This is an optimization exercise on Yosys and OpenROAD, whose aim is small area, a short achievable clock period and few clock cycles per item, not a production implementation.
Where RTL was checked, it was by simulation tests only, not by an equivalence proof against the original.
The series may have gaps, and a smaller design here may also do less where the tests do not look.
Only the layout flow was run in runs 3 to 7 and 10 to 13; the RTL was not checked for function there.
Power figures rest on the tool's default switching activity, not on a simulated workload.

### config.mk
export PLATFORM = sky130hd
export DESIGN_NAME = NN
export DESIGN_NICKNAME = NN
export VERILOG_FILES = /design/flow/design.v
export SDC_FILE = /design/flow/constraint.sdc
export NUM_CORES = 4
export LEC_CHECK = 0
export CAP_MARGIN = 20
export CORE_MARGIN = 2
export CORE_UTILIZATION = 65
export SLEW_MARGIN = 20
### standard.sh
#!/bin/bash
# synth_recipe.tcl (not shown) runs the flow's synth.tcl, then flattens the netlist and writes it again
# the make line also repeats each setting of config.mk as NAME=value (left out here)
make -C /OpenROAD-flow-scripts/flow DESIGN_CONFIG=/design/flow/config.mk WORK_HOME=/design/flow/orfs CLKGATE_MAP_FILE= SYNTH_SCRIPT=/design/flow/synth_recipe.tcl "${@:-finish}"
### constraint.sdc
create_clock -name core_clock -period 16.0 [get_ports {clk}]
set_input_delay 3.2000 -clock core_clock [delete_from_list [all_inputs] [get_ports {clk}]]
set_output_delay 3.2000 -clock core_clock [all_outputs]
set_load 0.01 [all_outputs]
### design.v
`timescale 1ns / 1ps
module NN
    # (parameter DATAWIDTH = 32)
    (
    input wire signed[31:0] input_1,
    input wire signed[31:0] input_2,
    input wire clk,
    input wire resetn,
    input wire enable,
    output reg signed[31:0] final_output,
    output reg total_ovf,
    output reg total_zero,
    output reg[2:0] ovf_fsm_state,
    output reg[2:0] zero_fsm_state,
    output wire ready,
    output reg done
);
function gt_const31(input [30:0] x, input [30:0] c);
    integer k;
    reg g;
    begin
        g = 1'b0;
        for (k = 0; k < 31; k = k + 1)
            g = c[k] ? (x[k] & g) : (x[k] | g);
        gt_const31 = g;
    end
endfunction
wire [30:0] i1o = {~input_1[31], input_1[30:2]};
wire [30:0] i2o = {~input_2[31], input_2[30:1]};
wire r3 = !gt_const31(i1o, ((357913941) + 31'sd536870912)) &&  gt_const31(i1o, ((-357913941) + 31'sd536870912)) &&
          !gt_const31(i2o, ((429496729) + 32'sd1073741824)) &&  gt_const31(i2o, ((-429496730) + 32'sd1073741824));
wire r4 = !gt_const31(i1o, ((44739243) + 31'sd536870912)) &&  gt_const31(i1o, ((-44739242) + 31'sd536870912)) &&
          !gt_const31(i2o, ((42949673) + 32'sd1073741824)) &&  gt_const31(i2o, ((-42949673) + 32'sd1073741824));
wire z3 = (input_1[31:2] == 30'd0) || (input_2[31:1] == 31'd0);
wire z4 = (input_1[31:2] == 30'd89478486) || (input_1[31:2] == (30'h3FFFFFFF & -30'sd178956970)) ||
          (input_2[31:1] == (31'h7FFFFFFF & -31'sd429496729));
wire [31:0] i1x = {{2{input_1[31]}}, input_1[31:2]};
wire [31:0] i2x = {input_2[31], input_2[31:1]};
wire [31:0] p1 = i1x << 3;
wire [31:0] p2 = i1x << 4;
wire [31:0] p3 = i2x << 3;
wire [31:0] p4 = i2x << 4;
wire [31:0] p5 = i2x;
wire [31:0] pk = 32'hFFFFFFDE;
wire [31:0] s1 = p1 ^ p2 ^ p3;
wire [31:0] c1 = ((p1 & p2) | (p1 & p3) | (p2 & p3)) << 1;
wire [31:0] s2 = p4 ^ p5 ^ pk;
wire [31:0] c2 = ((p4 & p5) | (p4 & pk) | (p5 & pk)) << 1;
wire [31:0] s3 = s1 ^ c1 ^ s2;
wire [31:0] c3 = ((s1 & c1) | (s1 & s2) | (c1 & s2)) << 1;
wire [31:0] s4 = s3 ^ c3 ^ c2;
wire [31:0] c4 = ((s3 & c3) | (s3 & c2) | (c3 & c2)) << 1;
wire [31:0] u = s4 + c4;
reg [31:0] u_q;
reg r3_q, r4_q, z3_q, z4_q;
always @(posedge clk) begin
    u_q  <= u;
    r3_q <= r3;
    r4_q <= r4;
    z3_q <= z3;
    z4_q <= z4 && r3;
end
always @(posedge clk, negedge resetn) begin
    if (!resetn)
        done <= 1'b0;
    else
        done <= enable;
end
assign ready = 1'b1;
wire u31 = (u_q[31] == u_q[30]);
wire u29 = (u_q[31:28] == 4'b0000) || (u_q[31:28] == 4'b1111);
wire ovf = !(r4_q && u29);
always @(*) begin
    final_output = ovf ? 32'hFFFFFFFF : {u_q[28:0], 3'b100};
    total_ovf = ovf;
    total_zero = 1'b0;
    ovf_fsm_state = !r3_q ? 3'd3 : (!r4_q || !u31) ? 3'd4 : !u29 ? 3'd5 : 3'd0;
    zero_fsm_state = z4_q ? 3'd4 : z3_q ? 3'd3 : 3'd0;
end
endmodule
### flow/run.sh
#!/bin/bash
# Own layout flow: the standard ORFS flow (standard.sh, standard synthesis unchanged),
# with the port buffers chosen explicitly instead of the resizer's default pick.
set -euo pipefail
bash standard.sh "BUFFER_PORTS_ARGS=-buffer_cell sky130_fd_sc_hd__buf_2" finish > flow_standard.log 2>&1
Run 1, signal wires on met1:
Drawn at 6 px/um.
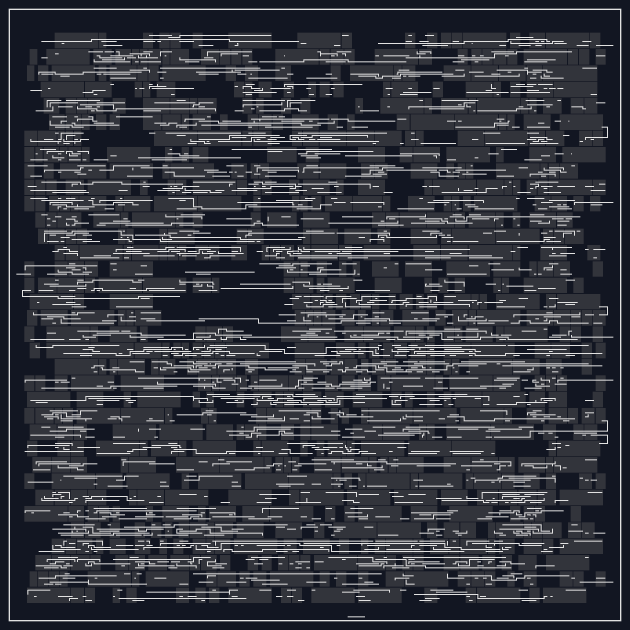
share of all routed wire: 40%
wire length on this layer: 6000 um
main direction: horizontal
longest straight run: 33.6 um

Run 1, IR drop over the die:
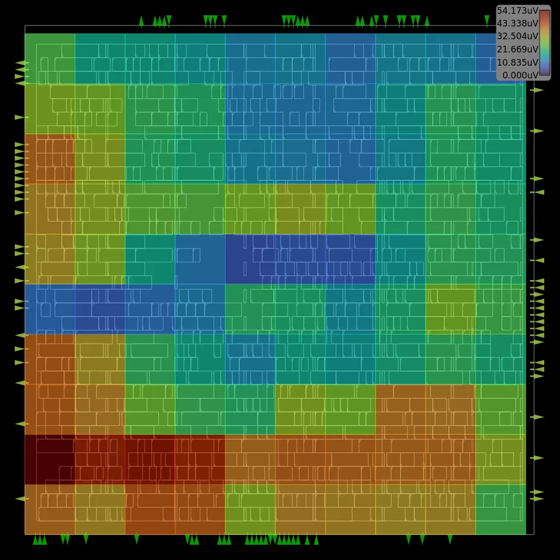
Overall Power: 0.879 mW
net load switching power: 0.412 mW
power density cells: 128 mW/mm^2
internal power: 0.467 mW

Run 1, port wiring:
Drawn at 6 px/um.
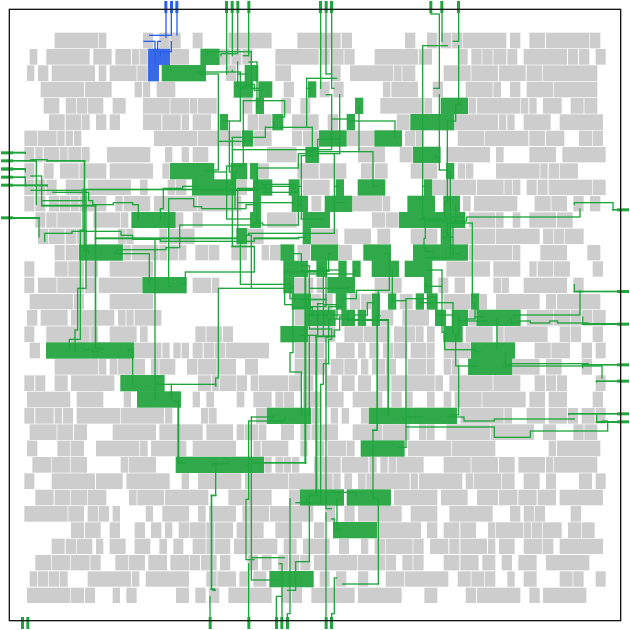
[`ovf_fsm_state`] blue | bits: 3 | direction: output | end cells: 3 | buffers: 3 | wire: 28.6 um
[`input_1`] green | bits: 32 | direction: input | end cells: 98 | buffers: 30 | wire: 2110 um

Run 1, metal layers overlaid:
Drawn at 6 px/um. Only two layers are drawn.
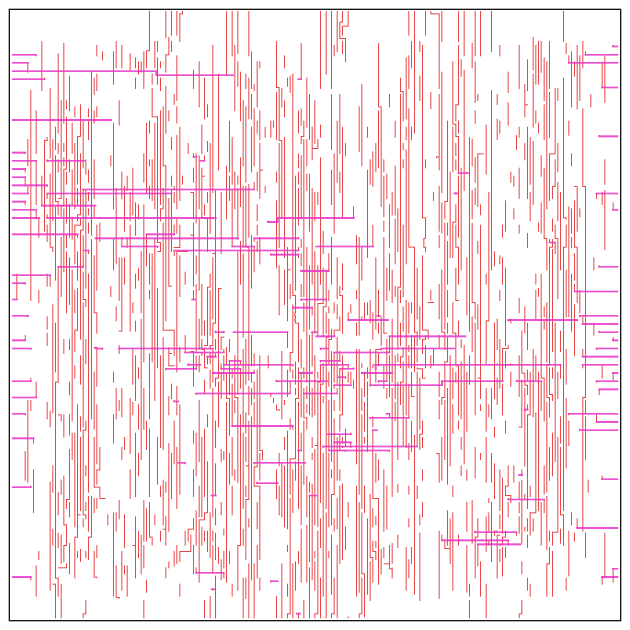
[metal 3] magenta | wire length: 788 um
[metal 2] red | wire length: 7700 um

==> impl_metrics.json, run 1 <==
{
  "outcome": "timing/DRC/antenna clean",
  "grt_use_total_pct": 30.8,
  "relSlewSlack_pct": 38.7,
  "dr.pass1.iters": 5,
  "max-vdd-ir-drop_mv": 0.115,
  "setup_viol": 0,
  "first_iter_violations": 218,
  "grt_max_degree": 32,
  "cp_slowest_stage_delay_ns": 0.49,
  "cp_slowest_cell": "fa_1",
  "critPathLaunchType": "primary input",
  "drt_wl_total_um": 15000,
  "period_share_pct": 43.2,
  "post_cts_buffers": 0,
  "cts_resized": 0,
  "place_congestion": 0.934,
  "ios": 109,
  "synthDistinctLibCells": 60,
  "report.final.slew_viol_count": 0,
  "endpoint_kind": "register",
  "final_common_cell": "inv_1",
  "dp_hpwl_um": 13000,
  "grt.overflow.total": 0,
  "die_area_mm2": 0.0103,
  "syn_to_final_growth_pct": 11.1,
  "crit_top_cell": "fa_1",
  "cap_violations": 0,
  "num-nets-final": 1024,
  "fp.dieW_um": 102,
  "num_vias": 5220,
  "hold_slack_ns": 2.66,
  "clockRootBuffer": "clkbuf_8",
  "critPathBufInv": 3,
  "cts_tree": "built",
  "die_y_um": 102,
  "cts_buffers": 5,
  "hold_viol": 0,
  "cp_top_family": "adder cells",
  "cts_buffer_depth": 2,
  "synth.avg_cell_area_um2": 9.03,
  "ys_ff_latch": 37,
  "period_minus_slack_ns": 6.91,
  "hp-class": "primary input to asynchronous set/reset pin",
  "fin_setup_tns_ns": 0,
  "yosysSeqAreaShare_pct": 12.0,
  "yosys_warnings": 1,
  "grt_pass1_vias": 5362
}
Testbench counts for the RTL of run 1, summed over its fixed seeds: cycles 2,400, items 2,400.
## run 1: cells in the mapped netlist (all sizes together), types with 8 or more instances
cell | instances | area [um^2]
a21o | 13 | 97.6
or2 | 29 | 181
nor3 | 12 | 60.1
nand4 | 15 | 93.8
fa | 82 | 1640
a211oi | 8 | 60.1
a21oi | 42 | 218
xor2 | 9 | 78.8
dfxtp | 36 | 721
o21ai | 32 | 160
nand2 | 22 | 82.6
nor4 | 10 | 68.8
nand3 | 15 | 75.1
nor2 | 15 | 56.3
buf | 9 | 67.6
ha | 93 | 1160
o211ai | 10 | 80.1
inv | 134 | 503
o21a | 8 | 60.1
xnor2 | 21 | 184
## run 1: power breakdown
part,internal [mW],total [mW],switching [mW],leakage (nW)
combinational,0.287,0.653,0.366,2.92
clock,0.0390,0.0756,0.0366,0.0542
sequential,0.141,0.150,0.00932,0.314
## run 1: logic make-up after synthesis
kind of cell	count (synthesis)	share of synthesized area, %
adder cells (fa/ha/maj)	175	45.3
AND/OR/NAND/NOR	142	12.7
flip-flops	37	12.0
AO/OA/AOI/OAI	152	16.2
other	2	0.121
buffers and inverters	148	9.51
XOR/XNOR	30	4.24
## run 1: final cells by class
type / count / area [um^2]
well taps: 129 / 161
inverters: 134 / 503
clock buffers: 7 / 96.3
flip-flops and latches: 37 / 746
clock inverters: 1 / 5.00
repair buffers: 102 / 510
fillers: 712 / 2350
multi-input cells: 502 / 4870
## run 1: stage by stage
stage | area (um^2) | instances | util (%) | setup WS [ns] | power [mW]
after CTS | 6890 | 912 | 74.5 | 9.13 | 0.881
after global placement | 6790 | 904 | 73.4 | 8.84 | 0.773
final | 6890 | 912 | 74.5 | 9.09 | 0.879
after detailed placement | 6790 | 904 | 73.4 | 8.82 | 0.799
after global routing | 6890 | 912 | 74.5 | 8.87 | 0.974
after floorplan | 6200 | 687 | - | 9.49 | 0.662
## run 1: layer usage
layer  GRT usage, %  share of wire (%)
met1           37.5                 40
met2           55.9                 51
met3           3.93                5.3
met4           11.0                3.2
met5              0                  0
## run 1: sequential cells by signal, summed over array words and instances, names as in the netlist
name	flops
done	1
u_q	32
r4_q	1
z3_q	1
r3_q	1
z4_q	1
## run 1: path summary, 6_finish.rpt
kind / cells past startpoint / startpoint / endpoint / slack, ns
setup / recovery: 15 / input_2[4] / u_q[30] / 9.09
hold / removal: 1 / resetn / done / 2.66
max in group asynchronous: 1 / resetn / done / 13.25
min in group core_clock: 1 / enable / done / 3.02
Run 1, the routed nets:
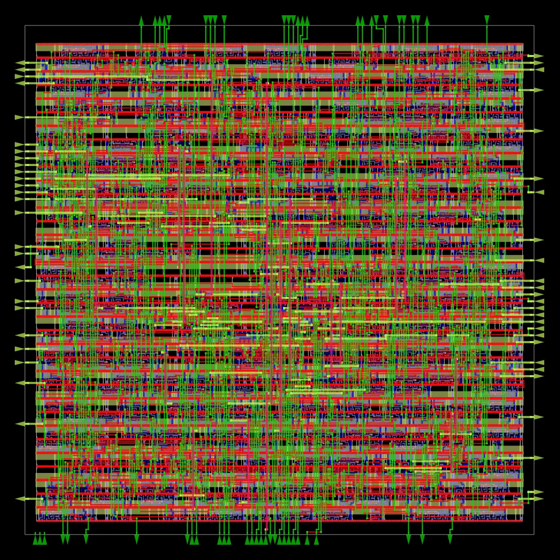

==> inputs of run 2 (changes only) <==
--- a/config.mk
+++ b/config.mk
@@ -8,4 +8,4 @@
 export CAP_MARGIN = 20
 export CORE_MARGIN = 2
-export CORE_UTILIZATION = 65
+export CORE_UTILIZATION = 40
 export SLEW_MARGIN = 20
Run 2, the routed nets:
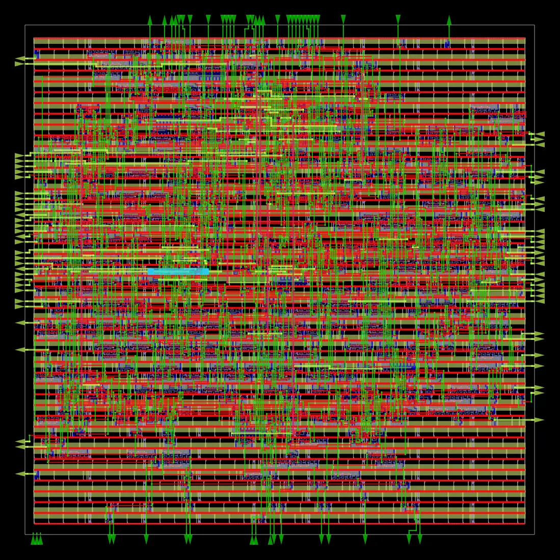
met2 WL: 7590 um
Post-Route M1 WL: 6970 um
overall routing resource usage: 20.0%
final wirelength: 15900 um
metal3 WL: 982 um

Run 2, port wiring:
Drawn at 4 px/um.
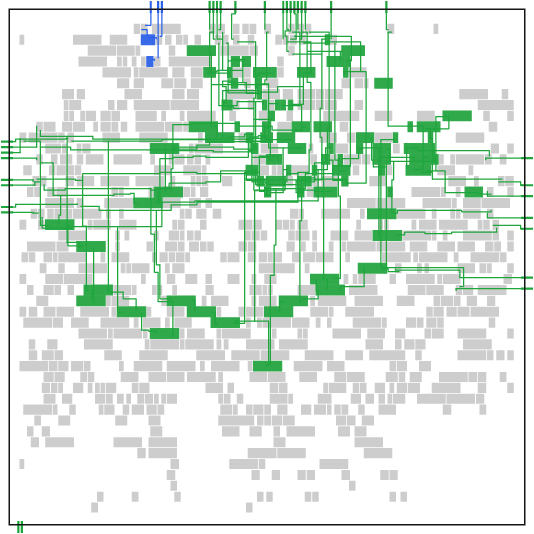
[`input_1`] green | bits: 32 | direction: input | end cells: 98 | buffers: 30 | wire: 2690 um
[`ovf_fsm_state`] blue | bits: 3 | direction: output | end cells: 3 | buffers: 3 | wire: 29.8 um

==> run 2 against run 1 <==
First-iteration DRC count increased by 12%. Routed wire length up 6.1%. Combinational power down 0.6%. Sequential cell count unchanged. Critical endpoint unchanged.
==> impl_metrics.json, run 2 <==
{
  "outcome": "timing/DRC/antenna clean",
  "hold_slack_ns": 2.67,
  "setup_viol": 0,
  "dr.pass1.iters": 5,
  "power_density_mw_per_mm2": 130,
  "cts_resized": 0,
  "post_cts_buffers": 0,
  "endpoint_kind": "register",
  "p_switching_mw": 0.414,
  "fin_total_pwr_mw": 0.916,
  "largest_register_ffs": 32,
  "cts_buffer_depth": 2,
  "fin_cells": 973,
  "syn_to_final_growth_pct": 13.7,
  "grt.overflow.total": 0,
  "synth_top_cell_by_area": "fa_1",
  "final_common_cell": "inv_1",
  "first_iter_violations": 244,
  "period_minus_slack_ns": 6.93,
  "setup_slack_ns": 9.07,
  "num_vias": 5134,
  "seqPwrFrac_pct": 16.4,
  "yosysMostFrequentCell": "inv_1",
  "synth.top_cell.area_share_pct": 26.5,
  "cts_tree": "built",
  "yosysSeqAreaShare_pct": 12.0,
  "sw_frac_of_total_pct": 45.2,
  "num-nets-final": 1025,
  "die_y_um": 128,
  "report.final.slew_viol_count": 0,
  "synth.avg_cell_area_um2": 9.03,
  "place_congestion": 0.883,
  "cap_violations": 0,
  "dp_cells": 963,
  "fp.dieW_um": 128,
  "critPathLaunchType": "primary input",
  "cts_buffers": 5,
  "max-vdd-ir-drop_mv": 0.0949,
  "use_met2_pct": 33.2,
  "grt_max_degree": 32,
  "period_share_pct": 43.3,
  "clockRootBuffer": "clkbuf_16",
  "gr-usage-met1_pct": 26.0,
  "hp-class": "primary input to asynchronous set/reset pin",
  "ios": 109,
  "use_met3_pct": 4.53,
  "fillers": 1504,
  "yosys_warnings": 1,
  "grt_pass1_vias": 5246,
  "fin_setup_tns_ns": 0,
  "place_ws_ns": 8.79
}
Run 2, the metal 3 layer:
Drawn at 4 px/um.
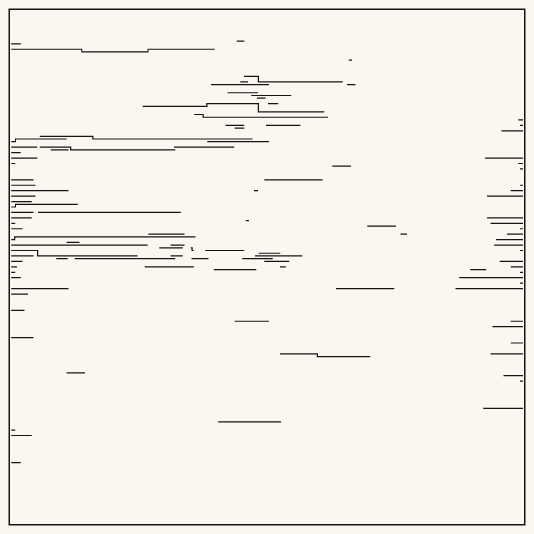
nets with wire on the layer: 96
share of all routed wire: 6.2%
wire length on this layer: 982 um

run 2: changes by cell type in the layout (fill, tap and decap cells not counted):
cell | before | now
buf_8 | 0 | 1
bufinv_16 | 0 | 1
clkbuf_1 | 0 | 1
clkbuf_16 | 0 | 5
clkbuf_8 | 7 | 0
clkinv_2 | 1 | 0
clkinv_4 | 0 | 1
diode_2 | 0 | 1
run 2: area by class of cell:
cell class,instances,area [um^2],area share (%)
clock inverters,2,38.8,0.551
inverters,134,503,7.14
repair buffers,103,526,7.46
diodes,1,2.50,0.0355
clock buffers,6,129,1.83
well taps,188,235,3.34
flip-flops and latches,37,746,10.6
multi-input cells,502,4870,69.1
run 2: logic make-up after synthesis:
logic type,Yosys count,synth area share [%]
flip-flops,37,12.0
buffers and inverters,148,9.51
adder cells (fa/ha/maj),175,45.3
AO/OA/AOI/OAI,152,16.2
XOR/XNOR,30,4.24
other,2,0.121
AND/OR/NAND/NOR,142,12.7
run 2: worst max-delay path, stage by stage:
cell,delay [ns]
buf_2,0.13
inv_1,0.25
fa_1,0.49
fa_1,0.46
fa_1,0.49
inv_1,0.04
ha_1,0.32
o21ai_0,0.13
o21a_1,0.23
nor4_2,0.32
o21ai_1,0.14
nor2_1,0.21
o21ai_1,0.20
a2111o_1,0.41
o211ai_1,0.11
run 2: layer usage:
layer / part of all wire [%] / routed length, um / vias up
met1: 44 / 6970 / 2477
met4: 2.1 / 333 / 2
met3: 6.2 / 982 / 22
li1: - / - / 2489
met5: 0.082 / 13 / -
met2: 48 / 7590 / 144
run 2: how the worst max path moves through the flow:
stage               cells past startpoint       start  endpoint  slack [ns]
detailed placement                     15  input_2[4]   u_q[30]        8.79
CTS                                    15  input_2[4]   u_q[30]        9.10
global placement                       15  input_2[4]   u_q[30]        8.82
floorplan                              14  input_2[4]   u_q[31]        9.49
finish                                 15  input_2[4]   u_q[30]        9.07
global route                           15  input_2[4]   u_q[30]        8.91
run 2: power by group through the flow:
| stage | combinational [mW] | sequential [mW] | clock (mW) |
|---|---|---|---|
| after floorplan | 0.514 | 0.149 | 0 |
| after global placement | 0.636 | 0.151 | 0 |
| after detailed placement | 0.648 | 0.153 | 0 |
| after CTS | 0.654 | 0.151 | 0.123 |
| after global routing | 0.737 | 0.155 | 0.125 |
| final | 0.649 | 0.150 | 0.117 |
run 2: per-stage QoR:
stage                     area, um^2  utilization, %
final                           7050            46.5
after global routing            7040            46.5
after CTS                       7030            46.4
after detailed placement        6860            45.3
after global placement          6860            45.3
after floorplan                 6200               -
Run 2, IR drop over the die:
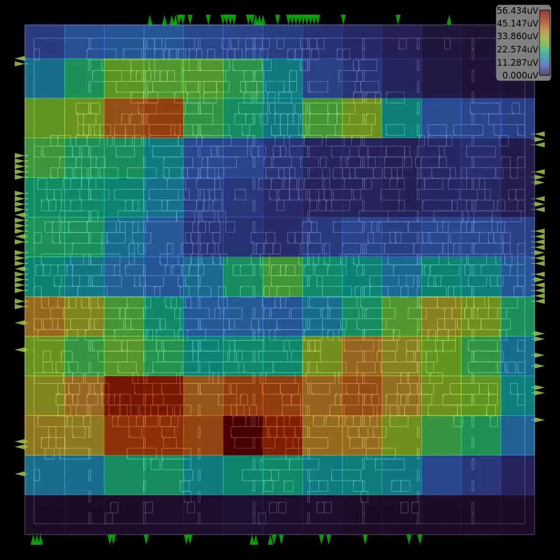

==> inputs of run 3 (changes only) <==
--- a/design.v
+++ b/design.v
@@ -37,19 +37,5 @@
 wire [31:0] i1x = {{2{input_1[31]}}, input_1[31:2]};
 wire [31:0] i2x = {input_2[31], input_2[31:1]};
-wire [31:0] p1 = i1x << 3;
-wire [31:0] p2 = i1x << 4;
-wire [31:0] p3 = i2x << 3;
-wire [31:0] p4 = i2x << 4;
-wire [31:0] p5 = i2x;
-wire [31:0] pk = 32'hFFFFFFDE;
-wire [31:0] s1 = p1 ^ p2 ^ p3;
-wire [31:0] c1 = ((p1 & p2) | (p1 & p3) | (p2 & p3)) << 1;
-wire [31:0] s2 = p4 ^ p5 ^ pk;
-wire [31:0] c2 = ((p4 & p5) | (p4 & pk) | (p5 & pk)) << 1;
-wire [31:0] s3 = s1 ^ c1 ^ s2;
-wire [31:0] c3 = ((s1 & c1) | (s1 & s2) | (c1 & s2)) << 1;
-wire [31:0] s4 = s3 ^ c3 ^ c2;
-wire [31:0] c4 = ((s3 & c3) | (s3 & c2) | (c3 & c2)) << 1;
-wire [31:0] u = s4 + c4;
+wire [31:0] u = (i1x << 4) + (i1x << 3) + (i2x << 4) + (i2x << 3) + i2x - 32'd34;
 reg [31:0] u_q;
 reg r3_q, r4_q, z3_q, z4_q;
Run 3, IR drop over the die:
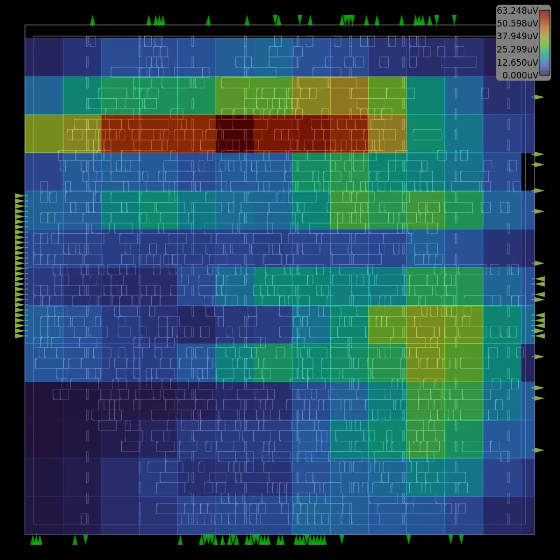
internal power: 0.477 mW
power density cells: 119 mW/mm^2
Overall Power: 0.898 mW

Run 3, port wiring:
Drawn at 4 px/um.
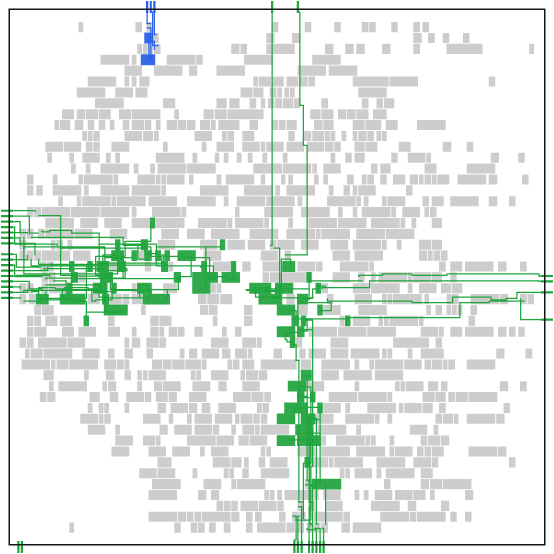
[`input_1`] green | bits: 32 | direction: input | end cells: 75 | buffers: 30 | wire: 1720 um
[`ovf_fsm_state`] blue | bits: 3 | direction: output | end cells: 3 | buffers: 3 | wire: 41.8 um

==> run 3 against run 2 <==
Still clean. Routed wire length is 5.0% higher. Core utilization shrank 0.74 points. First-iteration DRC count is 16% higher. Die area grew 8.0%. Critical endpoint is now u_q[20]. Highest routed layer is now met4.
==> impl_metrics.json, run 3 <==
{
  "outcome": "timing/DRC/antenna clean",
  "cts_tree": "built",
  "ys_ff_latch": 37,
  "crit_start": "input_2[5]",
  "report.final.slew_viol_count": 0,
  "cts_buffer_depth": 2,
  "largest_register_ffs": 32,
  "post_cts_buffers": 0,
  "top_register": "u_q",
  "synth_top_cell_by_area": "fa_1",
  "hold_viol": 0,
  "num-nets-final": 1118,
  "dp_hpwl_um": 14400,
  "period_minus_slack_ns": 6.89,
  "synth.avg_cell_area_um2": 8.87,
  "die_area_mm2": 0.0178,
  "setup_slack_ns": 9.11,
  "grt_max_degree": 32,
  "grt.overflow.total": 0,
  "dr.pass1.iters": 4,
  "syn_to_final_growth_pct": 12.4,
  "cts_buffers": 5,
  "place_ws_ns": 8.78,
  "max-vdd-ir-drop_mv": 0.0625,
  "hp-class": "primary input to asynchronous set/reset pin",
  "final_util_pct": 45.8
}
Run 3, the metal 3 layer:
Drawn at 4 px/um.
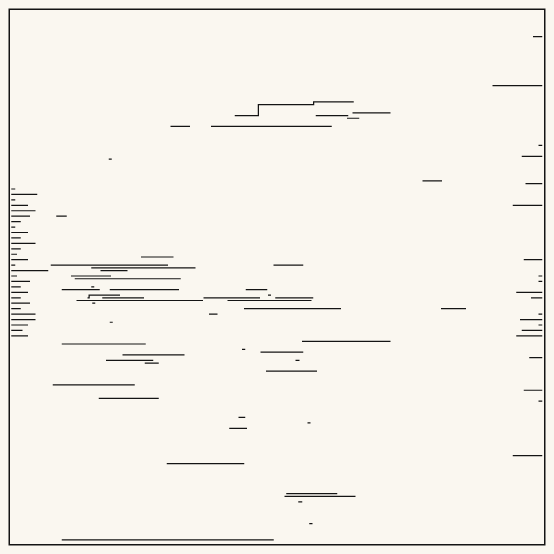
nets with wire on the layer: 90
main direction: horizontal

run 3: cell types whose count changed after synthesis, sizes merged, moves of 4 or more:
cell | before | now
ha | 93 | 120
a32oi | 0 | 5
o22ai | 0 | 4
nand3 | 15 | 11
nor3 | 12 | 7
nand4 | 15 | 19
inv | 134 | 174
nor2 | 15 | 25
a21o | 13 | 7
run 3: how the worst min path moves through the flow:
stage | endpoint | slack [ns] | cells past startpoint
after floorplan | done | 2.90 | 0
final | done | 2.67 | 1
after CTS | done | 2.66 | 1
after global routing | done | 2.66 | 1
after global placement | done | 2.98 | 1
after detailed placement | done | 2.98 | 1
run 3: routing by layer:
layer | wire, um | vias to the layer above | GRT usage (%)
met5 | 0 | - | 0
met4 | 257 | 0 | 4.31
met3 | 776 | 16 | 2.13
met2 | 7730 | 145 | 31.9
met1 | 7920 | 2581 | 27.2
li1 | - | 2665 | -
run 3: cells by family (layout without fill, tap and decap cells):
logic type	Yosys count	count (layout)	synth area share [%]
adder cells (fa/ha/maj)	202	202	46.9
buffers and inverters	191	283	11.1
AND/OR/NAND/NOR	148	148	12.2
AO/OA/AOI/OAI	147	147	14.8
flip-flops	37	37	11.1
XOR/XNOR	29	29	3.79
other	2	3	0.112
run 3: cell type report:
| cell class | instances | share of cell area [%] |
|---|---|---|
| clock buffers | 6 | 1.71 |
| clock inverters | 1 | 0.0664 |
| multi-input cells | 529 | 69.2 |
| inverters | 174 | 8.67 |
| well taps | 220 | 3.65 |
| repair buffers | 102 | 6.77 |
| flip-flops and latches | 37 | 9.89 |
run 3: power breakdown:
| group | total [mW] | internal, mW | switching [mW] |
|---|---|---|---|
| registers | 0.148 | 0.140 | 0.00819 |
| logic | 0.654 | 0.280 | 0.373 |
| clock network | 0.0957 | 0.0566 | 0.0391 |
run 3: critical path, stage by stage:
cell and delay (ns):
buf_2 0.15, inv_1 0.18, fa_1 0.47, fa_1 0.54, inv_1 0.04, ha_1 0.26
ha_1 0.22, fa_1 0.50, a211oi_2 0.32, o21ai_2 0.12, a21oi_4 0.26, o22ai_2 0.17
nor2_4 0.13, or4b_1 0.43, o211ai_1 0.10
Run 3, metal layers overlaid:
Drawn at 4 px/um. Only two layers are drawn.
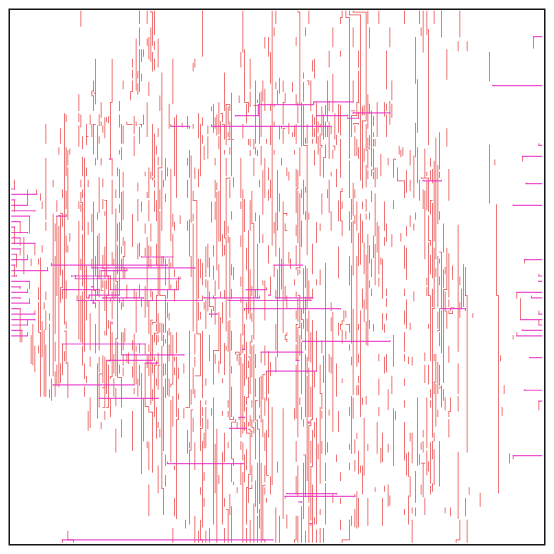

==> inputs of run 4 (changes only) <==
==> flow/run.sh (replaced) <==
#!/bin/bash
# Own layout flow: the standard ORFS flow (standard.sh, standard synthesis unchanged),
# with the port buffers chosen explicitly instead of the resizer's default pick.
set -euo pipefail
bash standard.sh "BUFFER_PORTS_ARGS=-buffer_cell sky130_fd_sc_hd__buf_2" SETUP_SLACK_MARGIN=10 finish > flow_standard.log 2>&1
Run 4, metal layers overlaid:
Drawn at 4 px/um. Only two layers are drawn.
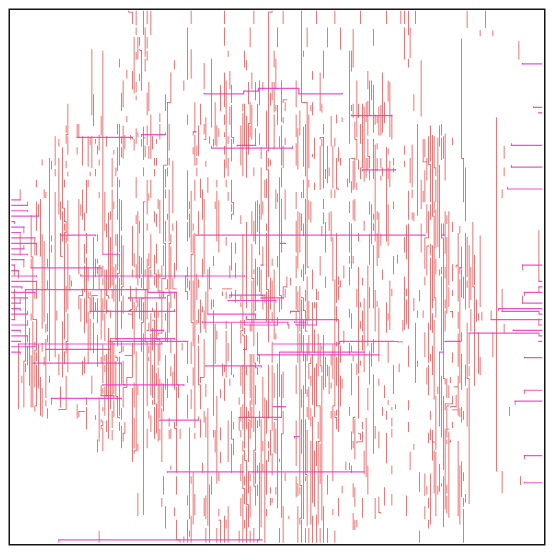
[metal 2] red | wire length: 8360 um
[metal 3] magenta | wire length: 1010 um

Run 4, the metal 3 layer:
Drawn at 4 px/um.
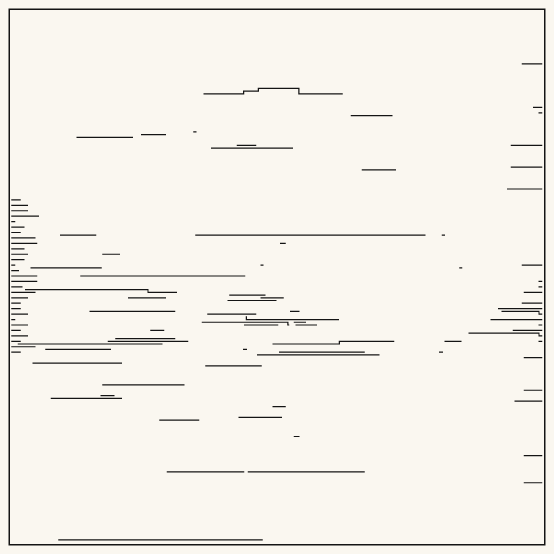
nets with wire on the layer: 94
wire length on this layer: 1010 um
main direction: horizontal
longest straight run: 57.3 um
share of all routed wire: 5.7%

Run 4, the routed nets:
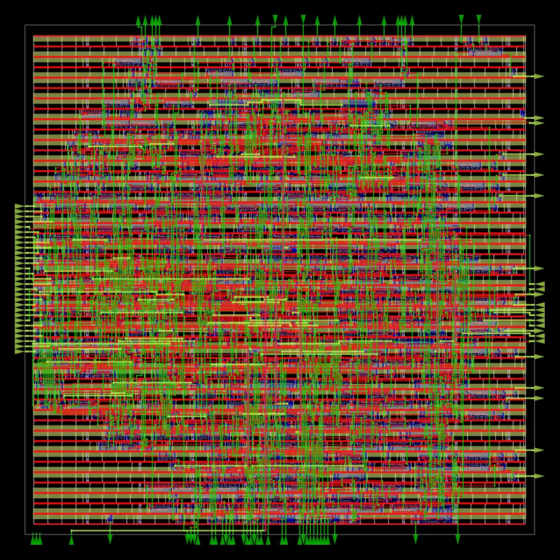
Post-Route M1 WL: 8210 um
final wirelength: 17900 um

==> run 4 against run 3 <==
Clock power grew 23%. Synthesized cell count is the same. Combinational power grew 48%. Core utilization grew 5.9 points. Die area is the same. Sequential power is essentially flat. Final cell count grew 2.9%. Critical path depth shrank 1. First-iteration DRC count shrank 10%. Via count grew 3.0%. Largest cell class unchanged. Largest power group unchanged. Highest routed layer unchanged.
==> impl_metrics.json, run 4 <==
{
  "cts_buffer_depth": 2,
  "path_cells": "buf_8 > fa_1 > inv_2 > fa_1 > inv_1 > fa_1 > fa_2 > a211oi_4 > o21ai_2 > a21oi_4 > o22ai_4 > nor2_4 > or4b_1 > o211ai_1",
  "report.final.slew_viol_count": 0,
  "fin_total_pwr_mw": 1.23,
  "hp-class": "primary input to asynchronous set/reset pin",
  "post_dp_cell_area_mm2": 0.00750,
  "synth.top_cell.area_share_pct": 24.5,
  "setup_viol": 0,
  "max-vdd-ir-drop_mv": 0.0775,
  "die_y_um": 133,
  "grt_max_degree": 32,
  "synthDistinctLibCells": 63,
  "die_area_mm2": 0.0178,
  "syn_to_final_growth_pct": 26.9,
  "cp_slowest_stage_delay_ns": 0.54,
  "cts_tree": "built",
  "dp_hpwl_um": 14300,
  "outcome": "timing/DRC/antenna clean",
  "top_register": "u_q",
  "cts_buffers": 5,
  "grt.overflow.total": 0,
  "synth.avg_cell_area_um2": 8.87,
  "ys_ff_latch": 37,
  "finish.instance_area_mm2": 0.00851,
  "period_share_pct": 40.0,
  "fp.dieW_um": 133,
  "yosys_warnings": 1,
  "hold_viol": 0,
  "top_layer": "met4",
  "grt_use_total_pct": 20.7,
  "largest_register_ffs": 32,
  "final_common_cell": "inv_1",
  "antenna-diode-count": 0,
  "power_density_mw_per_mm2": 145,
  "ys_top_cells_by_count": "inv_1, ha_1, fa_1, a21oi_1, dfxtp_1",
  "num_vias": 5571,
  "critPathLaunchType": "primary input",
  "period_minus_slack_ns": 6.40,
  "final_util_pct": 51.7,
  "dr_wl_met3_um": 1010,
  "crit_start": "input_1[3]",
  "grt_pass1_vias": 5549,
  "yosysSeqAreaShare_pct": 11.1,
  "path_max_fanout": 3,
  "first_iter_violations": 255,
  "yosysMostFrequentCell": "inv_1",
  "cap_violations": 0,
  "fin_setup_tns_ns": 0,
  "clk_pin_slew_worst_paths_ns": 0.06,
  "num-nets-final": 1148,
  "synth_top_cell_by_area": "fa_1",
  "dr.pass1.iters": 4,
  "place_congestion": 0.932,
  "clockRootBuffer": "clkbuf_16",
  "cp_slowest_cell": "fa_1",
  "synthTopCellsByArea": "fa_1, ha_1, dfxtp_1"
}
-- run 4: through the flow --
step                      instances  setup WS, ns  hold WS (ns)
final                          1100          9.60          2.67
after global routing           1100          9.49          2.65
after CTS                      1086          9.52          2.66
after detailed placement       1062          8.96          2.98
after global placement         1062          8.98          2.98
after floorplan                 757          9.49          2.90
-- run 4: routing by layer --
layer	global-route usage (%)	vias up
met1	28.6	2679
li1	-	2728
met2	33.9	148
met4	5.32	0
met5	0	-
met3	3.31	16
-- run 4: cell families after synthesis --
group	count (synthesis)	synth area share, %
XOR/XNOR	29	3.79
AO/OA/AOI/OAI	147	14.8
flip-flops	37	11.1
AND/OR/NAND/NOR	148	12.2
adder cells (fa/ha/maj)	202	46.9
buffers and inverters	191	11.1
other	2	0.112
-- run 4: where the power goes --
| group | switching (mW) | internal, mW |
|---|---|---|
| logic | 0.491 | 0.475 |
| clock network | 0.0403 | 0.0779 |
| registers | 0.00832 | 0.140 |
-- run 4: layout make-up --
cell class / count / area, um^2
Fill cell: 1584 / 7950
Multi-Input combinational cell: 529 / 5800
Timing Repair Buffer: 132 / 862
Sequential cell: 37 / 746
Inverter: 174 / 659
Tap cell: 220 / 275
Clock buffer: 7 / 143
Clock inverter: 1 / 30.0
-- run 4: final timing paths --
check	endpoint	slack [ns]
max	u_q[20]	9.60
min	done	2.67
max in group asynchronous	done	13.25
min in group core_clock	done	3.01
-- run 4: timing repair --
item	in CTS	in global routing
endpoints found under the setup margin	21	21
buffers inserted	16	14
cloned	0	0
gates resized for setup	79	60
pin swaps	24	46
-- run 4: worst max-delay path, delay by kind of cell --
| family | cells | cell delay [ns] |
|---|---|---|
| fa+ha+maj | 4 | 1.88 |
| simple gates | 2 | 0.53 |
| compound gates | 5 | 0.79 |
| buf+inv | 3 | 0.19 |
Run 4, signal wires on met1:
Drawn at 4 px/um.
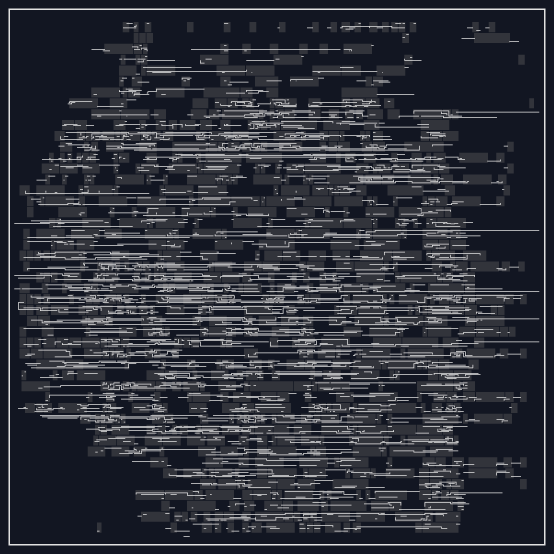

==> inputs of run 5 (changes only) <==
==> flow/run.sh (replaced) <==
#!/bin/bash
# Own layout flow: the standard ORFS flow (standard.sh, standard synthesis unchanged),
# with the port buffers chosen explicitly instead of the resizer's default pick.
set -euo pipefail
bash standard.sh "BUFFER_PORTS_ARGS=-buffer_cell sky130_fd_sc_hd__buf_2" SETUP_SLACK_MARGIN=11 finish > flow_standard.log 2>&1
Run 5, signal wires on met1:
Drawn at 4 px/um.
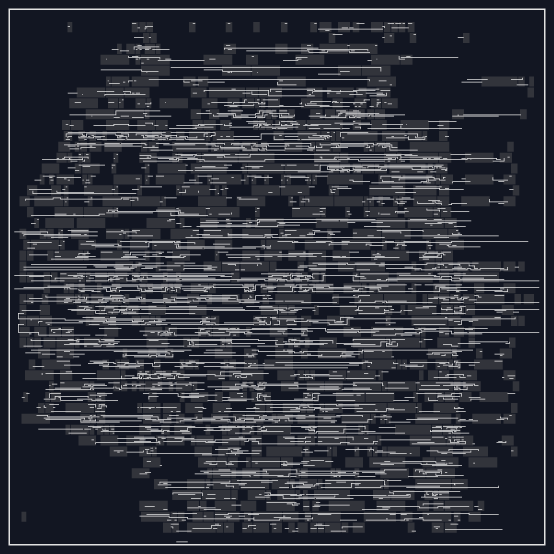
longest straight run: 60.3 um
share of all routed wire: 48%
wire length on this layer: 8780 um
nets with wire on the layer: 990

Run 5, the metal 3 layer:
Drawn at 4 px/um.
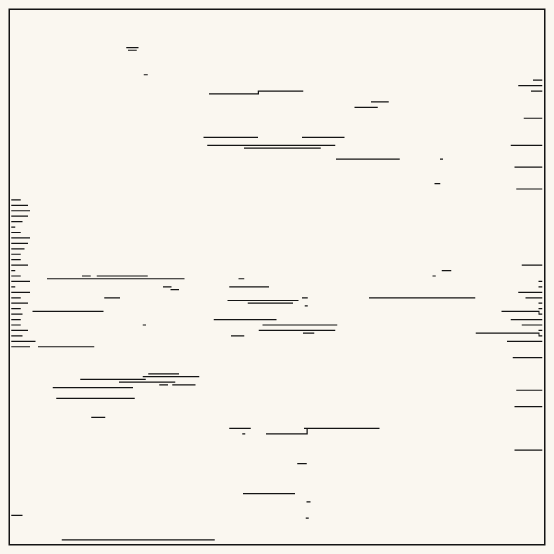
share of all routed wire: 4.1%
longest straight run: 38.0 um
main direction: horizontal
wire length on this layer: 747 um
nets with wire on the layer: 92

==> run 5 against run 4 <==
Non-clock buffer count is the same. Largest power group unchanged. Total power shrank 0.78%. Highest routed layer unchanged. Count of clock-buffer cells in the layout shrank 1.
==> impl_metrics.json, run 5 <==
{
  "die_area_mm2": 0.0178,
  "endpoint_kind": "register",
  "report.final.slew_viol_count": 0,
  "path_cells": "buf_12 > clkinvlp_4 > buf_6 > fa_1 > fa_1 > fa_1 > inv_2 > ha_4 > o21ai_4 > o21ai_2 > a21oi_4 > buf_4 > o32ai_4 > o22ai_2 > buf_4 > xnor2_2",
  "ys_ff_latch": 37,
  "cts_buffers": 5,
  "first_iter_violations": 225,
  "critPathBufInv": 6,
  "yosys_warnings": 1,
  "num_vias": 5628,
  "setup_slack_ns": 9.55,
  "cp_top_family": "adder cells",
  "hold_viol": 0,
  "synth.top_cell.area_share_pct": 24.5,
  "place_congestion": 0.960,
  "dr.pass1.iters": 5,
  "num-nets-final": 1151,
  "wl_met1_um": 8780,
  "cp_slowest_stage_delay_ns": 0.52,
  "die_y_um": 133,
  "synth_top_cell_by_area": "fa_1",
  "met2_length_um": 8430,
  "synthTopCellsByArea": "fa_1, ha_1, dfxtp_1",
  "grt_max_degree": 17,
  "synth.avg_cell_area_um2": 8.87,
  "synthDistinctLibCells": 63,
  "hold_slack_ns": 2.66,
  "grt.overflow.total": 0,
  "ios": 109,
  "drt_wl_total_um": 18300,
  "outcome": "timing/DRC/antenna clean"
}
Run 5, metal layers overlaid:
Drawn at 4 px/um. Only two layers are drawn.
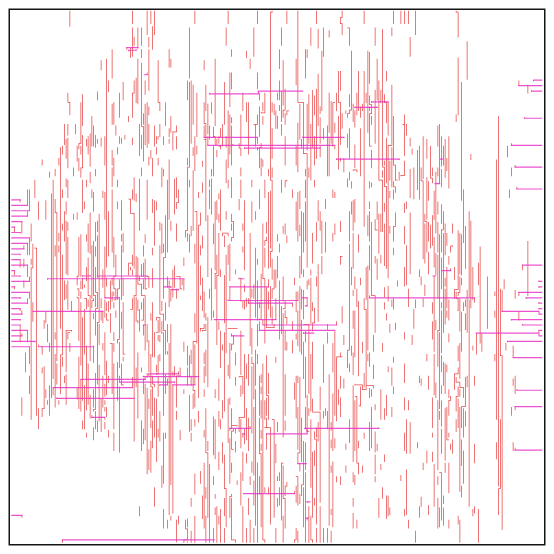
[metal 3] magenta | wire length: 747 um
[metal 2] red | wire length: 8430 um

## run 5: cell counts after synthesis
No cell type changed its count.
## run 5: timing repair
action / CTS / global route
hold endpoints to repair: 0 / 0
pin swaps: 29 / 71
resized for setup: 48 / 149
setup endpoints to repair: 61 / 59
gates cloned: 1 / 2
setup buffers: 13 / 17
## run 5: area by class of cell
type	count	area, um^2
timing repair buffer	132	861
tap	220	275
clock inverter	1	5.00
fill	1535	7760
inverter	174	659
multi-input combinational	532	6030
clock buffer	6	129
sequential	37	746
## run 5: power by group
group	leakage, nW	internal, mW	switching, mW
Sequential	0.314	0.141	0.0131
Clock	0.0667	0.0566	0.0393
Combinational	3.67	0.473	0.500
## run 5: logic make-up (layout without fill, tap and decap cells)
| group | count (synthesis) | in the layout | share of synthesized area (%) |
|---|---|---|---|
| and+or+nand+nor | 148 | 151 | 12.2 |
| AOI/OAI and AO/OA | 147 | 147 | 14.8 |
| adders and majority gates | 202 | 202 | 46.9 |
| buffers and inverters | 191 | 313 | 11.1 |
| other | 2 | 3 | 0.112 |
| DFF | 37 | 37 | 11.1 |
| xor gates and xnor gates | 29 | 29 | 3.79 |
## run 5: path summary, 6_finish.rpt
check,cells after the start,start,end,slack (ns)
max,16,input_2[5],u_q[28],9.55
min,1,resetn,done,2.66
max in group asynchronous,1,resetn,done,13.25
min in group core_clock,1,enable,done,3.01
## run 5: routing by layer
| metal | GRT usage, % | up-vias |
|---|---|---|
| met5 | 0 | - |
| met4 | 5.97 | 0 |
| met3 | 2.13 | 21 |
| met2 | 31.6 | 140 |
| met1 | 29.5 | 2728 |
| li1 | - | 2739 |
## run 5: through the flow
stage          instances  instance area (um^2)
3_3_place_gp        1062                  7510
4_1_cts             1083                  7960
2_1_floorplan        757                  6830
3_5_place_dp        1062                  7510
6_report            1102                  8710
5_1_grt             1102                  8710
Run 5, port wiring:
Drawn at 4 px/um.
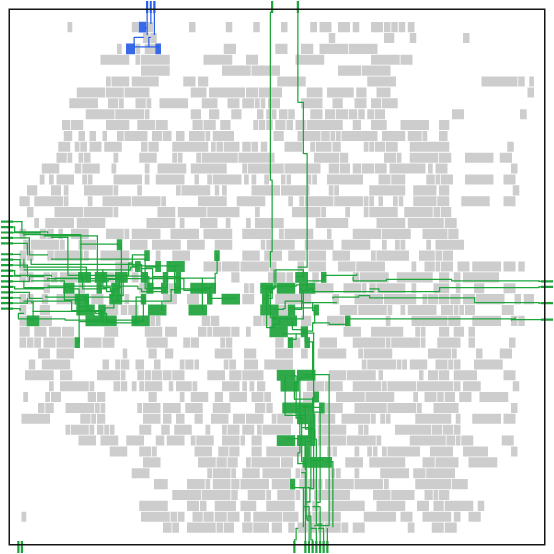

==> inputs of run 6 (changes only) <==
==> run.sh (new file) <==
#!/bin/bash
# synth_recipe.tcl (not shown) runs the flow's synth.tcl, then flattens the netlist and writes it again
# the make line also repeats each setting of config.mk as NAME=value (left out here)
make -C /OpenROAD-flow-scripts/flow DESIGN_CONFIG=/design/flow/config.mk WORK_HOME=/design/flow/orfs CLKGATE_MAP_FILE= SYNTH_SCRIPT=/design/flow/synth_recipe.tcl finish
removed: flow/run.sh
removed: standard.sh
Run 6, port wiring:
Drawn at 4 px/um.
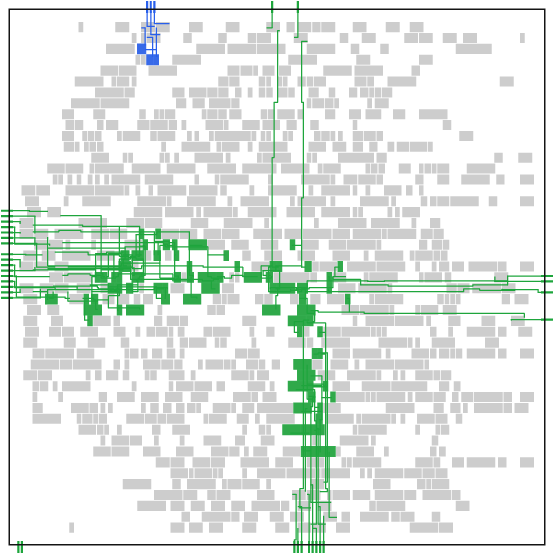
[`input_1`] green | bits: 32 | direction: input | end cells: 75 | buffers: 30 | wire: 1780 um
[`ovf_fsm_state`] blue | bits: 3 | direction: output | end cells: 3 | buffers: 3 | wire: 42.4 um

Run 6, metal layers overlaid:
Drawn at 4 px/um. Only two layers are drawn.
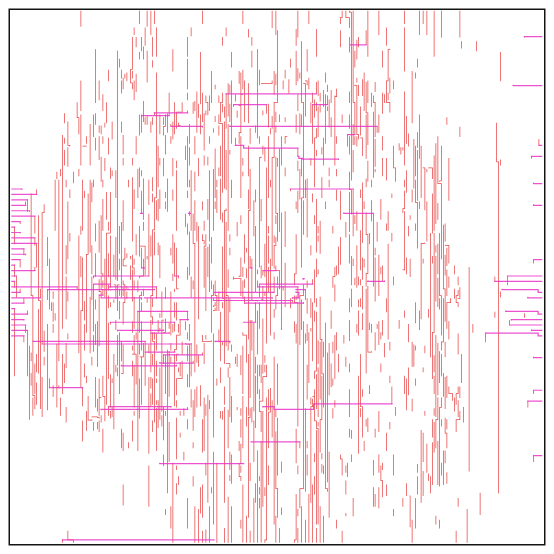
[metal 3] magenta | wire length: 861 um
[metal 2] red | wire length: 7810 um

Run 6, signal wires on met1:
Drawn at 4 px/um.
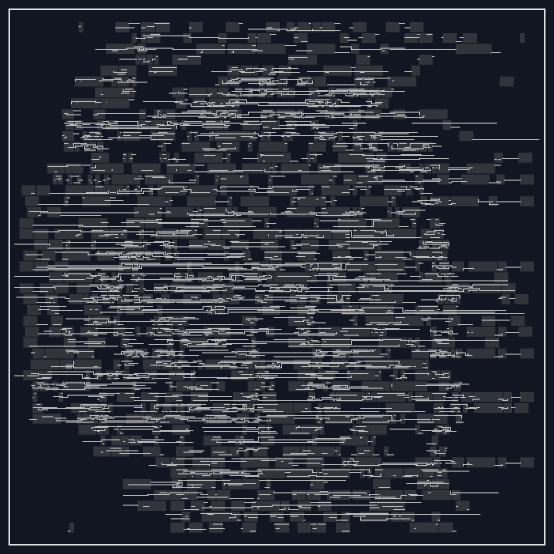
longest straight run: 62.1 um
main direction: horizontal
wire length on this layer: 7920 um
share of all routed wire: 47%
nets with wire on the layer: 975

==> run 6 against run 5 <==
Final area fell by 7.6%. Sequential cell count did not move. Final cell count fell by 3.0%. First-iteration DRC count rose by 12%. Clock power fell by 0.6%. Maximum frequency fell by 13%. Sequential share of layout area rose by 0.70 points. Via count fell by 4.5%. Critical endpoint is now u_q[30]. Largest cell class unchanged.
==> impl_metrics.json, run 6 <==
{
  "cp_slowest_stage_delay_ns": 0.70,
  "hold_viol": 0,
  "drt_wl_total_um": 16900,
  "yosysMostFrequentCell": "inv_1",
  "ios": 109,
  "synth_top_cell_by_area": "fa_1",
  "top_register": "u_q",
  "num_vias": 5372,
  "die_area_mm2": 0.0178,
  "yosysSeqAreaShare_pct": 11.1,
  "syn_to_final_growth_pct": 20.0,
  "ys_ff_latch": 37,
  "period_share_pct": 46.4,
  "synthTopCellsByArea": "fa_1, ha_1, dfxtp_1",
  "synth.avg_cell_area_um2": 8.87,
  "fin_cells": 1069,
  "final_common_cell": "inv_1",
  "max-vdd-ir-drop_mv": 0.0728,
  "dp_hpwl_um": 14400,
  "power_density_mw_per_mm2": 113,
  "relSlewSlack_pct": 45.9,
  "die_y_um": 133,
  "synthDistinctLibCells": 63,
  "cts_tree": "built",
  "ys_top_cells_by_count": "inv_1, ha_1, fa_1, a21oi_1, dfxtp_1",
  "dr.pass1.iters": 4,
  "fin_setup_tns_ns": 0,
  "path_cells": "clkdlybuf4s50_1 > fa_1 > inv_1 > fa_1 > fa_1 > inv_1 > ha_1 > and4_1 > nand3_1 > o32ai_1 > o22ai_2 > a31o_2",
  "num-nets-final": 1118,
  "critPathLaunchType": "primary input",
  "clk_pin_slew_worst_paths_ns": 0.06,
  "clockRootBuffer": "clkbuf_16",
  "largest_register_ffs": 32,
  "post_cts_buffers": 0,
  "period_minus_slack_ns": 7.42,
  "grt_max_degree": 32,
  "cts_resized": 0,
  "dp_cells": 1062,
  "cap_violations": 0,
  "grt.overflow.total": 0,
  "path_max_fanout": 7,
  "crit_top_cell": "fa_1",
  "synth.top_cell.area_share_pct": 24.5,
  "cts_buffers": 5,
  "hp-class": "primary input to asynchronous set/reset pin",
  "outcome": "timing/DRC/antenna clean"
}
-- run 6: cell types whose count changed in the layout (fill, tap and decap cells not counted), moves of 10 or more --
cell             before  now
clkdlybuf4s50_1       0  102
buf_2                80    0
buf_4                33    0
or2_2                 1   29
or2_4                28    0
ha_1                 99  120
ha_4                 21    0
a21oi_1              26   40
buf_6                10    0
inv_1               164  174
-- run 6: critical path, delay by kind of cell --
family	cells	cell delay (ns)
AO/OA/AOI/OAI	3	1.08
adder cells (fa/ha/maj)	4	2.03
buffers and inverters	3	0.79
AND/OR/NAND/NOR	2	0.50
-- run 6: power by group --
| group | internal [mW] | leakage, nW | total [mW] | switching [mW] |
|---|---|---|---|---|
| Combinational | 0.289 | 3.45 | 0.662 | 0.373 |
| Clock | 0.0566 | 0.0667 | 0.0953 | 0.0387 |
| Sequential | 0.140 | 0.314 | 0.148 | 0.00841 |
| Total | 0.486 | 3.83 | 0.906 | 0.420 |
-- run 6: per-layer routing --
layer | vias to the layer above | GRT usage [%] | wire length [um] | part of all wire (%)
met1 | 2540 | 27.1 | 7920 | 47
met4 | 0 | 5.26 | 297 | 1.8
li1 | 2663 | - | - | -
met3 | 17 | 2.74 | 860 | 5.1
met5 | - | 0 | 0 | 0
met2 | 152 | 32.5 | 7810 | 46
-- run 6: final timing paths --
path	start	to	slack, ns	cells past startpoint
worst min-delay path	resetn	done	3.04	1
min in group core_clock	enable	done	3.35	1
worst max-delay path	input_2[20]	u_q[30]	8.58	12
max in group asynchronous	resetn	done	12.86	1
-- run 6: area by class of cell --
cell class,count,area (um^2)
Timing Repair Buffer,102,1020
Tap cell,220,275
Sequential cell,37,746
Inverter,174,653
Fill cell,1635,8420
Multi-Input combinational cell,529,5220
Clock buffer,6,129
Clock inverter,1,5.00
-- run 6: metrics by stage --
| step | area [um^2] | setup WS [ns] | hold WS, ns |
|---|---|---|---|
| final | 8050 | 8.58 | 3.04 |
| after detailed placement | 7910 | 8.28 | 3.35 |
| after global placement | 7910 | 8.31 | 3.35 |
| after global routing | 8050 | 8.42 | 3.04 |
| after floorplan | 6710 | 9.28 | 2.90 |
| after CTS | 8050 | 8.58 | 3.03 |
-- run 6: kinds of logic (layout without fill, tap and decap cells) --
kind of cell / after synthesis / after routing / synth area share (%)
buf+inv: 191 / 283 / 11.1
other cells: 2 / 3 / 0.112
fa+ha+maj: 202 / 202 / 46.9
compound gates: 147 / 147 / 14.8
flops: 37 / 37 / 11.1
xor+xnor: 29 / 29 / 3.79
simple gates: 148 / 148 / 12.2
Run 6, the routed nets:
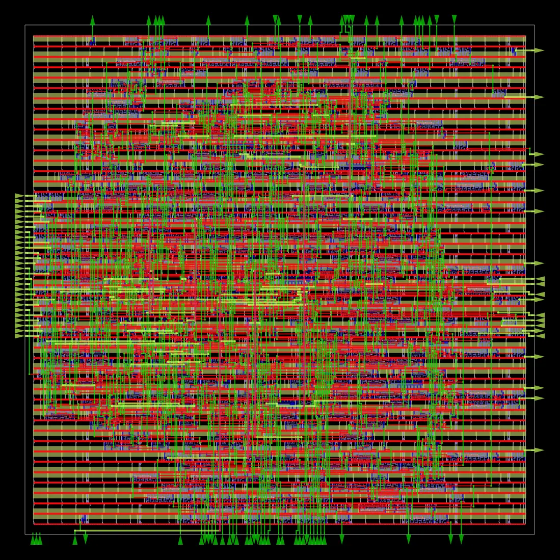

==> inputs of run 7 (changes only) <==
--- a/design.v
+++ b/design.v
@@ -26,5 +26,5 @@
     end
 endfunction
-wire [30:0] i1o = {~input_1[31], input_1[30:2]};
+wire [30:0] i1o = {1'b0, ~input_1[31], input_1[30:2]};
 wire [30:0] i2o = {~input_2[31], input_2[30:1]};
 wire r3 = !gt_const31(i1o, ((357913941) + 31'sd536870912)) &&  gt_const31(i1o, ((-357913941) + 31'sd536870912)) &&
@@ -35,11 +35,45 @@
 wire z4 = (input_1[31:2] == 30'd89478486) || (input_1[31:2] == (30'h3FFFFFFF & -30'sd178956970)) ||
           (input_2[31:1] == (31'h7FFFFFFF & -31'sd429496729));
-wire [31:0] i1x = {{2{input_1[31]}}, input_1[31:2]};
-wire [31:0] i2x = {input_2[31], input_2[31:1]};
-wire [31:0] u = (i1x << 4) + (i1x << 3) + (i2x << 4) + (i2x << 3) + i2x - 32'd34;
-reg [31:0] u_q;
+wire [31:0] na = ~input_1;
+wire [31:0] nb = ~input_2;
+wire [31:0] q1 = {na[30:2], 3'b000};
+wire [31:0] q2 = {na[29:2], 4'b0000};
+wire [31:0] q3 = {nb[29:1], 3'b000};
+wire [31:0] q4 = {nb[28:1], 4'b0000};
+wire [31:0] q5 = {nb[31], nb[31:1]};
+wire [31:0] qk = 32'd82;
+wire [31:0] s1 = q1 ^ q3 ^ q5;
+wire [31:0] c1 = ((q1 & q3) | (q1 & q5) | (q3 & q5)) << 1;
+wire [31:0] s2 = s1 ^ c1 ^ q2;
+wire [31:0] c2 = ((s1 & c1) | (s1 & q2) | (c1 & q2)) << 1;
+wire [31:0] s3 = s2 ^ c2 ^ q4;
+wire [31:0] c3 = ((s2 & c2) | (s2 & q4) | (c2 & q4)) << 1;
+wire [31:0] s4 = s3 ^ c3 ^ qk;
+wire [31:0] c4 = ((s3 & c3) | (s3 & qk) | (c3 & qk)) << 1;
+wire [31:0] pg_p = s4 ^ c4;
+wire [31:0] pg_g = s4 & c4;
+wire [31:0] gl [0:5];
+wire [31:0] pl [0:5];
+assign gl[0] = pg_g;
+assign pl[0] = pg_p;
+genvar lv, bi;
+generate
+    for (lv = 0; lv < 5; lv = lv + 1) begin : PREFIX
+        for (bi = 0; bi < 32; bi = bi + 1) begin : BIT
+            if (bi & (1 << lv)) begin : COMB
+                assign gl[lv+1][bi] = gl[lv][bi] | (pl[lv][bi] & gl[lv][((bi >> lv) << lv) - 1]);
+                assign pl[lv+1][bi] = pl[lv][bi] & pl[lv][((bi >> lv) << lv) - 1];
+            end else begin : PASS
+                assign gl[lv+1][bi] = gl[lv][bi];
+                assign pl[lv+1][bi] = pl[lv][bi];
+            end
+        end
+    end
+endgenerate
+wire [31:0] w = pg_p ^ {gl[5][30:0], 1'b0};
+reg [31:0] w_q;
 reg r3_q, r4_q, z3_q, z4_q;
 always @(posedge clk) begin
-    u_q  <= u;
+    w_q  <= w;
     r3_q <= r3;
     r4_q <= r4;
@@ -54,9 +88,9 @@
 end
 assign ready = 1'b1;
-wire u31 = (u_q[31] == u_q[30]);
-wire u29 = (u_q[31:28] == 4'b0000) || (u_q[31:28] == 4'b1111);
+wire u31 = (w_q[31] == w_q[30]);
+wire u29 = (w_q[31:28] == 4'b0000) || (w_q[31:28] == 4'b1111);
 wire ovf = !(r4_q && u29);
 always @(*) begin
-    final_output = ovf ? 32'hFFFFFFFF : {u_q[28:0], 3'b100};
+    final_output = {~w_q[28:0] | {29{ovf}}, 1'b1, ovf, ovf};
     total_ovf = ovf;
     total_zero = 1'b0;
==> flow/run.sh (new file) <==
#!/bin/bash
# Own layout flow: the standard ORFS flow (standard.sh, standard synthesis unchanged),
# with the port buffers chosen explicitly instead of the resizer's default pick.
set -euo pipefail
bash standard.sh "BUFFER_PORTS_ARGS=-buffer_cell sky130_fd_sc_hd__buf_2" finish > flow_standard.log 2>&1
==> standard.sh (new file) <==
#!/bin/bash
# synth_recipe.tcl (not shown) runs the flow's synth.tcl, then flattens the netlist and writes it again
# the make line also repeats each setting of config.mk as NAME=value (left out here)
make -C /OpenROAD-flow-scripts/flow DESIGN_CONFIG=/design/flow/config.mk WORK_HOME=/design/flow/orfs CLKGATE_MAP_FILE= SYNTH_SCRIPT=/design/flow/synth_recipe.tcl "${@:-finish}"
--- a/config.mk
+++ b/config.mk
@@ -8,4 +8,4 @@
 export CAP_MARGIN = 20
 export CORE_MARGIN = 2
-export CORE_UTILIZATION = 40
+export CORE_UTILIZATION = 65
 export SLEW_MARGIN = 20
removed: run.sh
Run 7, the routed nets:
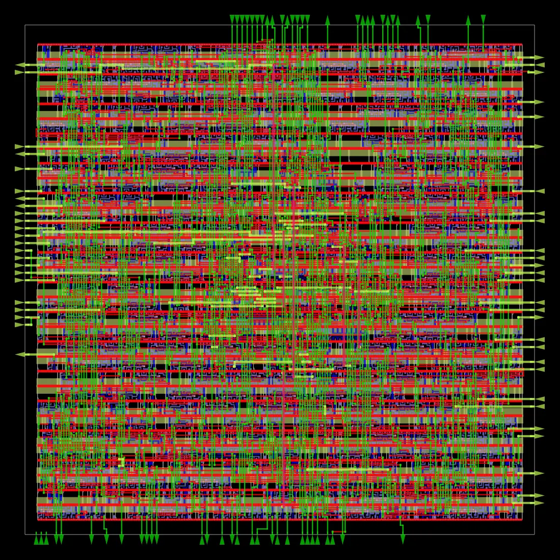
routed via count: 4308
overall routing resource usage: 29.1%
met2 WL: 6160 um
final wirelength: 11900 um
top sig layer: met4

Run 7, IR drop over the die:
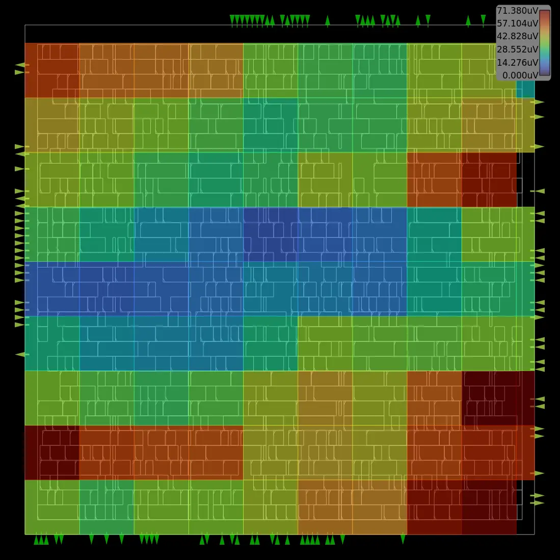
power density cells: 145 mW/mm^2
internal power: 0.471 mW
net load switching power: 0.383 mW
Overall Power: 0.854 mW

Run 7, metal layers overlaid:
Drawn at 6 px/um. Only two layers are drawn.
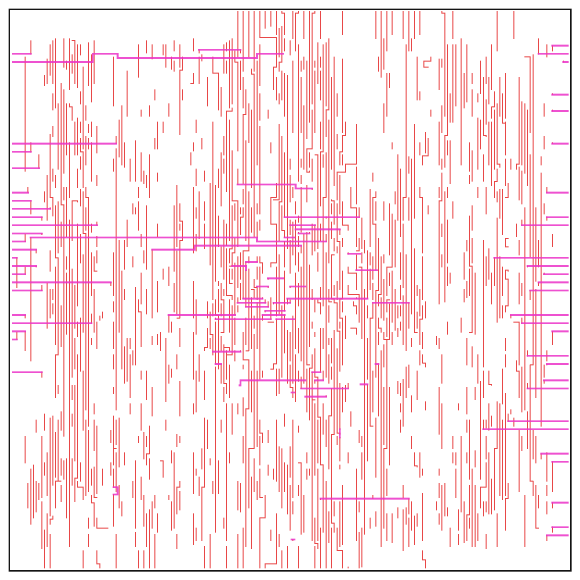
[metal 3] magenta | wire length: 567 um
[metal 2] red | wire length: 6160 um

==> run 7 against run 6 <==
Still clean on timing, DRC and antenna. Final area decreased by 27%. Maximum frequency shrank 0.58%. Routed wire length is 30% lower. Global-route usage increased by 9.4 points. Critical path depth is 3 higher. Synthesized area fell by 23%. Die area down 51%. Critical path type unchanged.
==> impl_metrics.json, run 7 <==
{
  "outcome": "timing/DRC/antenna clean",
  "synth.top_cell.area_share_pct": 32.0,
  "post_cts_buffers": 0,
  "synthTopCellsByArea": "fa_1, ha_1, dfxtp_1",
  "hold_slack_ns": 2.66,
  "fin_setup_tns_ns": 0,
  "critical_path.endpoint": "w_q[17]",
  "ios": 109,
  "clk_pin_slew_worst_paths_ns": 0.09,
  "post_dp_cell_area_mm2": 0.00577,
  "period_share_pct": 46.6,
  "largest_register_ffs": 32,
  "endpoint_kind": "register",
  "cap_violations": 0,
  "crit_start": "input_1[6]",
  "synth.avg_cell_area_um2": 9.55,
  "finish.instance_area_mm2": 0.00590,
  "syn_to_final_growth_pct": 13.7,
  "relSlewSlack_pct": 57.3,
  "dr.pass1.iters": 4,
  "fp.dieW_um": 93.3,
  "grt_max_degree": 31,
  "ys_top_cells_by_count": "fa_1, inv_1, ha_1, nand2_1, dfxtp_1",
  "clockRootBuffer": "clkbuf_8",
  "period_minus_slack_ns": 7.46,
  "critPathLaunchType": "primary input",
  "clockPowerShare_pct": 11.8,
  "setup_viol": 0
}
==> run 7: cells by family (layout without fill, tap and decap cells) <==
| family | after synthesis | count (layout) | synth area share, % |
|---|---|---|---|
| compound gates | 99 | 99 | 13.4 |
| xor+xnor | 27 | 27 | 4.56 |
| other cells | 2 | 3 | 0.145 |
| simple gates | 156 | 156 | 14.9 |
| buf+inv | 80 | 180 | 6.30 |
| fa+ha+maj | 142 | 142 | 46.3 |
| flops | 37 | 37 | 14.4 |
==> run 7: power groups by stage <==
stage / clock network, mW / logic (mW) / registers [mW]
final: 0.101 / 0.600 / 0.153
after CTS: 0.102 / 0.602 / 0.153
after detailed placement: 0 / 0.596 / 0.155
after global routing: 0.105 / 0.685 / 0.156
after global placement: 0 / 0.567 / 0.153
after floorplan: 0 / 0.460 / 0.152
==> run 7: cell type report <==
cell class	instances	area [um^2]	area share, %
Clock inverter	3	65.1	1.10
Tap cell	102	128	2.16
Multi-Input combinational cell	427	4120	69.8
Sequential cell	37	746	12.6
Inverter	70	263	4.45
Timing Repair Buffer	102	510	8.65
Clock buffer	5	68.8	1.17
==> run 7: worst min path at each step <==
stage,from,end,slack (ns),cells past startpoint
3_3_place_gp,resetn,done,2.97,1
4_1_cts,resetn,done,2.66,1
6_report,resetn,done,2.66,1
3_5_place_dp,resetn,done,2.98,1
2_1_floorplan,resetn,done,2.90,0
5_1_grt,resetn,done,2.65,1
==> run 7: metal layers <==
layer  vias up  global-route usage, %  part of all wire (%)
met1      2101                   38.2                    42
met2       129                   52.2                    52
met4         0                   5.64                   1.2
met5         -                      0                     0
met3        14                   3.38                   4.8
li1       2064                      -                     -
==> run 7: critical path: stages <==
cell and delay [ns]:
buf_2 0.16, fa_1 0.56, fa_1 0.43, fa_1 0.50
inv_1 0.05, ha_1 0.27, ha_1 0.34, a21o_1 0.18
a21oi_1 0.24, a21oi_1 0.21, nor3_1 0.42, o211ai_1 0.22
a21o_1 0.23, fa_1 0.44, xor2_1 0.19
==> run 7: stage by stage <==
stage / utilization, % / setup WS [ns]
floorplan: - / 8.91
global placement: 74.6 / 8.35
detailed placement: 74.6 / 8.21
CTS: 76.3 / 8.53
global route: 76.4 / 8.42
finish: 76.4 / 8.54
Run 7, signal wires on met1:
Drawn at 6 px/um.
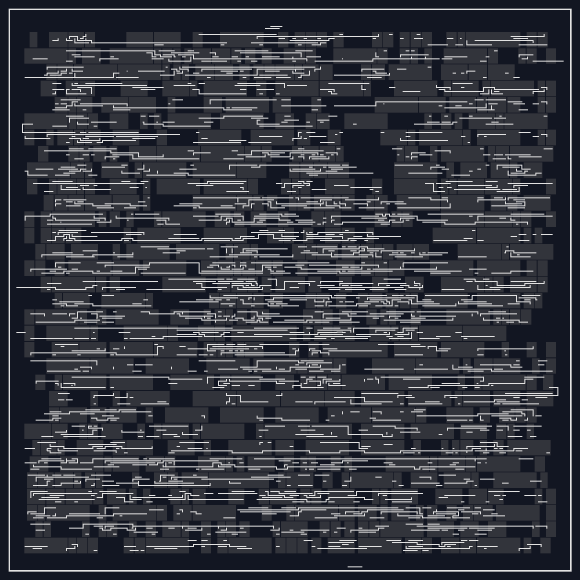

==> inputs of run 8 (changes only) <==
--- a/design.v
+++ b/design.v
@@ -43,14 +43,14 @@
 wire [31:0] q5 = {nb[31], nb[31:1]};
 wire [31:0] qk = 32'd82;
-wire [31:0] s1 = q1 ^ q3 ^ q5;
-wire [31:0] c1 = ((q1 & q3) | (q1 & q5) | (q3 & q5)) << 1;
-wire [31:0] s2 = s1 ^ c1 ^ q2;
-wire [31:0] c2 = ((s1 & c1) | (s1 & q2) | (c1 & q2)) << 1;
-wire [31:0] s3 = s2 ^ c2 ^ q4;
-wire [31:0] c3 = ((s2 & c2) | (s2 & q4) | (c2 & q4)) << 1;
-wire [31:0] s4 = s3 ^ c3 ^ qk;
-wire [31:0] c4 = ((s3 & c3) | (s3 & qk) | (c3 & qk)) << 1;
-wire [31:0] pg_p = s4 ^ c4;
-wire [31:0] pg_g = s4 & c4;
+wire [31:0] sa = q1 ^ q3 ^ q5;
+wire [31:0] ca = ((q1 & q3) | (q1 & q5) | (q3 & q5)) << 1;
+wire [31:0] sb = q2 ^ q4 ^ qk;
+wire [31:0] cb = ((q2 & q4) | (q2 & qk) | (q4 & qk)) << 1;
+wire [31:0] s2 = sa ^ ca ^ sb;
+wire [31:0] c2 = ((sa & ca) | (sa & sb) | (ca & sb)) << 1;
+wire [31:0] s3 = s2 ^ c2 ^ cb;
+wire [31:0] c3 = ((s2 & c2) | (s2 & cb) | (c2 & cb)) << 1;
+wire [31:0] pg_p = s3 ^ c3;
+wire [31:0] pg_g = s3 & c3;
 wire [31:0] gl [0:5];
 wire [31:0] pl [0:5];
Run 8, signal wires on met1:
Drawn at 6 px/um.
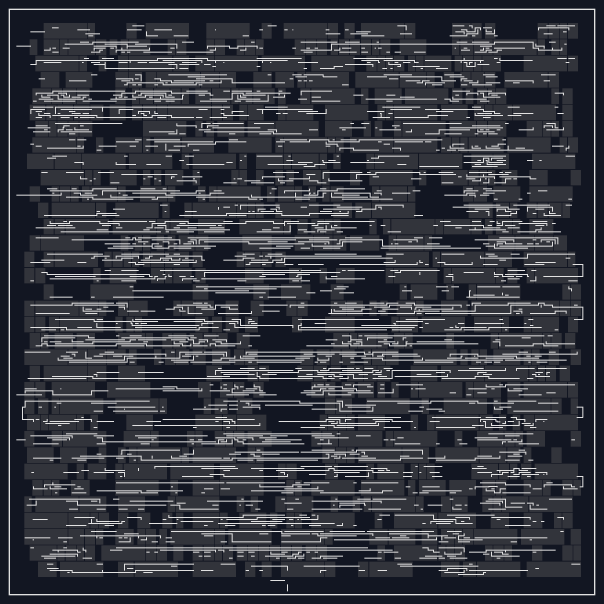
share of all routed wire: 43%
longest straight run: 41.9 um
wire length on this layer: 5950 um
nets with wire on the layer: 871

Run 8, port wiring:
Drawn at 6 px/um.
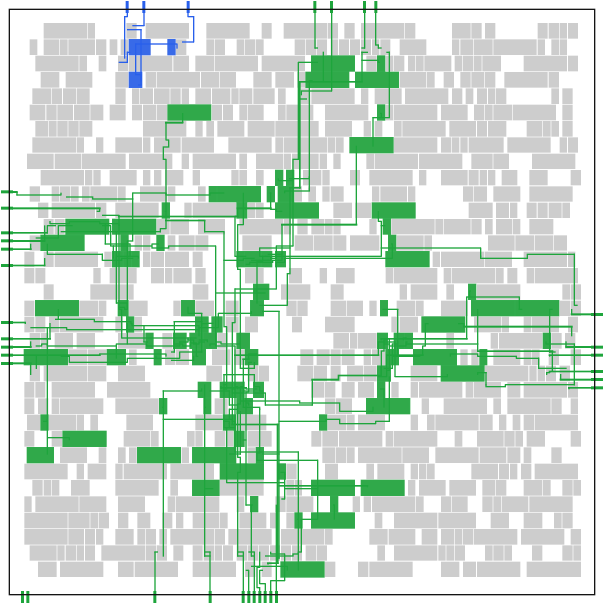
[`input_1`] green | bits: 32 | direction: input | end cells: 92 | buffers: 30 | wire: 1940 um
[`ovf_fsm_state`] blue | bits: 3 | direction: output | end cells: 3 | buffers: 3 | wire: 49.9 um

==> run 8 against run 7 <==
Still clean on timing, DRC and antenna. Final area increased by 7.4%. Count of clock-buffer cells in the layout increased by 1. Synthesized cell count increased by 20%. Total power decreased by 4.7%.
==> impl_metrics.json, run 8 <==
{
  "outcome": "timing/DRC/antenna clean",
  "setup_viol": 0,
  "ios": 109,
  "critPathLaunchType": "primary input",
  "relSlewSlack_pct": 64.9,
  "cts_resized": 0,
  "dr.pass1.iters": 4,
  "synth_top_family_by_area": "adder cells",
  "num-nets-final": 960,
  "fin_setup_tns_ns": 0,
  "max-vdd-ir-drop_mv": 0.101,
  "hold_viol": 0,
  "top_register": "w_q",
  "yosysMostFrequentCell": "inv_1",
  "clockRootBuffer": "clkbuf_8",
  "cts_buffer_depth": 2,
  "final_common_cell": "inv_1",
  "die_area_mm2": 0.00947,
  "synth_xor_area_share_pct": 3.87,
  "path_max_fanout": 5,
  "die_y_um": 97.3,
  "largest_register_ffs": 32,
  "first_iter_violations": 223,
  "fp.dieW_um": 97.3,
  "synth.avg_cell_area_um2": 8.72,
  "dp_hpwl_um": 12000,
  "antenna-diode-count": 0,
  "grt_use_total_pct": 31.1,
  "yosys_warnings": 1,
  "grt.overflow.total": 0,
  "cap_violations": 0,
  "ys_top_cells_by_count": "inv_1, fa_1, ha_1, nand2_1, dfxtp_1",
  "synthDistinctLibCells": 60,
  "drt_wl_total_um": 13900,
  "grt_pass1_vias": 5169,
  "num_vias": 4956,
  "synthMuxAreaShare_pct": 0,
  "syn_to_final_growth_pct": 11.9,
  "hold_slack_ns": 2.66,
  "cts_buffers": 5,
  "cts_tree": "built",
  "report.final.slew_viol_count": 0,
  "synth_adder_area_share_pct": 42.6,
  "hp-class": "primary input to asynchronous set/reset pin",
  "place_congestion": 0.952,
  "clk_pin_slew_worst_paths_ns": 0.08,
  "synth_compound_area_share_pct": 13.6,
  "post_cts_buffers": 0,
  "synth_top_cell_by_area": "fa_1",
  "period_minus_slack_ns": 6.66,
  "crit_start": "input_1[5]",
  "synthSimpleGateAreaFrac_pct": 15.1,
  "period_share_pct": 41.6,
  "grt_max_degree": 22,
  "endpoint_kind": "register",
  "synthTopCellsByArea": "fa_1, ha_1, dfxtp_1"
}
Testbench counts for the RTL of run 8, summed over its fixed seeds: cycles 2,400, items 2,400.
Run 8, IR drop over the die:
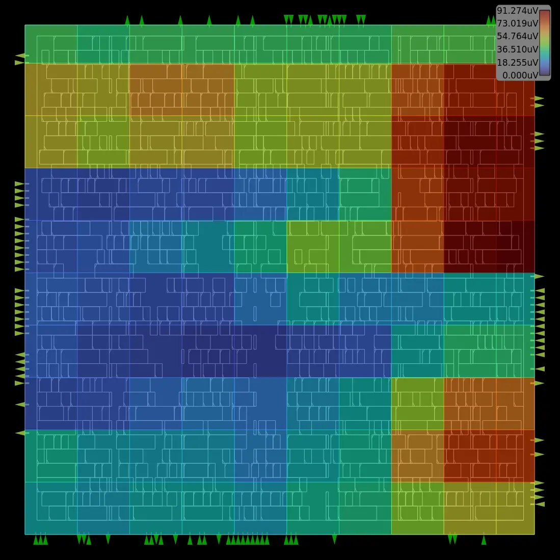
power density cells: 129 mW/mm^2
Overall Power: 0.814 mW
net load switching power: 0.391 mW

==> run 8: power breakdown <==
part	internal (mW)	switching, mW	leakage (nW)
Sequential	0.139	0.0110	0.314
Combinational	0.253	0.343	2.74
Clock	0.0303	0.0366	0.0450
==> run 8: cell type report <==
type	count	area (um^2)
clock inverter	2	10.0
fill	685	2260
sequential	37	746
timing repair buffer	103	518
clock buffer	6	72.6
tap	108	135
inverter	155	582
multi-input combinational	448	4270
==> run 8: metal layers <==
layer / part of all wire, % / track usage, %
met1: 43 / 40.1
met5: 0 / 0
met3: 5.7 / 5.18
met2: 49 / 54.1
met4: 2.4 / 9.62
==> run 8: cells by family (layout without fill, tap and decap cells) <==
kind of cell             Yosys count  in the layout
buffers and inverters            165            266
XOR/XNOR                          25             25
flip-flops                        37             37
other                              2              3
AO/OA/AOI/OAI                    110            110
AND/OR/NAND/NOR                  167            167
adder cells (fa/ha/maj)          143            143
==> run 8: worst paths after layout <==
path / slack, ns / depth (start not counted) / end
min: 2.66 / 1 / done
max in group asynchronous: 13.26 / 1 / done
max: 9.34 / 12 / w_q[16]
min in group core_clock: 3.01 / 1 / done
==> run 8: critical path, stage by stage <==
cell and delay, ns:
buf_2 0.14, fa_1 0.53, inv_1 0.05, fa_1 0.50, fa_1 0.43, ha_1 0.31
and4b_1 0.22, o31a_1 0.34, a22o_4 0.29, a211oi_2 0.38, fa_1 0.45, inv_1 0.06
==> run 8: through the flow <==
stage	cells	instance area (um^2)	setup slack, ns	util, %
final	859	6330	9.34	73.7
after global routing	859	6330	9.20	73.7
after CTS	859	6330	9.36	73.7
after detailed placement	851	6250	9.10	72.8
after global placement	851	6250	9.07	72.8
after floorplan	650	5660	9.45	-
Run 8, the routed nets:
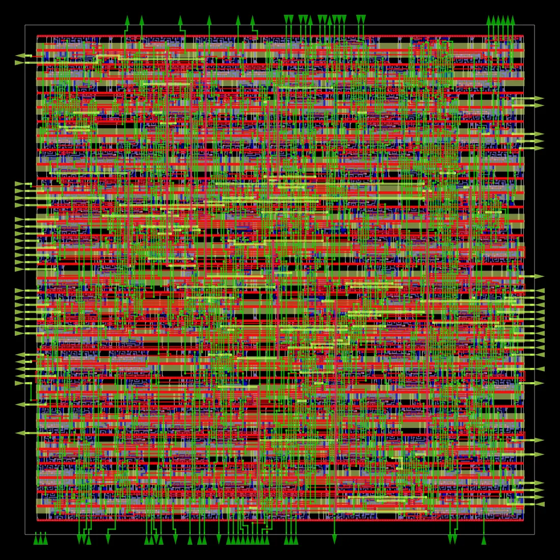

==> inputs of run 9 (changes only) <==
==> flow/run.sh (replaced) <==
#!/bin/bash
# Own layout flow: the standard ORFS flow (standard.sh, standard synthesis unchanged),
# with the port buffers chosen explicitly instead of the resizer's default pick.
set -euo pipefail
bash standard.sh "BUFFER_PORTS_ARGS=-buffer_cell sky130_fd_sc_hd__buf_2" SETUP_SLACK_MARGIN=10 finish > flow_standard.log 2>&1
Run 9, the routed nets:
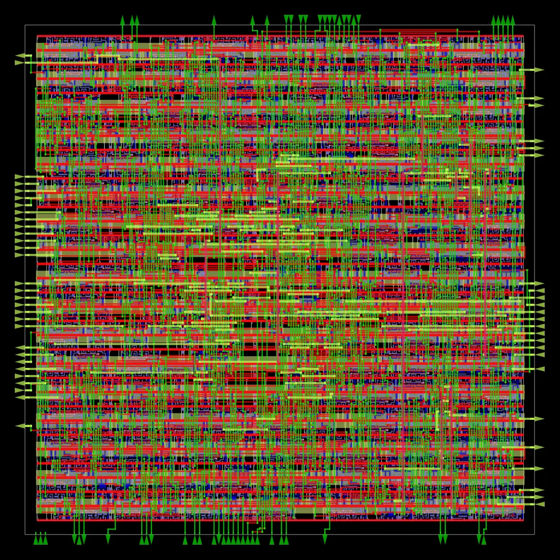
final wirelength: 15300 um
met2 WL: 7850 um
metal3 WL: 957 um

Run 9, the metal 3 layer:
Drawn at 4 px/um.
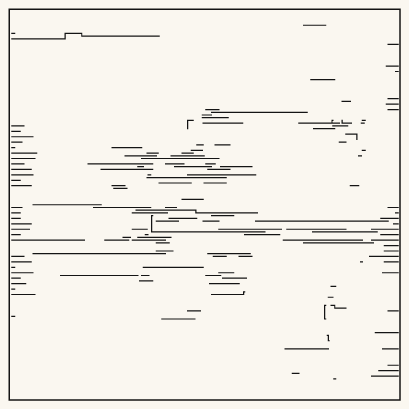
longest straight run: 33.1 um
wire length on this layer: 957 um
nets with wire on the layer: 124
main direction: horizontal

Run 9, port wiring:
Drawn at 6 px/um.
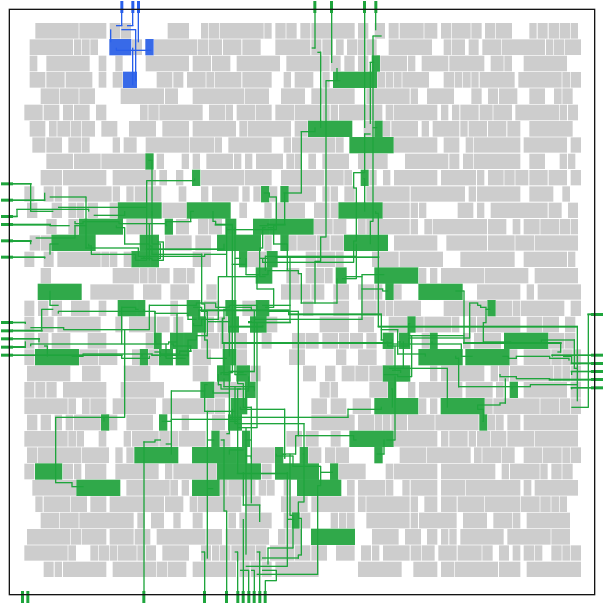
[`ovf_fsm_state`] blue | bits: 3 | direction: output | end cells: 3 | buffers: 3 | wire: 36.2 um
[`input_1`] green | bits: 32 | direction: input | end cells: 92 | buffers: 31 | wire: 2000 um

==> run 9 against run 8 <==
First-iteration DRC count rose by 33%. Total power rose by 27%. Routed wire length rose by 10%. Largest power group unchanged. Non-clock buffer count rose by 24. Still clean.
==> impl_metrics.json, run 9 <==
{
  "outcome": "timing/DRC/antenna clean",
  "first_iter_violations": 296,
  "place_ws_ns": 9.02,
  "syn_to_final_growth_pct": 22.8,
  "dp_hpwl_um": 12000,
  "hold_viol": 0,
  "synth.top_cell.area_share_pct": 29.4,
  "grt_max_degree": 22,
  "grt_pass1_vias": 5278,
  "report.final.slew_viol_count": 0,
  "grt.overflow.total": 0,
  "die_area_mm2": 0.00947,
  "ys_top_cells_by_count": "inv_1, fa_1, ha_1, nand2_1, dfxtp_1",
  "post_dp_cell_area_mm2": 0.00636,
  "setup_viol": 0,
  "yosysMostFrequentCell": "inv_1",
  "path_cells": "buf_8 > fa_1 > inv_1 > fa_1 > fa_1 > ha_4 > and4b_1 > o31a_1 > a22o_4 > a211oi_4 > fa_1 > inv_1",
  "period_share_pct": 40.4,
  "path_max_fanout": 3,
  "yosys_warnings": 1,
  "relSlewSlack_pct": 62.5,
  "fin_cells": 883,
  "num_vias": 5177,
  "finish.instance_area_mm2": 0.00695,
  "fin_setup_tns_ns": 0,
  "fin_total_pwr_mw": 1.03,
  "die_y_um": 97.3,
  "dr.pass1.iters": 5,
  "yosysSeqAreaShare_pct": 13.2,
  "fp.dieW_um": 97.3,
  "dp_cells": 851,
  "max-vdd-ir-drop_mv": 0.0989,
  "ys_ff_latch": 37,
  "hp-class": "primary input to asynchronous set/reset pin",
  "endpoint_kind": "register",
  "cts_buffers": 5,
  "final_common_cell": "inv_1",
  "cp_slowest_cell": "fa_1",
  "cts_buffer_depth": 2,
  "crit_top_cell": "fa_1",
  "power_density_mw_per_mm2": 148,
  "place_congestion": 0.946
}
[run 9: through the flow]
| step | utilization, % | hold WS [ns] |
|---|---|---|
| 2_1_floorplan | - | 2.90 |
| 3_3_place_gp | 74.0 | 2.97 |
| 3_5_place_dp | 74.0 | 2.98 |
| 4_1_cts | 77.8 | 2.66 |
| 5_1_grt | 80.9 | 2.65 |
| 6_report | 80.9 | 2.66 |
[run 9: timing repair]
action,in CTS,in global routing
endpoints found under the setup margin,22,24
pin swaps,18,24
gates resized for setup,42,40
buffers inserted,9,15
hold buffers,0,0
[run 9: final cells by class]
class,count,area (um^2)
fillers,577,1650
multi-input cells,448,4620
inverters,155,582
flip-flops and latches,37,746
repair buffers,127,779
clock inverters,2,10.0
well taps,108,135
clock buffers,6,72.6
[run 9: path summary, 6_finish.rpt]
check | startpoint | end | slack [ns] | cells after the start
max in group asynchronous | resetn | done | 13.26 | 1
worst max-delay path | input_1[5] | w_q[16] | 9.54 | 12
min in group core_clock | enable | done | 3.01 | 1
worst min-delay path | resetn | done | 2.66 | 1
[run 9: critical path: cells and delay by family]
kind                       cells  cell delay [ns]
and+or+nand+nor                1             0.21
adders and majority gates      5             2.19
buffers and inverters          3             0.22
AOI/OAI and AO/OA              3             0.87
[run 9: metal layers]
layer  part of all wire (%)  vias up  GRT usage (%)  wire, um
met5                      0        -              0         0
met2                     51      231           56.0      7850
met1                     41     2529           42.0      6250
li1                       -     2391              -         -
met3                    6.2       26           4.24       957
met4                    1.7        0           9.40       266
[run 9: power by group]
part	switching, mW	internal, mW
Sequential	0.0118	0.139
Combinational	0.440	0.373
Clock	0.0366	0.0303
Total	0.488	0.543
[run 9: logic make-up (layout without fill, tap and decap cells)]
| family | after synthesis | in the layout | share of synthesized area [%] |
|---|---|---|---|
| flip-flops | 37 | 37 | 13.2 |
| other | 2 | 3 | 0.133 |
| AO/OA/AOI/OAI | 110 | 110 | 13.6 |
| XOR/XNOR | 25 | 25 | 3.87 |
| adder cells (fa/ha/maj) | 143 | 143 | 42.6 |
| AND/OR/NAND/NOR | 167 | 167 | 15.1 |
| buffers and inverters | 165 | 290 | 11.4 |
Run 9, metal layers overlaid:
Drawn at 6 px/um. Only two layers are drawn.
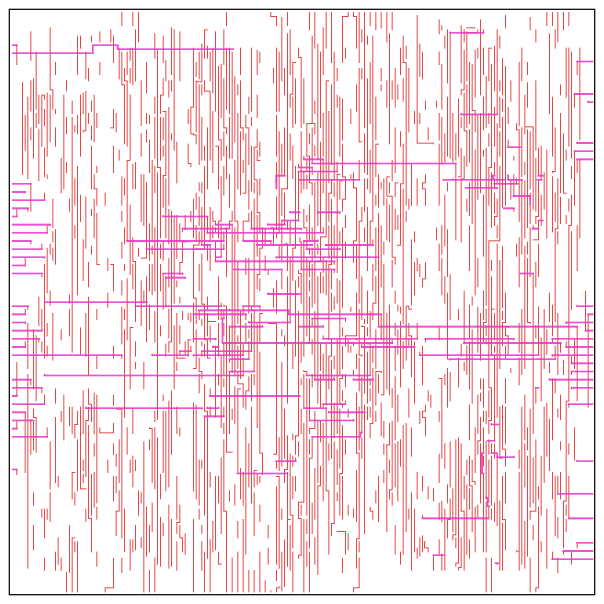

==> inputs of run 10 (changes only) <==
--- a/design.v
+++ b/design.v
@@ -35,22 +35,20 @@
 wire z4 = (input_1[31:2] == 30'd89478486) || (input_1[31:2] == (30'h3FFFFFFF & -30'sd178956970)) ||
           (input_2[31:1] == (31'h7FFFFFFF & -31'sd429496729));
-wire [31:0] na = ~input_1;
-wire [31:0] nb = ~input_2;
-wire [31:0] q1 = {na[30:2], 3'b000};
-wire [31:0] q2 = {na[29:2], 4'b0000};
-wire [31:0] q3 = {nb[29:1], 3'b000};
-wire [31:0] q4 = {nb[28:1], 4'b0000};
-wire [31:0] q5 = {nb[31], nb[31:1]};
-wire [31:0] qk = 32'd82;
-wire [31:0] sa = q1 ^ q3 ^ q5;
-wire [31:0] ca = ((q1 & q3) | (q1 & q5) | (q3 & q5)) << 1;
-wire [31:0] sb = q2 ^ q4 ^ qk;
-wire [31:0] cb = ((q2 & q4) | (q2 & qk) | (q4 & qk)) << 1;
+wire [31:0] t1 = {input_1[30:2], 3'b111};
+wire [31:0] t2 = {input_1[29:2], 4'b1111};
+wire [31:0] t3 = {input_2[29:1], 3'b111};
+wire [31:0] t4 = {input_2[28:1], 4'b1111};
+wire [31:0] t5 = {input_2[31], input_2[31:1]};
+wire [31:0] tk = ~32'd82;
+wire [31:0] sa = t1 ^ t3 ^ t5;
+wire [31:0] ca = {((t1 & t3) | (t1 & t5) | (t3 & t5)), 1'b1};
+wire [31:0] sb = t2 ^ t4 ^ tk;
+wire [31:0] cb = {((t2 & t4) | (t2 & tk) | (t4 & tk)), 1'b1};
 wire [31:0] s2 = sa ^ ca ^ sb;
-wire [31:0] c2 = ((sa & ca) | (sa & sb) | (ca & sb)) << 1;
+wire [31:0] c2 = {((sa & ca) | (sa & sb) | (ca & sb)), 1'b1};
 wire [31:0] s3 = s2 ^ c2 ^ cb;
-wire [31:0] c3 = ((s2 & c2) | (s2 & cb) | (c2 & cb)) << 1;
+wire [31:0] c3 = {((s2 & c2) | (s2 & cb) | (c2 & cb)), 1'b1};
 wire [31:0] pg_p = s3 ^ c3;
-wire [31:0] pg_g = s3 & c3;
+wire [31:0] pg_g = ~(s3 | c3);
 wire [31:0] gl [0:5];
 wire [31:0] pl [0:5];
==> flow/run.sh (replaced) <==
#!/bin/bash
# Own layout flow: the standard ORFS flow (standard.sh, standard synthesis unchanged),
# with the port buffers chosen explicitly instead of the resizer's default pick.
set -euo pipefail
bash standard.sh "BUFFER_PORTS_ARGS=-buffer_cell sky130_fd_sc_hd__buf_2" finish > flow_standard.log 2>&1
Run 10, metal layers overlaid:
Drawn at 6 px/um. Only two layers are drawn.
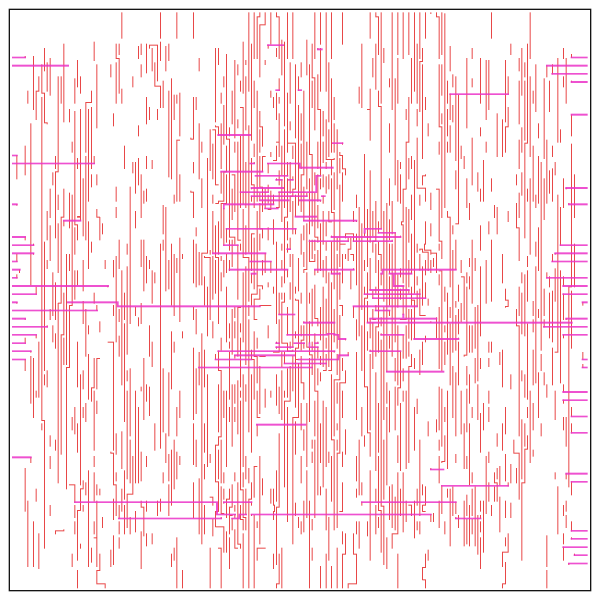
[metal 2] red | wire length: 6880 um
[metal 3] magenta | wire length: 765 um

Run 10, IR drop over the die:
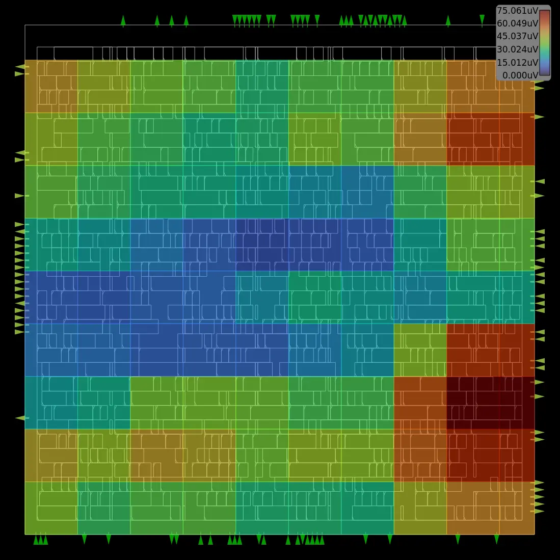
power density cells: 120 mW/mm^2
internal power: 0.412 mW
Overall Power: 0.754 mW
net load switching power: 0.342 mW

Run 10, port wiring:
Drawn at 6 px/um.
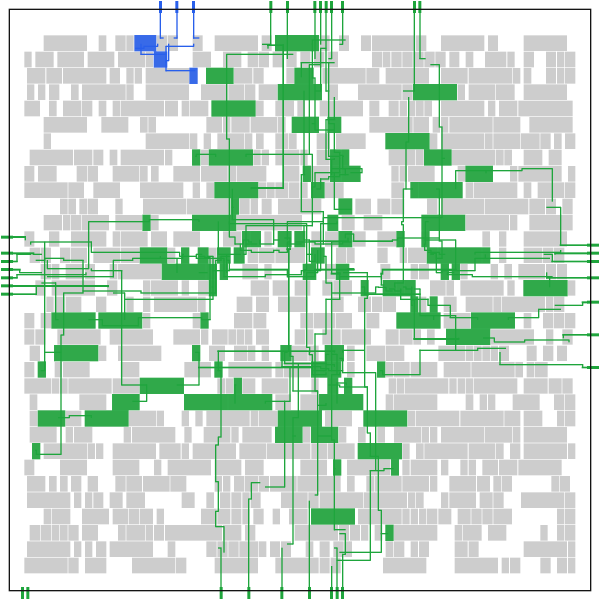
[`ovf_fsm_state`] blue | bits: 3 | direction: output | end cells: 3 | buffers: 3 | wire: 42.2 um
[`input_1`] green | bits: 32 | direction: input | end cells: 95 | buffers: 30 | wire: 1890 um

==> run 10 against run 9 <==
Clock power is about 30% higher. Critical path type unchanged. Routed wire length is 12% lower. Sequential share of layout area is 1.1 points higher. Synthesized area is 1.4% lower. Critical path depth is 1 higher. Synthesized cell count is 0.46% lower. Sequential cell count stayed put. First-iteration DRC count is 4.7% lower. Sequential power hardly changed. Count of clock-buffer cells in the layout is 1 lower.
==> impl_metrics.json, run 10 <==
{
  "clockRootBuffer": "clkbuf_8",
  "syn_to_final_growth_pct": 12.6,
  "cts_buffer_depth": 2,
  "drt_wl_total_um": 13400,
  "synth.top_cell.area_share_pct": 27.6,
  "largest_register_ffs": 32,
  "max-vdd-ir-drop_mv": 0.128,
  "die_y_um": 96.7,
  "start_util_pct": 67.6,
  "grt_pass1_vias": 5171,
  "die_area_mm2": 0.00934,
  "critPathLaunchType": "primary input",
  "synthTopCellsByArea": "fa_1, ha_1, dfxtp_1",
  "place_congestion": 0.940,
  "final_common_cell": "inv_1",
  "dr.pass1.iters": 5,
  "yosys_warnings": 1,
  "grt_max_degree": 18,
  "crit_start": "input_2[7]",
  "antenna-diode-count": 0,
  "grt_use_total_pct": 30.2,
  "hp-class": "primary input to asynchronous set/reset pin",
  "ios": 109,
  "first_iter_violations": 282,
  "outcome": "timing/DRC/antenna clean",
  "period_minus_slack_ns": 6.92,
  "relSlewSlack_pct": 58.0,
  "top_register": "w_q",
  "ys_ff_latch": 37,
  "setup_viol": 0,
  "cts_hold_buffers": 0,
  "path_max_fanout": 7,
  "fp.dieW_um": 96.7,
  "clk_pin_slew_worst_paths_ns": 0.08,
  "layout_common_cells": "inv_1, buf_2, fa_1",
  "fin_setup_tns_ns": 0,
  "yosysMostFrequentCell": "inv_1",
  "synth.avg_cell_area_um2": 8.64,
  "ys_top_cells_by_count": "inv_1, fa_1, ha_1, nand2_1, dfxtp_1",
  "numClockSinks": 37,
  "synthDistinctLibCells": 55,
  "endpoint_kind": "register",
  "cts_tree": "built",
  "hold_viol": 0,
  "grt.overflow.total": 0,
  "yosysSeqAreaShare_pct": 13.4,
  "post_cts_buffers": 0,
  "num-nets-final": 961,
  "report.final.slew_viol_count": 0,
  "rsz0062_at_grt": "no",
  "num_vias": 4860,
  "dp_hpwl_um": 11500,
  "critPathArrivalTime_ns": 7.11,
  "cts_resized": 0,
  "cap_violations": 0,
  "synth_top_cell_by_area": "fa_1",
  "cts_buffers": 5,
  "period_share_pct": 43.2
}
[run 10: changes by cell type in the layout (fill, tap and decap cells not counted), sizes merged, moves of 4 or more]
| cell | change |
|---|---|
| o21ai | -9 |
| a21oi | +5 |
| or4 | -4 |
| xor2 | +11 |
| clkbuf | -6 |
| fa | -6 |
| and3 | +5 |
| nand4 | -7 |
| nor2b | -8 |
| inv | +14 |
| ha | +10 |
| nor2 | +4 |
| buf | -19 |
[run 10: area by class of cell]
cell class                      count  area, um^2
Fill cell                         632        1970
Inverter                          169         634
Tap cell                          105         131
Clock inverter                      3        46.3
Timing Repair Buffer              103         518
Sequential cell                    37         746
Multi-Input combinational cell    431        4140
Clock buffer                        5        68.8
[run 10: routing by layer]
| layer | vias up | share of wire [%] | GRT usage, % |
|---|---|---|---|
| met1 | 2358 | 41 | 37.2 |
| met2 | 183 | 51 | 54.6 |
| met5 | - | 0 | 0 |
| met3 | 33 | 5.7 | 4.62 |
| li1 | 2286 | - | - |
| met4 | 0 | 2.2 | 9.32 |
[run 10: cells by family (layout without fill, tap and decap cells)]
logic type	count (synthesis)	in the layout	synth area share (%)
AOI/OAI and AO/OA	101	101	12.5
xor gates and xnor gates	36	36	5.65
adders and majority gates	147	147	43.3
buffers and inverters	179	280	12.5
DFF	37	37	13.4
other	2	3	0.135
and+or+nand+nor	144	144	12.5
[run 10: worst max path at each step]
| stage | to | slack, ns |
|---|---|---|
| floorplan | w_q[17] | 9.18 |
| global placement | w_q[17] | 8.78 |
| detailed placement | w_q[17] | 8.73 |
| CTS | w_q[17] | 9.07 |
| global route | w_q[17] | 8.89 |
| finish | w_q[17] | 9.08 |
[run 10: worst max-delay path: stages]
cell and delay (ns):
buf_2 0.19, fa_1 0.46, fa_1 0.46, fa_1 0.49, inv_1 0.04, ha_1 0.29
and4b_1 0.24, o31a_1 0.28, a311o_2 0.50, a21boi_0 0.27, inv_1 0.10, fa_1 0.43
xor2_1 0.15
[run 10: metrics by stage]
stage | util, % | cell area [um^2] | cells | hold slack (ns) | worst slack, ns
6_report | 76.1 | 6280 | 853 | 2.65 | 9.08
3_5_place_dp | 74.7 | 6170 | 845 | 2.98 | 8.73
5_1_grt | 76.1 | 6280 | 853 | 2.64 | 8.89
4_1_cts | 76.1 | 6280 | 853 | 2.65 | 9.07
2_1_floorplan | - | 5580 | 647 | 2.90 | 9.18
3_3_place_gp | 74.7 | 6170 | 845 | 2.97 | 8.78
[run 10: power by group]
group / leakage [nW] / switching (mW) / internal, mW / total (mW)
sequential: 0.314 / 0.0108 / 0.139 / 0.150
combinational: 2.85 / 0.291 / 0.226 / 0.517
clock: 0.0543 / 0.0403 / 0.0467 / 0.0870
total: 3.22 / 0.342 / 0.412 / 0.754
Run 10, the routed nets:
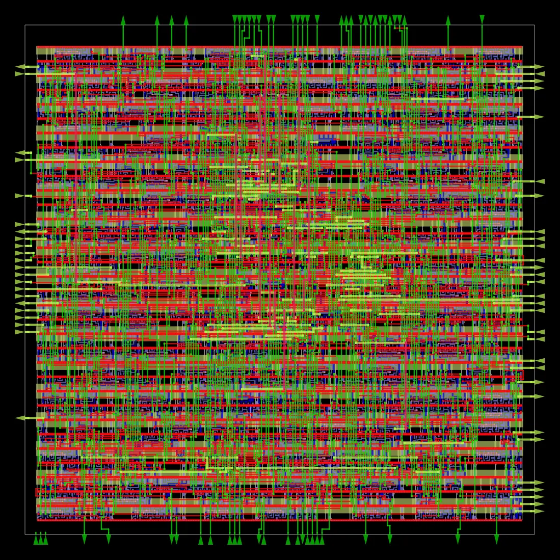

==> inputs of run 11 (changes only) <==
--- a/design.v
+++ b/design.v
@@ -35,20 +35,33 @@
 wire z4 = (input_1[31:2] == 30'd89478486) || (input_1[31:2] == (30'h3FFFFFFF & -30'sd178956970)) ||
           (input_2[31:1] == (31'h7FFFFFFF & -31'sd429496729));
-wire [31:0] t1 = {input_1[30:2], 3'b111};
-wire [31:0] t2 = {input_1[29:2], 4'b1111};
-wire [31:0] t3 = {input_2[29:1], 3'b111};
-wire [31:0] t4 = {input_2[28:1], 4'b1111};
-wire [31:0] t5 = {input_2[31], input_2[31:1]};
-wire [31:0] tk = ~32'd82;
-wire [31:0] sa = t1 ^ t3 ^ t5;
-wire [31:0] ca = {((t1 & t3) | (t1 & t5) | (t3 & t5)), 1'b1};
-wire [31:0] sb = t2 ^ t4 ^ tk;
-wire [31:0] cb = {((t2 & t4) | (t2 & tk) | (t4 & tk)), 1'b1};
+wire [31:0] na = ~input_1;
+wire [31:0] nb = ~input_2;
+wire [31:0] q1 = {na[30:2], 3'b000};
+wire [31:0] q2 = {na[29:2], 4'b0000};
+wire [31:0] q3 = {nb[29:1], 3'b000};
+wire [31:0] q4 = {nb[28:1], 4'b0000};
+wire [31:0] q5 = {nb[31], nb[31:1]};
+wire [31:0] qk = 32'd82;
+wire [31:0] sa = q1 ^ q3 ^ q5;
+wire [31:0] ca = ((q1 & q3) | (q1 & q5) | (q3 & q5)) << 1;
+wire [31:0] sb = q2 ^ q4 ^ qk;
+wire [31:0] cb = ((q2 & q4) | (q2 & qk) | (q4 & qk)) << 1;
 wire [31:0] s2 = sa ^ ca ^ sb;
-wire [31:0] c2 = {((sa & ca) | (sa & sb) | (ca & sb)), 1'b1};
+wire [31:0] c2 = ((sa & ca) | (sa & sb) | (ca & sb)) << 1;
 wire [31:0] s3 = s2 ^ c2 ^ cb;
-wire [31:0] c3 = {((s2 & c2) | (s2 & cb) | (c2 & cb)), 1'b1};
-wire [31:0] pg_p = s3 ^ c3;
-wire [31:0] pg_g = ~(s3 | c3);
+wire [31:0] c3 = ((s2 & c2) | (s2 & cb) | (c2 & cb)) << 1;
+reg [31:0] s3_q, c3_q;
+reg r3_q, r4_q, z3_q, z4_q;
+reg en_q;
+always @(posedge clk) begin
+    s3_q <= s3;
+    c3_q <= c3;
+    r3_q <= r3;
+    r4_q <= r4;
+    z3_q <= z3;
+    z4_q <= z4 && r3;
+end
+wire [31:0] pg_p = s3_q ^ c3_q;
+wire [31:0] pg_g = s3_q & c3_q;
 wire [31:0] gl [0:5];
 wire [31:0] pl [0:5];
@@ -70,29 +83,33 @@
 endgenerate
 wire [31:0] w = pg_p ^ {gl[5][30:0], 1'b0};
-reg [31:0] w_q;
-reg r3_q, r4_q, z3_q, z4_q;
+wire u31 = (w[31] == w[30]);
+wire u29 = (w[31:28] == 4'b0000) || (w[31:28] == 4'b1111);
+wire ovf = !(r4_q && u29);
+reg [28:0] res_q;
+reg ovf_q;
+reg [2:0] ovf_st_q;
+reg [2:0] zero_st_q;
 always @(posedge clk) begin
-    w_q  <= w;
-    r3_q <= r3;
-    r4_q <= r4;
-    z3_q <= z3;
-    z4_q <= z4 && r3;
+    res_q <= ~w[28:0] | {29{ovf}};
+    ovf_q <= ovf;
+    ovf_st_q <= !r3_q ? 3'd3 : (!r4_q || !u31) ? 3'd4 : !u29 ? 3'd5 : 3'd0;
+    zero_st_q <= z4_q ? 3'd4 : z3_q ? 3'd3 : 3'd0;
 end
 always @(posedge clk, negedge resetn) begin
-    if (!resetn)
+    if (!resetn) begin
+        en_q <= 1'b0;
         done <= 1'b0;
-    else
-        done <= enable;
+    end else begin
+        en_q <= enable;
+        done <= en_q;
+    end
 end
 assign ready = 1'b1;
-wire u31 = (w_q[31] == w_q[30]);
-wire u29 = (w_q[31:28] == 4'b0000) || (w_q[31:28] == 4'b1111);
-wire ovf = !(r4_q && u29);
 always @(*) begin
-    final_output = {~w_q[28:0] | {29{ovf}}, 1'b1, ovf, ovf};
-    total_ovf = ovf;
+    final_output = {res_q, 1'b1, ovf_q, ovf_q};
+    total_ovf = ovf_q;
     total_zero = 1'b0;
-    ovf_fsm_state = !r3_q ? 3'd3 : (!r4_q || !u31) ? 3'd4 : !u29 ? 3'd5 : 3'd0;
-    zero_fsm_state = z4_q ? 3'd4 : z3_q ? 3'd3 : 3'd0;
+    ovf_fsm_state = ovf_st_q;
+    zero_fsm_state = zero_st_q;
 end
 endmodule
Run 11, the routed nets:
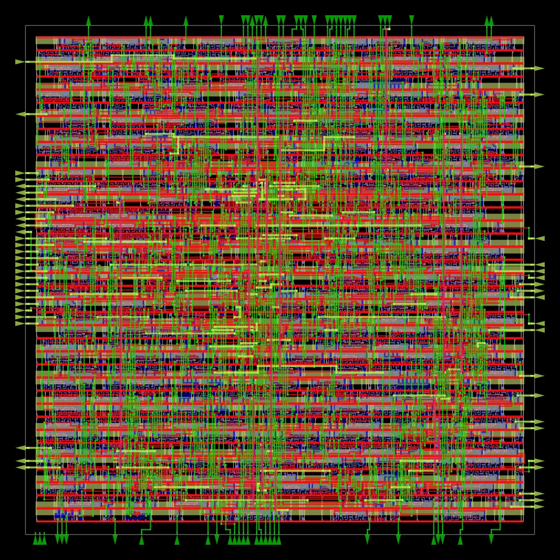
met2 WL: 7130 um
WL/cell: 16.1 um
overall routing resource usage: 28.1%
metal3 WL: 826 um

Run 11, metal layers overlaid:
Drawn at 6 px/um. Only two layers are drawn.
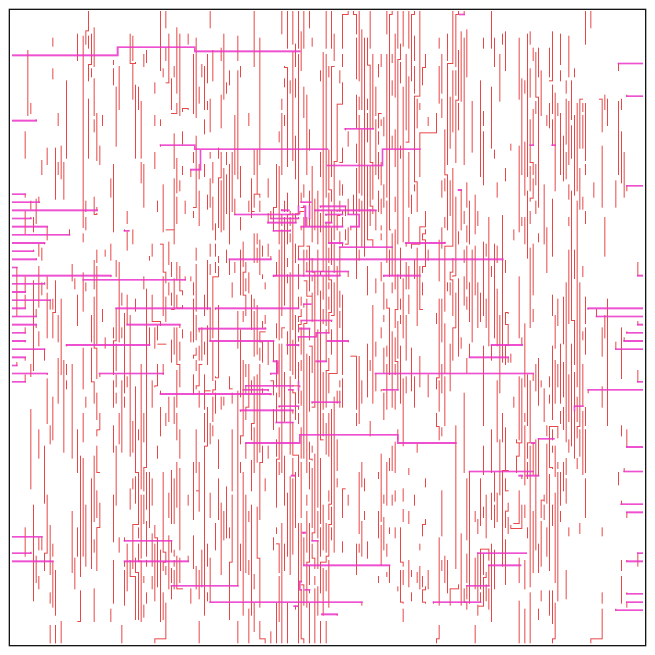
[metal 3] magenta | wire length: 827 um
[metal 2] red | wire length: 7130 um

Run 11, IR drop over the die:
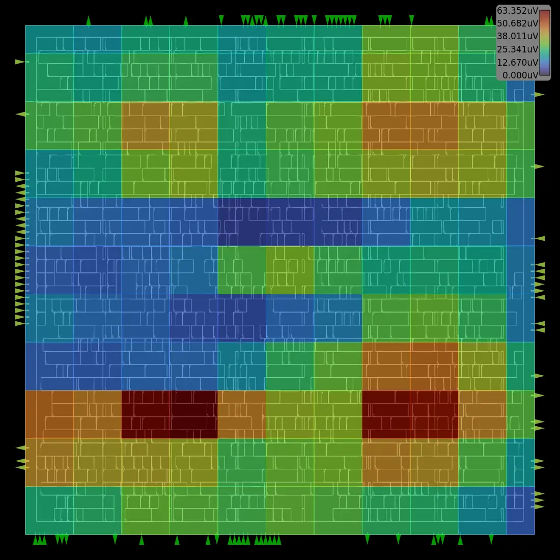
net load switching power: 0.396 mW
internal power: 0.609 mW
power density cells: 133 mW/mm^2
Overall Power: 1.01 mW

==> run 11 against run 10 <==
Still clean. Total power up 33%. Sequential share of layout area rose by 15 points. Combinational power decreased by 4.1%. Final area up 21%. Final cell count rose by 7.9%. Critical path depth fell by 2. Via count up 5.6%. Maximum frequency increased by 33%. Core utilization fell by 1.7 points. Synthesized area is 21% higher. Setup slack better by 1.7 ns.
==> impl_metrics.json, run 11 <==
{
  "layout_common_cells": "inv_1, buf_2, dfxtp_1",
  "yosys_warnings": 1,
  "numClockSinks": 100,
  "clockRootBuffer": "clkbuf_8",
  "place_congestion": 0.917,
  "outcome": "timing/DRC/antenna clean",
  "cts_resized": 0,
  "drt_wl_total_um": 14800,
  "fin_cells": 920,
  "grt_pass1_vias": 5191,
  "synthDistinctLibCells": 60,
  "clk_pin_slew_worst_paths_ns": 0.10,
  "yosysSeqAreaShare_pct": 29.9,
  "num_vias": 5133,
  "die_y_um": 106,
  "post_dp_cell_area_mm2": 0.00735,
  "cts_buffers": 9,
  "report.final.slew_viol_count": 0,
  "path_max_fanout": 5,
  "critPathArrivalTime_ns": 5.44,
  "syn_to_final_growth_pct": 12.4,
  "hp-class": "register to register",
  "hold_viol": 0,
  "num-nets-final": 990,
  "first_iter_violations": 351,
  "final_common_cell": "inv_1",
  "period_minus_slack_ns": 5.19,
  "synth.top_cell.area_share_pct": 29.1,
  "yosysMostFrequentCell": "inv_1",
  "synth_top_cell_by_area": "dfxtp_1",
  "period_share_pct": 32.5,
  "grt.overflow.total": 0,
  "ios": 109,
  "dr.pass1.iters": 5,
  "cts_hold_buffers": 0,
  "setup_viol": 0,
  "fin_setup_tns_ns": 0,
  "antenna-diode-count": 0,
  "die_area_mm2": 0.0112,
  "hold_slack_ns": 0.369,
  "ys_ff_latch": 100,
  "ys_top_cells_by_count": "inv_1, dfxtp_1, fa_1, ha_1, nand2_1",
  "start_util_pct": 66.2,
  "dp_hpwl_um": 12300,
  "cap_violations": 0,
  "synth.avg_cell_area_um2": 10.0,
  "top_register": "s3_q",
  "endpoint_kind": "register",
  "max-vdd-ir-drop_mv": 0.103,
  "top_regs": "s3_q x32, res_q x29, c3_q x27",
  "critPathLaunchType": "primary input",
  "cts_tree": "built",
  "grt_max_degree": 20
}
==> run 11: logic make-up (layout without fill, tap and decap cells) <==
kind of cell	after synthesis	after routing	synth area share, %
AO/OA/AOI/OAI	104	104	10.2
buffers and inverters	152	262	9.13
XOR/XNOR	25	25	3.25
AND/OR/NAND/NOR	146	146	11.6
other	2	3	0.111
flip-flops	100	100	29.9
adder cells (fa/ha/maj)	144	144	35.9
==> run 11: per-stage QoR <==
| step | utilization, % | total power, mW | setup slack, ns |
|---|---|---|---|
| 6_report | 74.4 | 1.01 | 10.81 |
| 5_1_grt | 74.4 | 1.09 | 10.53 |
| 4_1_cts | 74.4 | 1.01 | 10.90 |
| 3_5_place_dp | 72.2 | 0.824 | 10.54 |
| 3_3_place_gp | 72.2 | 0.796 | 10.49 |
| 2_1_floorplan | - | 0.697 | 11.10 |
==> run 11: cell type report <==
class                   count  area [um^2]
flip-flops and latches    100         2010
well taps                 136          170
repair buffers            103          518
multi-input cells         422         4120
clock inverters             6         95.1
fillers                   786         2610
clock buffers              10          128
inverters                 143          537
==> run 11: power breakdown <==
part | internal (mW) | switching (mW) | leakage, nW
clock | 0.0898 | 0.0893 | 0.111
combinational | 0.211 | 0.284 | 2.70
sequential | 0.308 | 0.0222 | 0.837
==> run 11: worst max-delay path: stages <==
cell and delay (ns):
buf_2 0.14, inv_1 0.09, ha_1 0.24, nor2b_1 0.14, o21ai_0 0.10, a2111oi_0 0.43
o21ai_0 0.17, a2111oi_0 0.53, o211ai_1 0.18, o211ai_1 0.11, a22oi_1 0.11
==> run 11: metal layers <==
| layer | GRT usage (%) | vias to the layer above | share of wire (%) |
|---|---|---|---|
| li1 | - | 2403 | - |
| met1 | 36.8 | 2503 | 43 |
| met2 | 46.8 | 199 | 48 |
| met3 | 4.70 | 28 | 5.6 |
| met4 | 11.4 | 0 | 2.9 |
| met5 | 0 | - | 0 |
==> run 11: final timing paths <==
path	from	end	slack [ns]	cells past startpoint
max in group asynchronous	resetn	en_q	13.32	1
setup / recovery	input_2[2]	r4_q	10.81	11
min in group asynchronous	resetn	done	2.59	1
hold / removal	en_q	done	0.37	0
hold reg to reg	en_q	done	0.37	0
setup reg to reg	s3_q[10]	res_q[16]	11.19	17
Run 11, the metal 3 layer:
Drawn at 4 px/um.
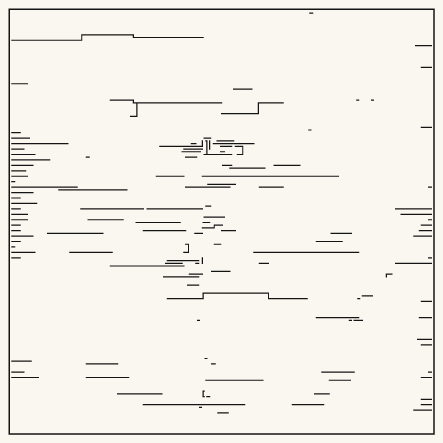

==> inputs of run 12 (changes only) <==
--- a/design.v
+++ b/design.v
@@ -17,11 +17,15 @@
 );
 function gt_const31(input [30:0] x, input [30:0] c);
-    integer k;
-    reg g;
+    integer lv, k;
+    reg [31:0] g, e;
     begin
-        g = 1'b0;
-        for (k = 0; k < 31; k = k + 1)
-            g = c[k] ? (x[k] & g) : (x[k] | g);
-        gt_const31 = g;
+        g = {1'b0, x & ~c};
+        e = {1'b1, ~(x ^ c)};
+        for (lv = 1; lv < 32; lv = lv * 2)
+            for (k = 0; k + lv < 32; k = k + 2 * lv) begin
+                g[k] = g[k+lv] | (e[k+lv] & g[k]);
+                e[k] = e[k+lv] & e[k];
+            end
+        gt_const31 = g[0];
     end
 endfunction
Run 12, the metal 3 layer:
Drawn at 4 px/um.
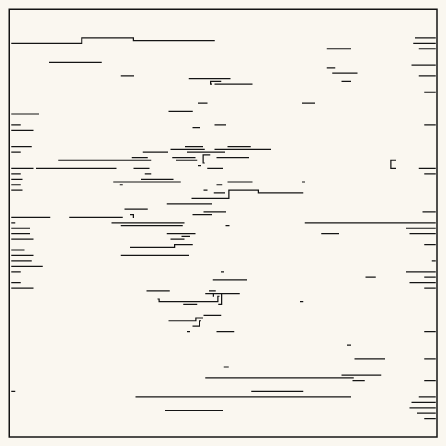
share of all routed wire: 5.9%
wire length on this layer: 877 um
longest straight run: 53.6 um
main direction: horizontal
nets with wire on the layer: 109

Run 12, the routed nets:
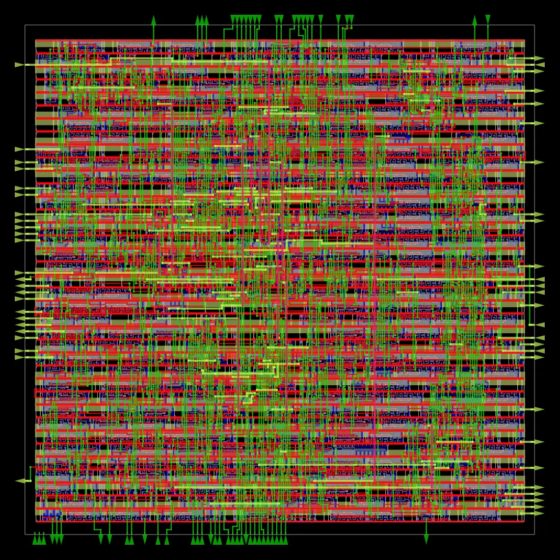
final wirelength: 14700 um
Post-Route M1 WL: 6290 um
met2 WL: 7230 um
WL/cell: 15.9 um

Run 12, port wiring:
Drawn at 6 px/um.
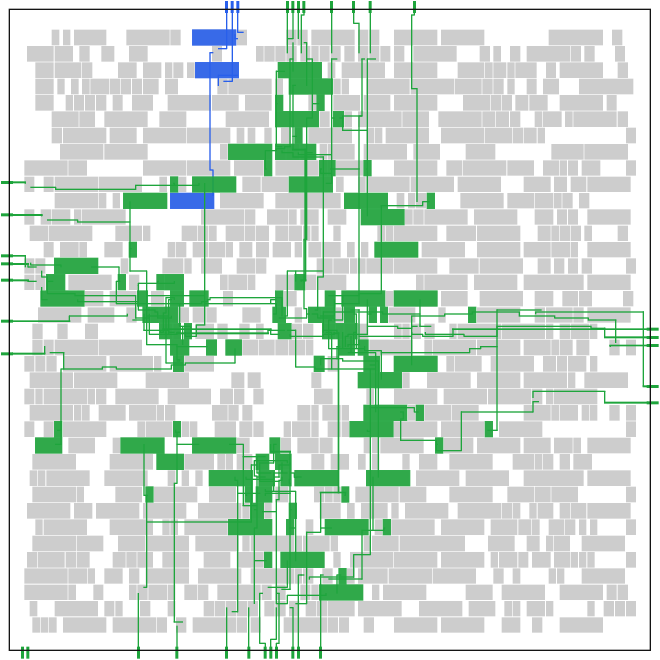
[`ovf_fsm_state`] blue | bits: 3 | direction: output | end cells: 3 | buffers: 3 | wire: 56.0 um
[`input_1`] green | bits: 32 | direction: input | end cells: 98 | buffers: 30 | wire: 1880 um

==> run 12 against run 11 <==
Still clean on timing, DRC and antenna. Register-to-register slack better by 0.10 ns. Total power is 4.3% higher. Maximum frequency is 6.7% higher. Combinational power is 7.5% higher. Worst hold slack better by 0.0037 ns. Global-route usage is 0.13 points lower. Final area is 1.3% higher. Critical path type unchanged. Critical endpoint unchanged. Largest power group unchanged. Highest routed layer unchanged.
==> impl_metrics.json, run 12 <==
{
  "intPower_mw": 0.635,
  "multi_input_area_mm2": 0.00425,
  "outcome": "timing/DRC/antenna clean",
  "place_congestion": 0.937,
  "grt.overflow.total": 0,
  "clockPowerShare_pct": 17.3,
  "ys_ff_latch": 100,
  "cts_hold_buffers": 0,
  "endpoint_kind": "register",
  "rsz0062_at_grt": "no",
  "fillers": 804,
  "max-vdd-ir-drop_mv": 0.147,
  "cts_buffer_depth": 2,
  "seqPwrFrac_pct": 31.8,
  "synthTopCellsByArea": "dfxtp_1, fa_1, ha_1",
  "ios": 109,
  "path_max_fanout": 6,
  "p_switching_mw": 0.414,
  "grt_pass1_vias": 5228,
  "sw_frac_of_total_pct": 39.5,
  "start_util_pct": 66.6,
  "num_vias": 5170,
  "synth.avg_cell_area_um2": 10.1,
  "cts_buffers": 9,
  "top_regs": "s3_q x32, res_q x29, c3_q x27",
  "largest_register_ffs": 32,
  "clockRootBuffer": "clkbuf_8",
  "finish.instance_area_mm2": 0.00767,
  "setup_viol": 0,
  "syn_to_final_growth_pct": 12.2,
  "final_common_cell": "inv_1",
  "ff_latch_area_mm2": 0.00201,
  "die_y_um": 107,
  "dp_hpwl_um": 11900
}
[run 12: cell types whose count changed after synthesis, sizes merged, moves of 5 or more]
cell	delta
nand4	+7
nor3	-7
inv	-10
and3	-5
nor2	+10
[run 12: per-stage QoR]
stage / std cells / power, mW / setup slack, ns
after CTS: 925 / 1.05 / 11.22
after global routing: 925 / 1.14 / 10.85
final: 925 / 1.05 / 11.13
after detailed placement: 909 / 0.866 / 10.85
after global placement: 909 / 0.840 / 10.83
after floorplan: 680 / 0.741 / 11.14
[run 12: worst paths after layout]
| path | from | end | slack (ns) |
|---|---|---|---|
| setup / recovery | input_1[15] | r4_q | 11.13 |
| hold / removal | s3_q[1] | res_q[1] | 0.37 |
| setup reg to reg | s3_q[19] | res_q[27] | 11.29 |
| hold reg to reg | s3_q[1] | res_q[1] | 0.37 |
| max in group asynchronous | resetn | done | 13.32 |
| min in group asynchronous | resetn | en_q | 2.59 |
[run 12: worst max-delay path, stage by stage]
cell and delay (ns):
buf_2 0.15, or4_1 0.55, nor2_1 0.18, a21boi_0 0.18, o21ai_0 0.09, a21oi_1 0.21, a221oi_1 0.11, nor4bb_1 0.43
[run 12: layout make-up]
cell class | instances | area share [%]
inverter | 133 | 6.51
sequential | 100 | 26.2
multi-input combinational | 437 | 55.4
timing repair buffer | 103 | 6.75
clock inverter | 5 | 1.08
tap | 136 | 2.22
clock buffer | 11 | 1.84
[run 12: cells by family (layout without fill, tap and decap cells)]
family / count (synthesis) / in the layout / synth area share (%)
simple gates: 149 / 149 / 11.5
fa+ha+maj: 143 / 143 / 35.3
buf+inv: 143 / 252 / 8.51
compound gates: 116 / 116 / 11.8
flops: 100 / 100 / 29.4
xor+xnor: 24 / 24 / 3.07
other cells: 2 / 3 / 0.110
mux: 2 / 2 / 0.366
[run 12: layer usage]
metal  up-vias  global-route usage (%)
li1       2477                       -
met1      2470                    36.1
met2       193                    47.8
met3        30                    4.50
met4         0                    10.3
met5         -                       0
[run 12: power groups by stage]
| stage | clock network, mW | registers (mW) | logic, mW |
|---|---|---|---|
| floorplan | 0 | 0.337 | 0.404 |
| finish | 0.182 | 0.334 | 0.533 |
| global placement | 0 | 0.338 | 0.502 |
| CTS | 0.186 | 0.334 | 0.532 |
| global route | 0.194 | 0.340 | 0.609 |
| detailed placement | 0 | 0.340 | 0.526 |
Run 12, metal layers overlaid:
Drawn at 6 px/um. Only two layers are drawn.
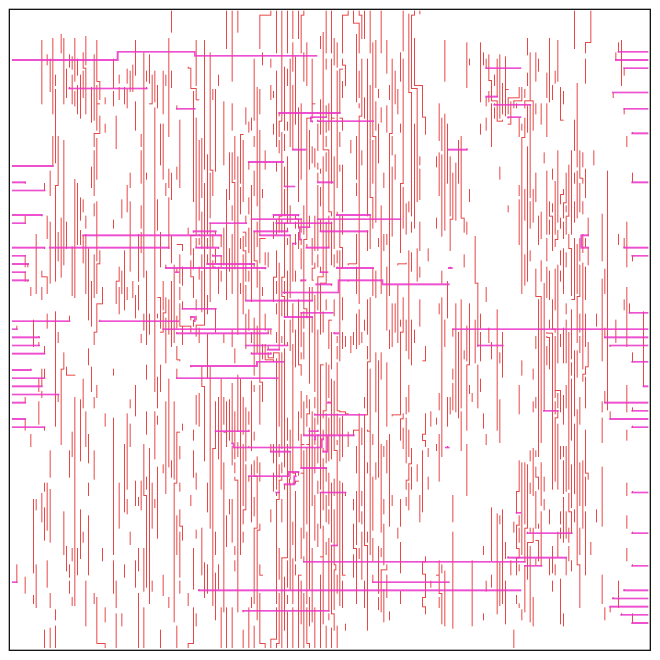

==> inputs of run 13 (changes only) <==
==> flow/run.sh (replaced) <==
#!/bin/bash
# Own layout flow: the standard ORFS flow (standard.sh, standard synthesis unchanged),
# with the port buffers chosen explicitly instead of the resizer's default pick.
set -euo pipefail
bash standard.sh "BUFFER_PORTS_ARGS=-buffer_cell sky130_fd_sc_hd__buf_2" SETUP_SLACK_MARGIN=11 finish > flow_standard.log 2>&1
Run 13, metal layers overlaid:
Drawn at 6 px/um. Only two layers are drawn.
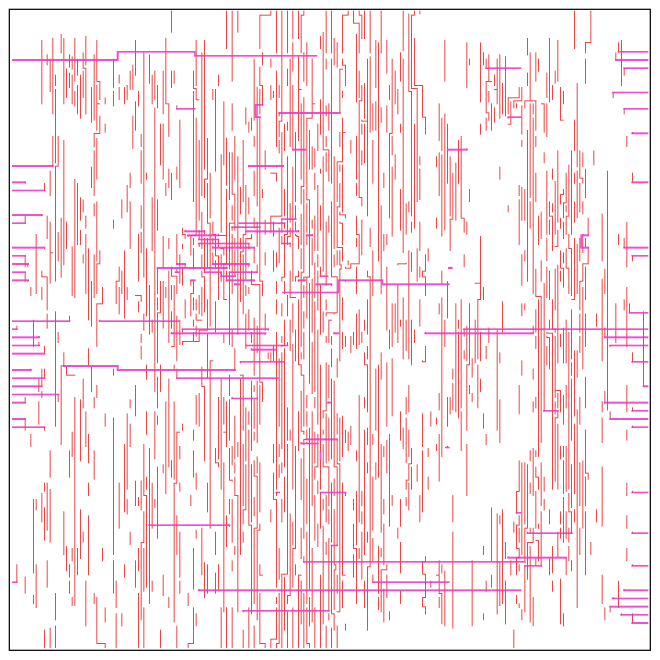
[metal 2] red | wire length: 7280 um
[metal 3] magenta | wire length: 738 um

Run 13, the metal 3 layer:
Drawn at 4 px/um.
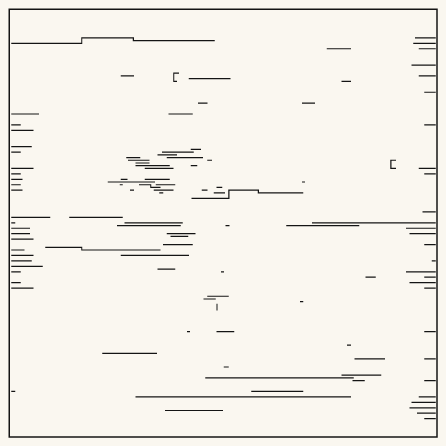
longest straight run: 53.6 um
wire length on this layer: 738 um
main direction: horizontal
share of all routed wire: 5.0%

==> run 13 against run 12 <==
Worst hold slack hardly changed. Sequential share of layout area hardly changed. Synthesized cell count stayed put. Setup slack worse by 0.0040 ns. Clock power hardly changed. Highest routed layer unchanged.
==> impl_metrics.json, run 13 <==
{
  "cts_buffers": 9,
  "clockRootBuffer": "clkbuf_8",
  "grt_pass1_vias": 5228,
  "period_minus_slack_ns": 4.87,
  "power_density_mw_per_mm2": 137,
  "p_comb_share_pct": 50.9,
  "ys_ff_latch": 100,
  "worstHoldStart": "s3_q[1]",
  "largest_register_ffs": 32,
  "outcome": "timing/DRC/antenna clean",
  "synth.top_cell.area_share_pct": 28.7,
  "cts_buffer_depth": 2,
  "yosysSeqAreaShare_pct": 29.4,
  "numClockSinks": 100,
  "report.final.slew_viol_count": 0,
  "dp_hpwl_um": 11900,
  "synth.avg_cell_area_um2": 10.1,
  "synthDistinctLibCells": 63,
  "cp_slowest_stage_delay_ns": 0.55,
  "top_regs": "s3_q x32, res_q x29, c3_q x27",
  "reg2reg_to": "res_q[27]",
  "clk_pin_slew_worst_paths_ns": 0.10,
  "cts_resized": 0,
  "antenna-diode-count": 0,
  "reg2regPathDepth": 16,
  "start_util_pct": 66.6,
  "synthTopCellsByArea": "dfxtp_1, fa_1, ha_1"
}
Run 13, sequential cells grouped by signal name:
Drawn at 8 px/um. Other sequential cells in the stronger grey, the rest of the logic in the fainter grey.
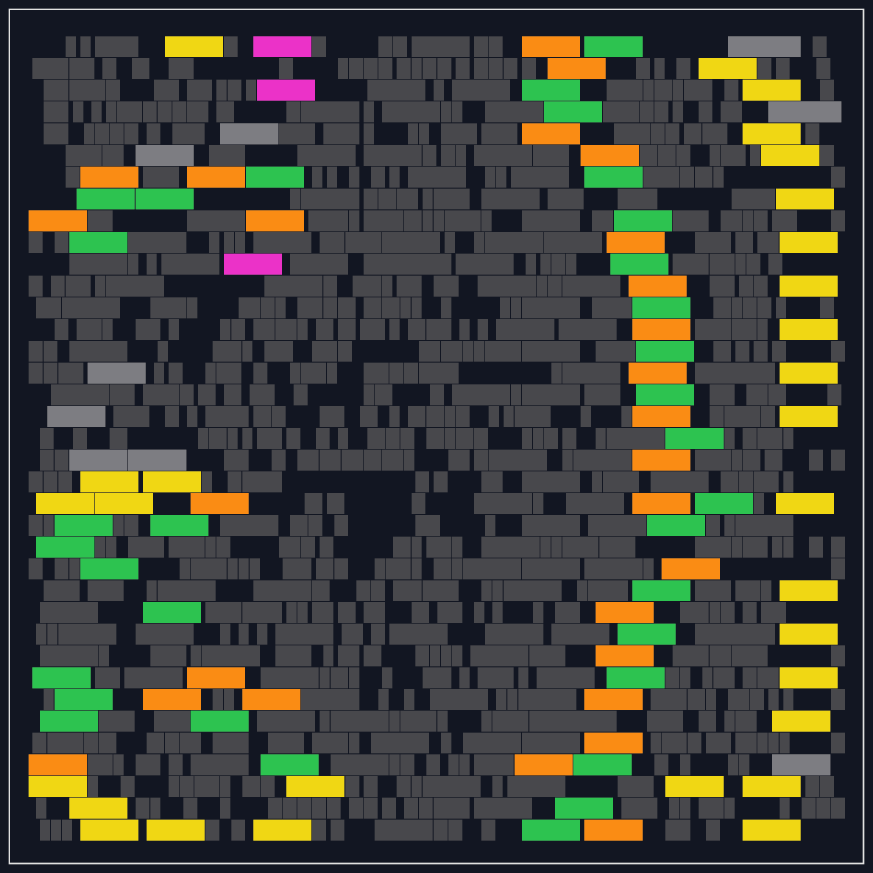
[`res_q`] yellow | flops: 29 | where: spread over the die
[`c3_q`] orange | flops: 27 | where: spread over the die
[`ovf_st_q`] magenta | flops: 3
[`s3_q`] green | flops: 32 | where: spread over the die

==> run 13: power by group through the flow <==
stage	Combinational, mW	Sequential, mW	Clock (mW)
after floorplan	0.404	0.337	0
after global placement	0.502	0.338	0
after detailed placement	0.526	0.340	0
after CTS	0.532	0.334	0.186
after global routing	0.609	0.340	0.194
final	0.534	0.334	0.182
==> run 13: cell type report <==
class                   instances  area [um^2]
multi-input cells             437         4260
inverters                     133          499
repair buffers                103          518
clock inverters                 5         82.6
flip-flops and latches        100         2010
clock buffers                  11          141
well taps                     136          170
fillers                       806         2590
==> run 13: layer usage <==
layer / share of wire, % / GRT usage [%] / up-vias
met2: 50 / 47.8 / 157
met5: 0 / 0 / -
met3: 5.0 / 4.50 / 28
met1: 43 / 36.1 / 2498
met4: 2.0 / 10.3 / 0
li1: - / - / 2475
==> run 13: worst min path at each step <==
stage	slack (ns)	end	cells after the start
CTS	0.37	res_q[1]	1
finish	0.37	res_q[1]	1
floorplan	0.33	done	0
global placement	0.34	done	0
detailed placement	0.35	zero_st_q[2]	0
global route	0.38	zero_st_q[2]	0
==> run 13: kinds of logic (layout without fill, tap and decap cells) <==
kind of cell / count (synthesis) / in the layout / share of synthesized area [%]
mux: 2 / 2 / 0.366
flops: 100 / 100 / 29.4
xor+xnor: 24 / 24 / 3.07
simple gates: 149 / 149 / 11.5
compound gates: 116 / 116 / 11.8
fa+ha+maj: 143 / 143 / 35.3
buf+inv: 143 / 252 / 8.51
other cells: 2 / 3 / 0.110
==> run 13: stage by stage <==
step	std cells	setup WS, ns	power [mW]	hold WS, ns
after global routing	925	11.06	1.14	0.381
final	925	11.13	1.05	0.373
after detailed placement	909	10.85	0.866	0.352
after floorplan	680	11.14	0.741	0.331
after CTS	925	11.22	1.05	0.375
after global placement	909	10.83	0.840	0.343

separate check: timing with driven ports:
How much do the figures lean on ideal ports? The routed layouts below were timed once more, with nothing changed but the port constraints. Step 1 sets driving cells, clkbuf_16 on the clock port and buf_2 on the other inputs (assumed; they add their load-dependent delay and slew). Step 2, shift: input delay + t, output delay - t, t = (earliest + latest rising clock arrival at the registers) / 2. This alone moves slack from input paths to output paths. Three values: no drivers, after step 1, after step 2; two values: the first two.
run | t (ns) | setup slack, ns | worst data-port slew with drivers (ns)
run 1 | 0.325 | 9.085 / 9.098 / 8.774 | 0.05
run 2 | 0.337 | 9.067 / 9.086 / 8.750 | 0.07
run 3 | 0.330 | 9.112 / 9.121 / 8.791 | 0.06
run 4 | 0.333 | 9.597 / 9.600 / 9.267 | 0.07
run 5 | 0.332 | 9.553 / 9.519 / 9.187 | 0.09
run 6 | 0.329 | 8.581 / 8.587 / 8.258 | 0.07
run 7 | 0.332 | 8.538 / 8.551 / 8.219 | 0.04
run 8 | 0.324 | 9.344 / 9.356 / 9.032 | 0.04
run 9 | 0.331 | 9.542 / 9.534 / 9.204 | 0.06
run 10 | 0.340 | 9.083 / 9.090 / 8.750 | 0.05
run 11 | 0.399 | 10.806 / 10.818 / 10.419 | 0.05
run 12 | 0.404 | 11.131 / 11.145 / 10.741 | 0.05
run 13 | 0.403 | 11.127 / 11.141 / 10.738 | 0.06
After both steps every run listed still meets setup and hold. For run 12, which loses most, drivers alone change the setup slack by +0.014 ns; drivers and shift together by -0.390 ns.
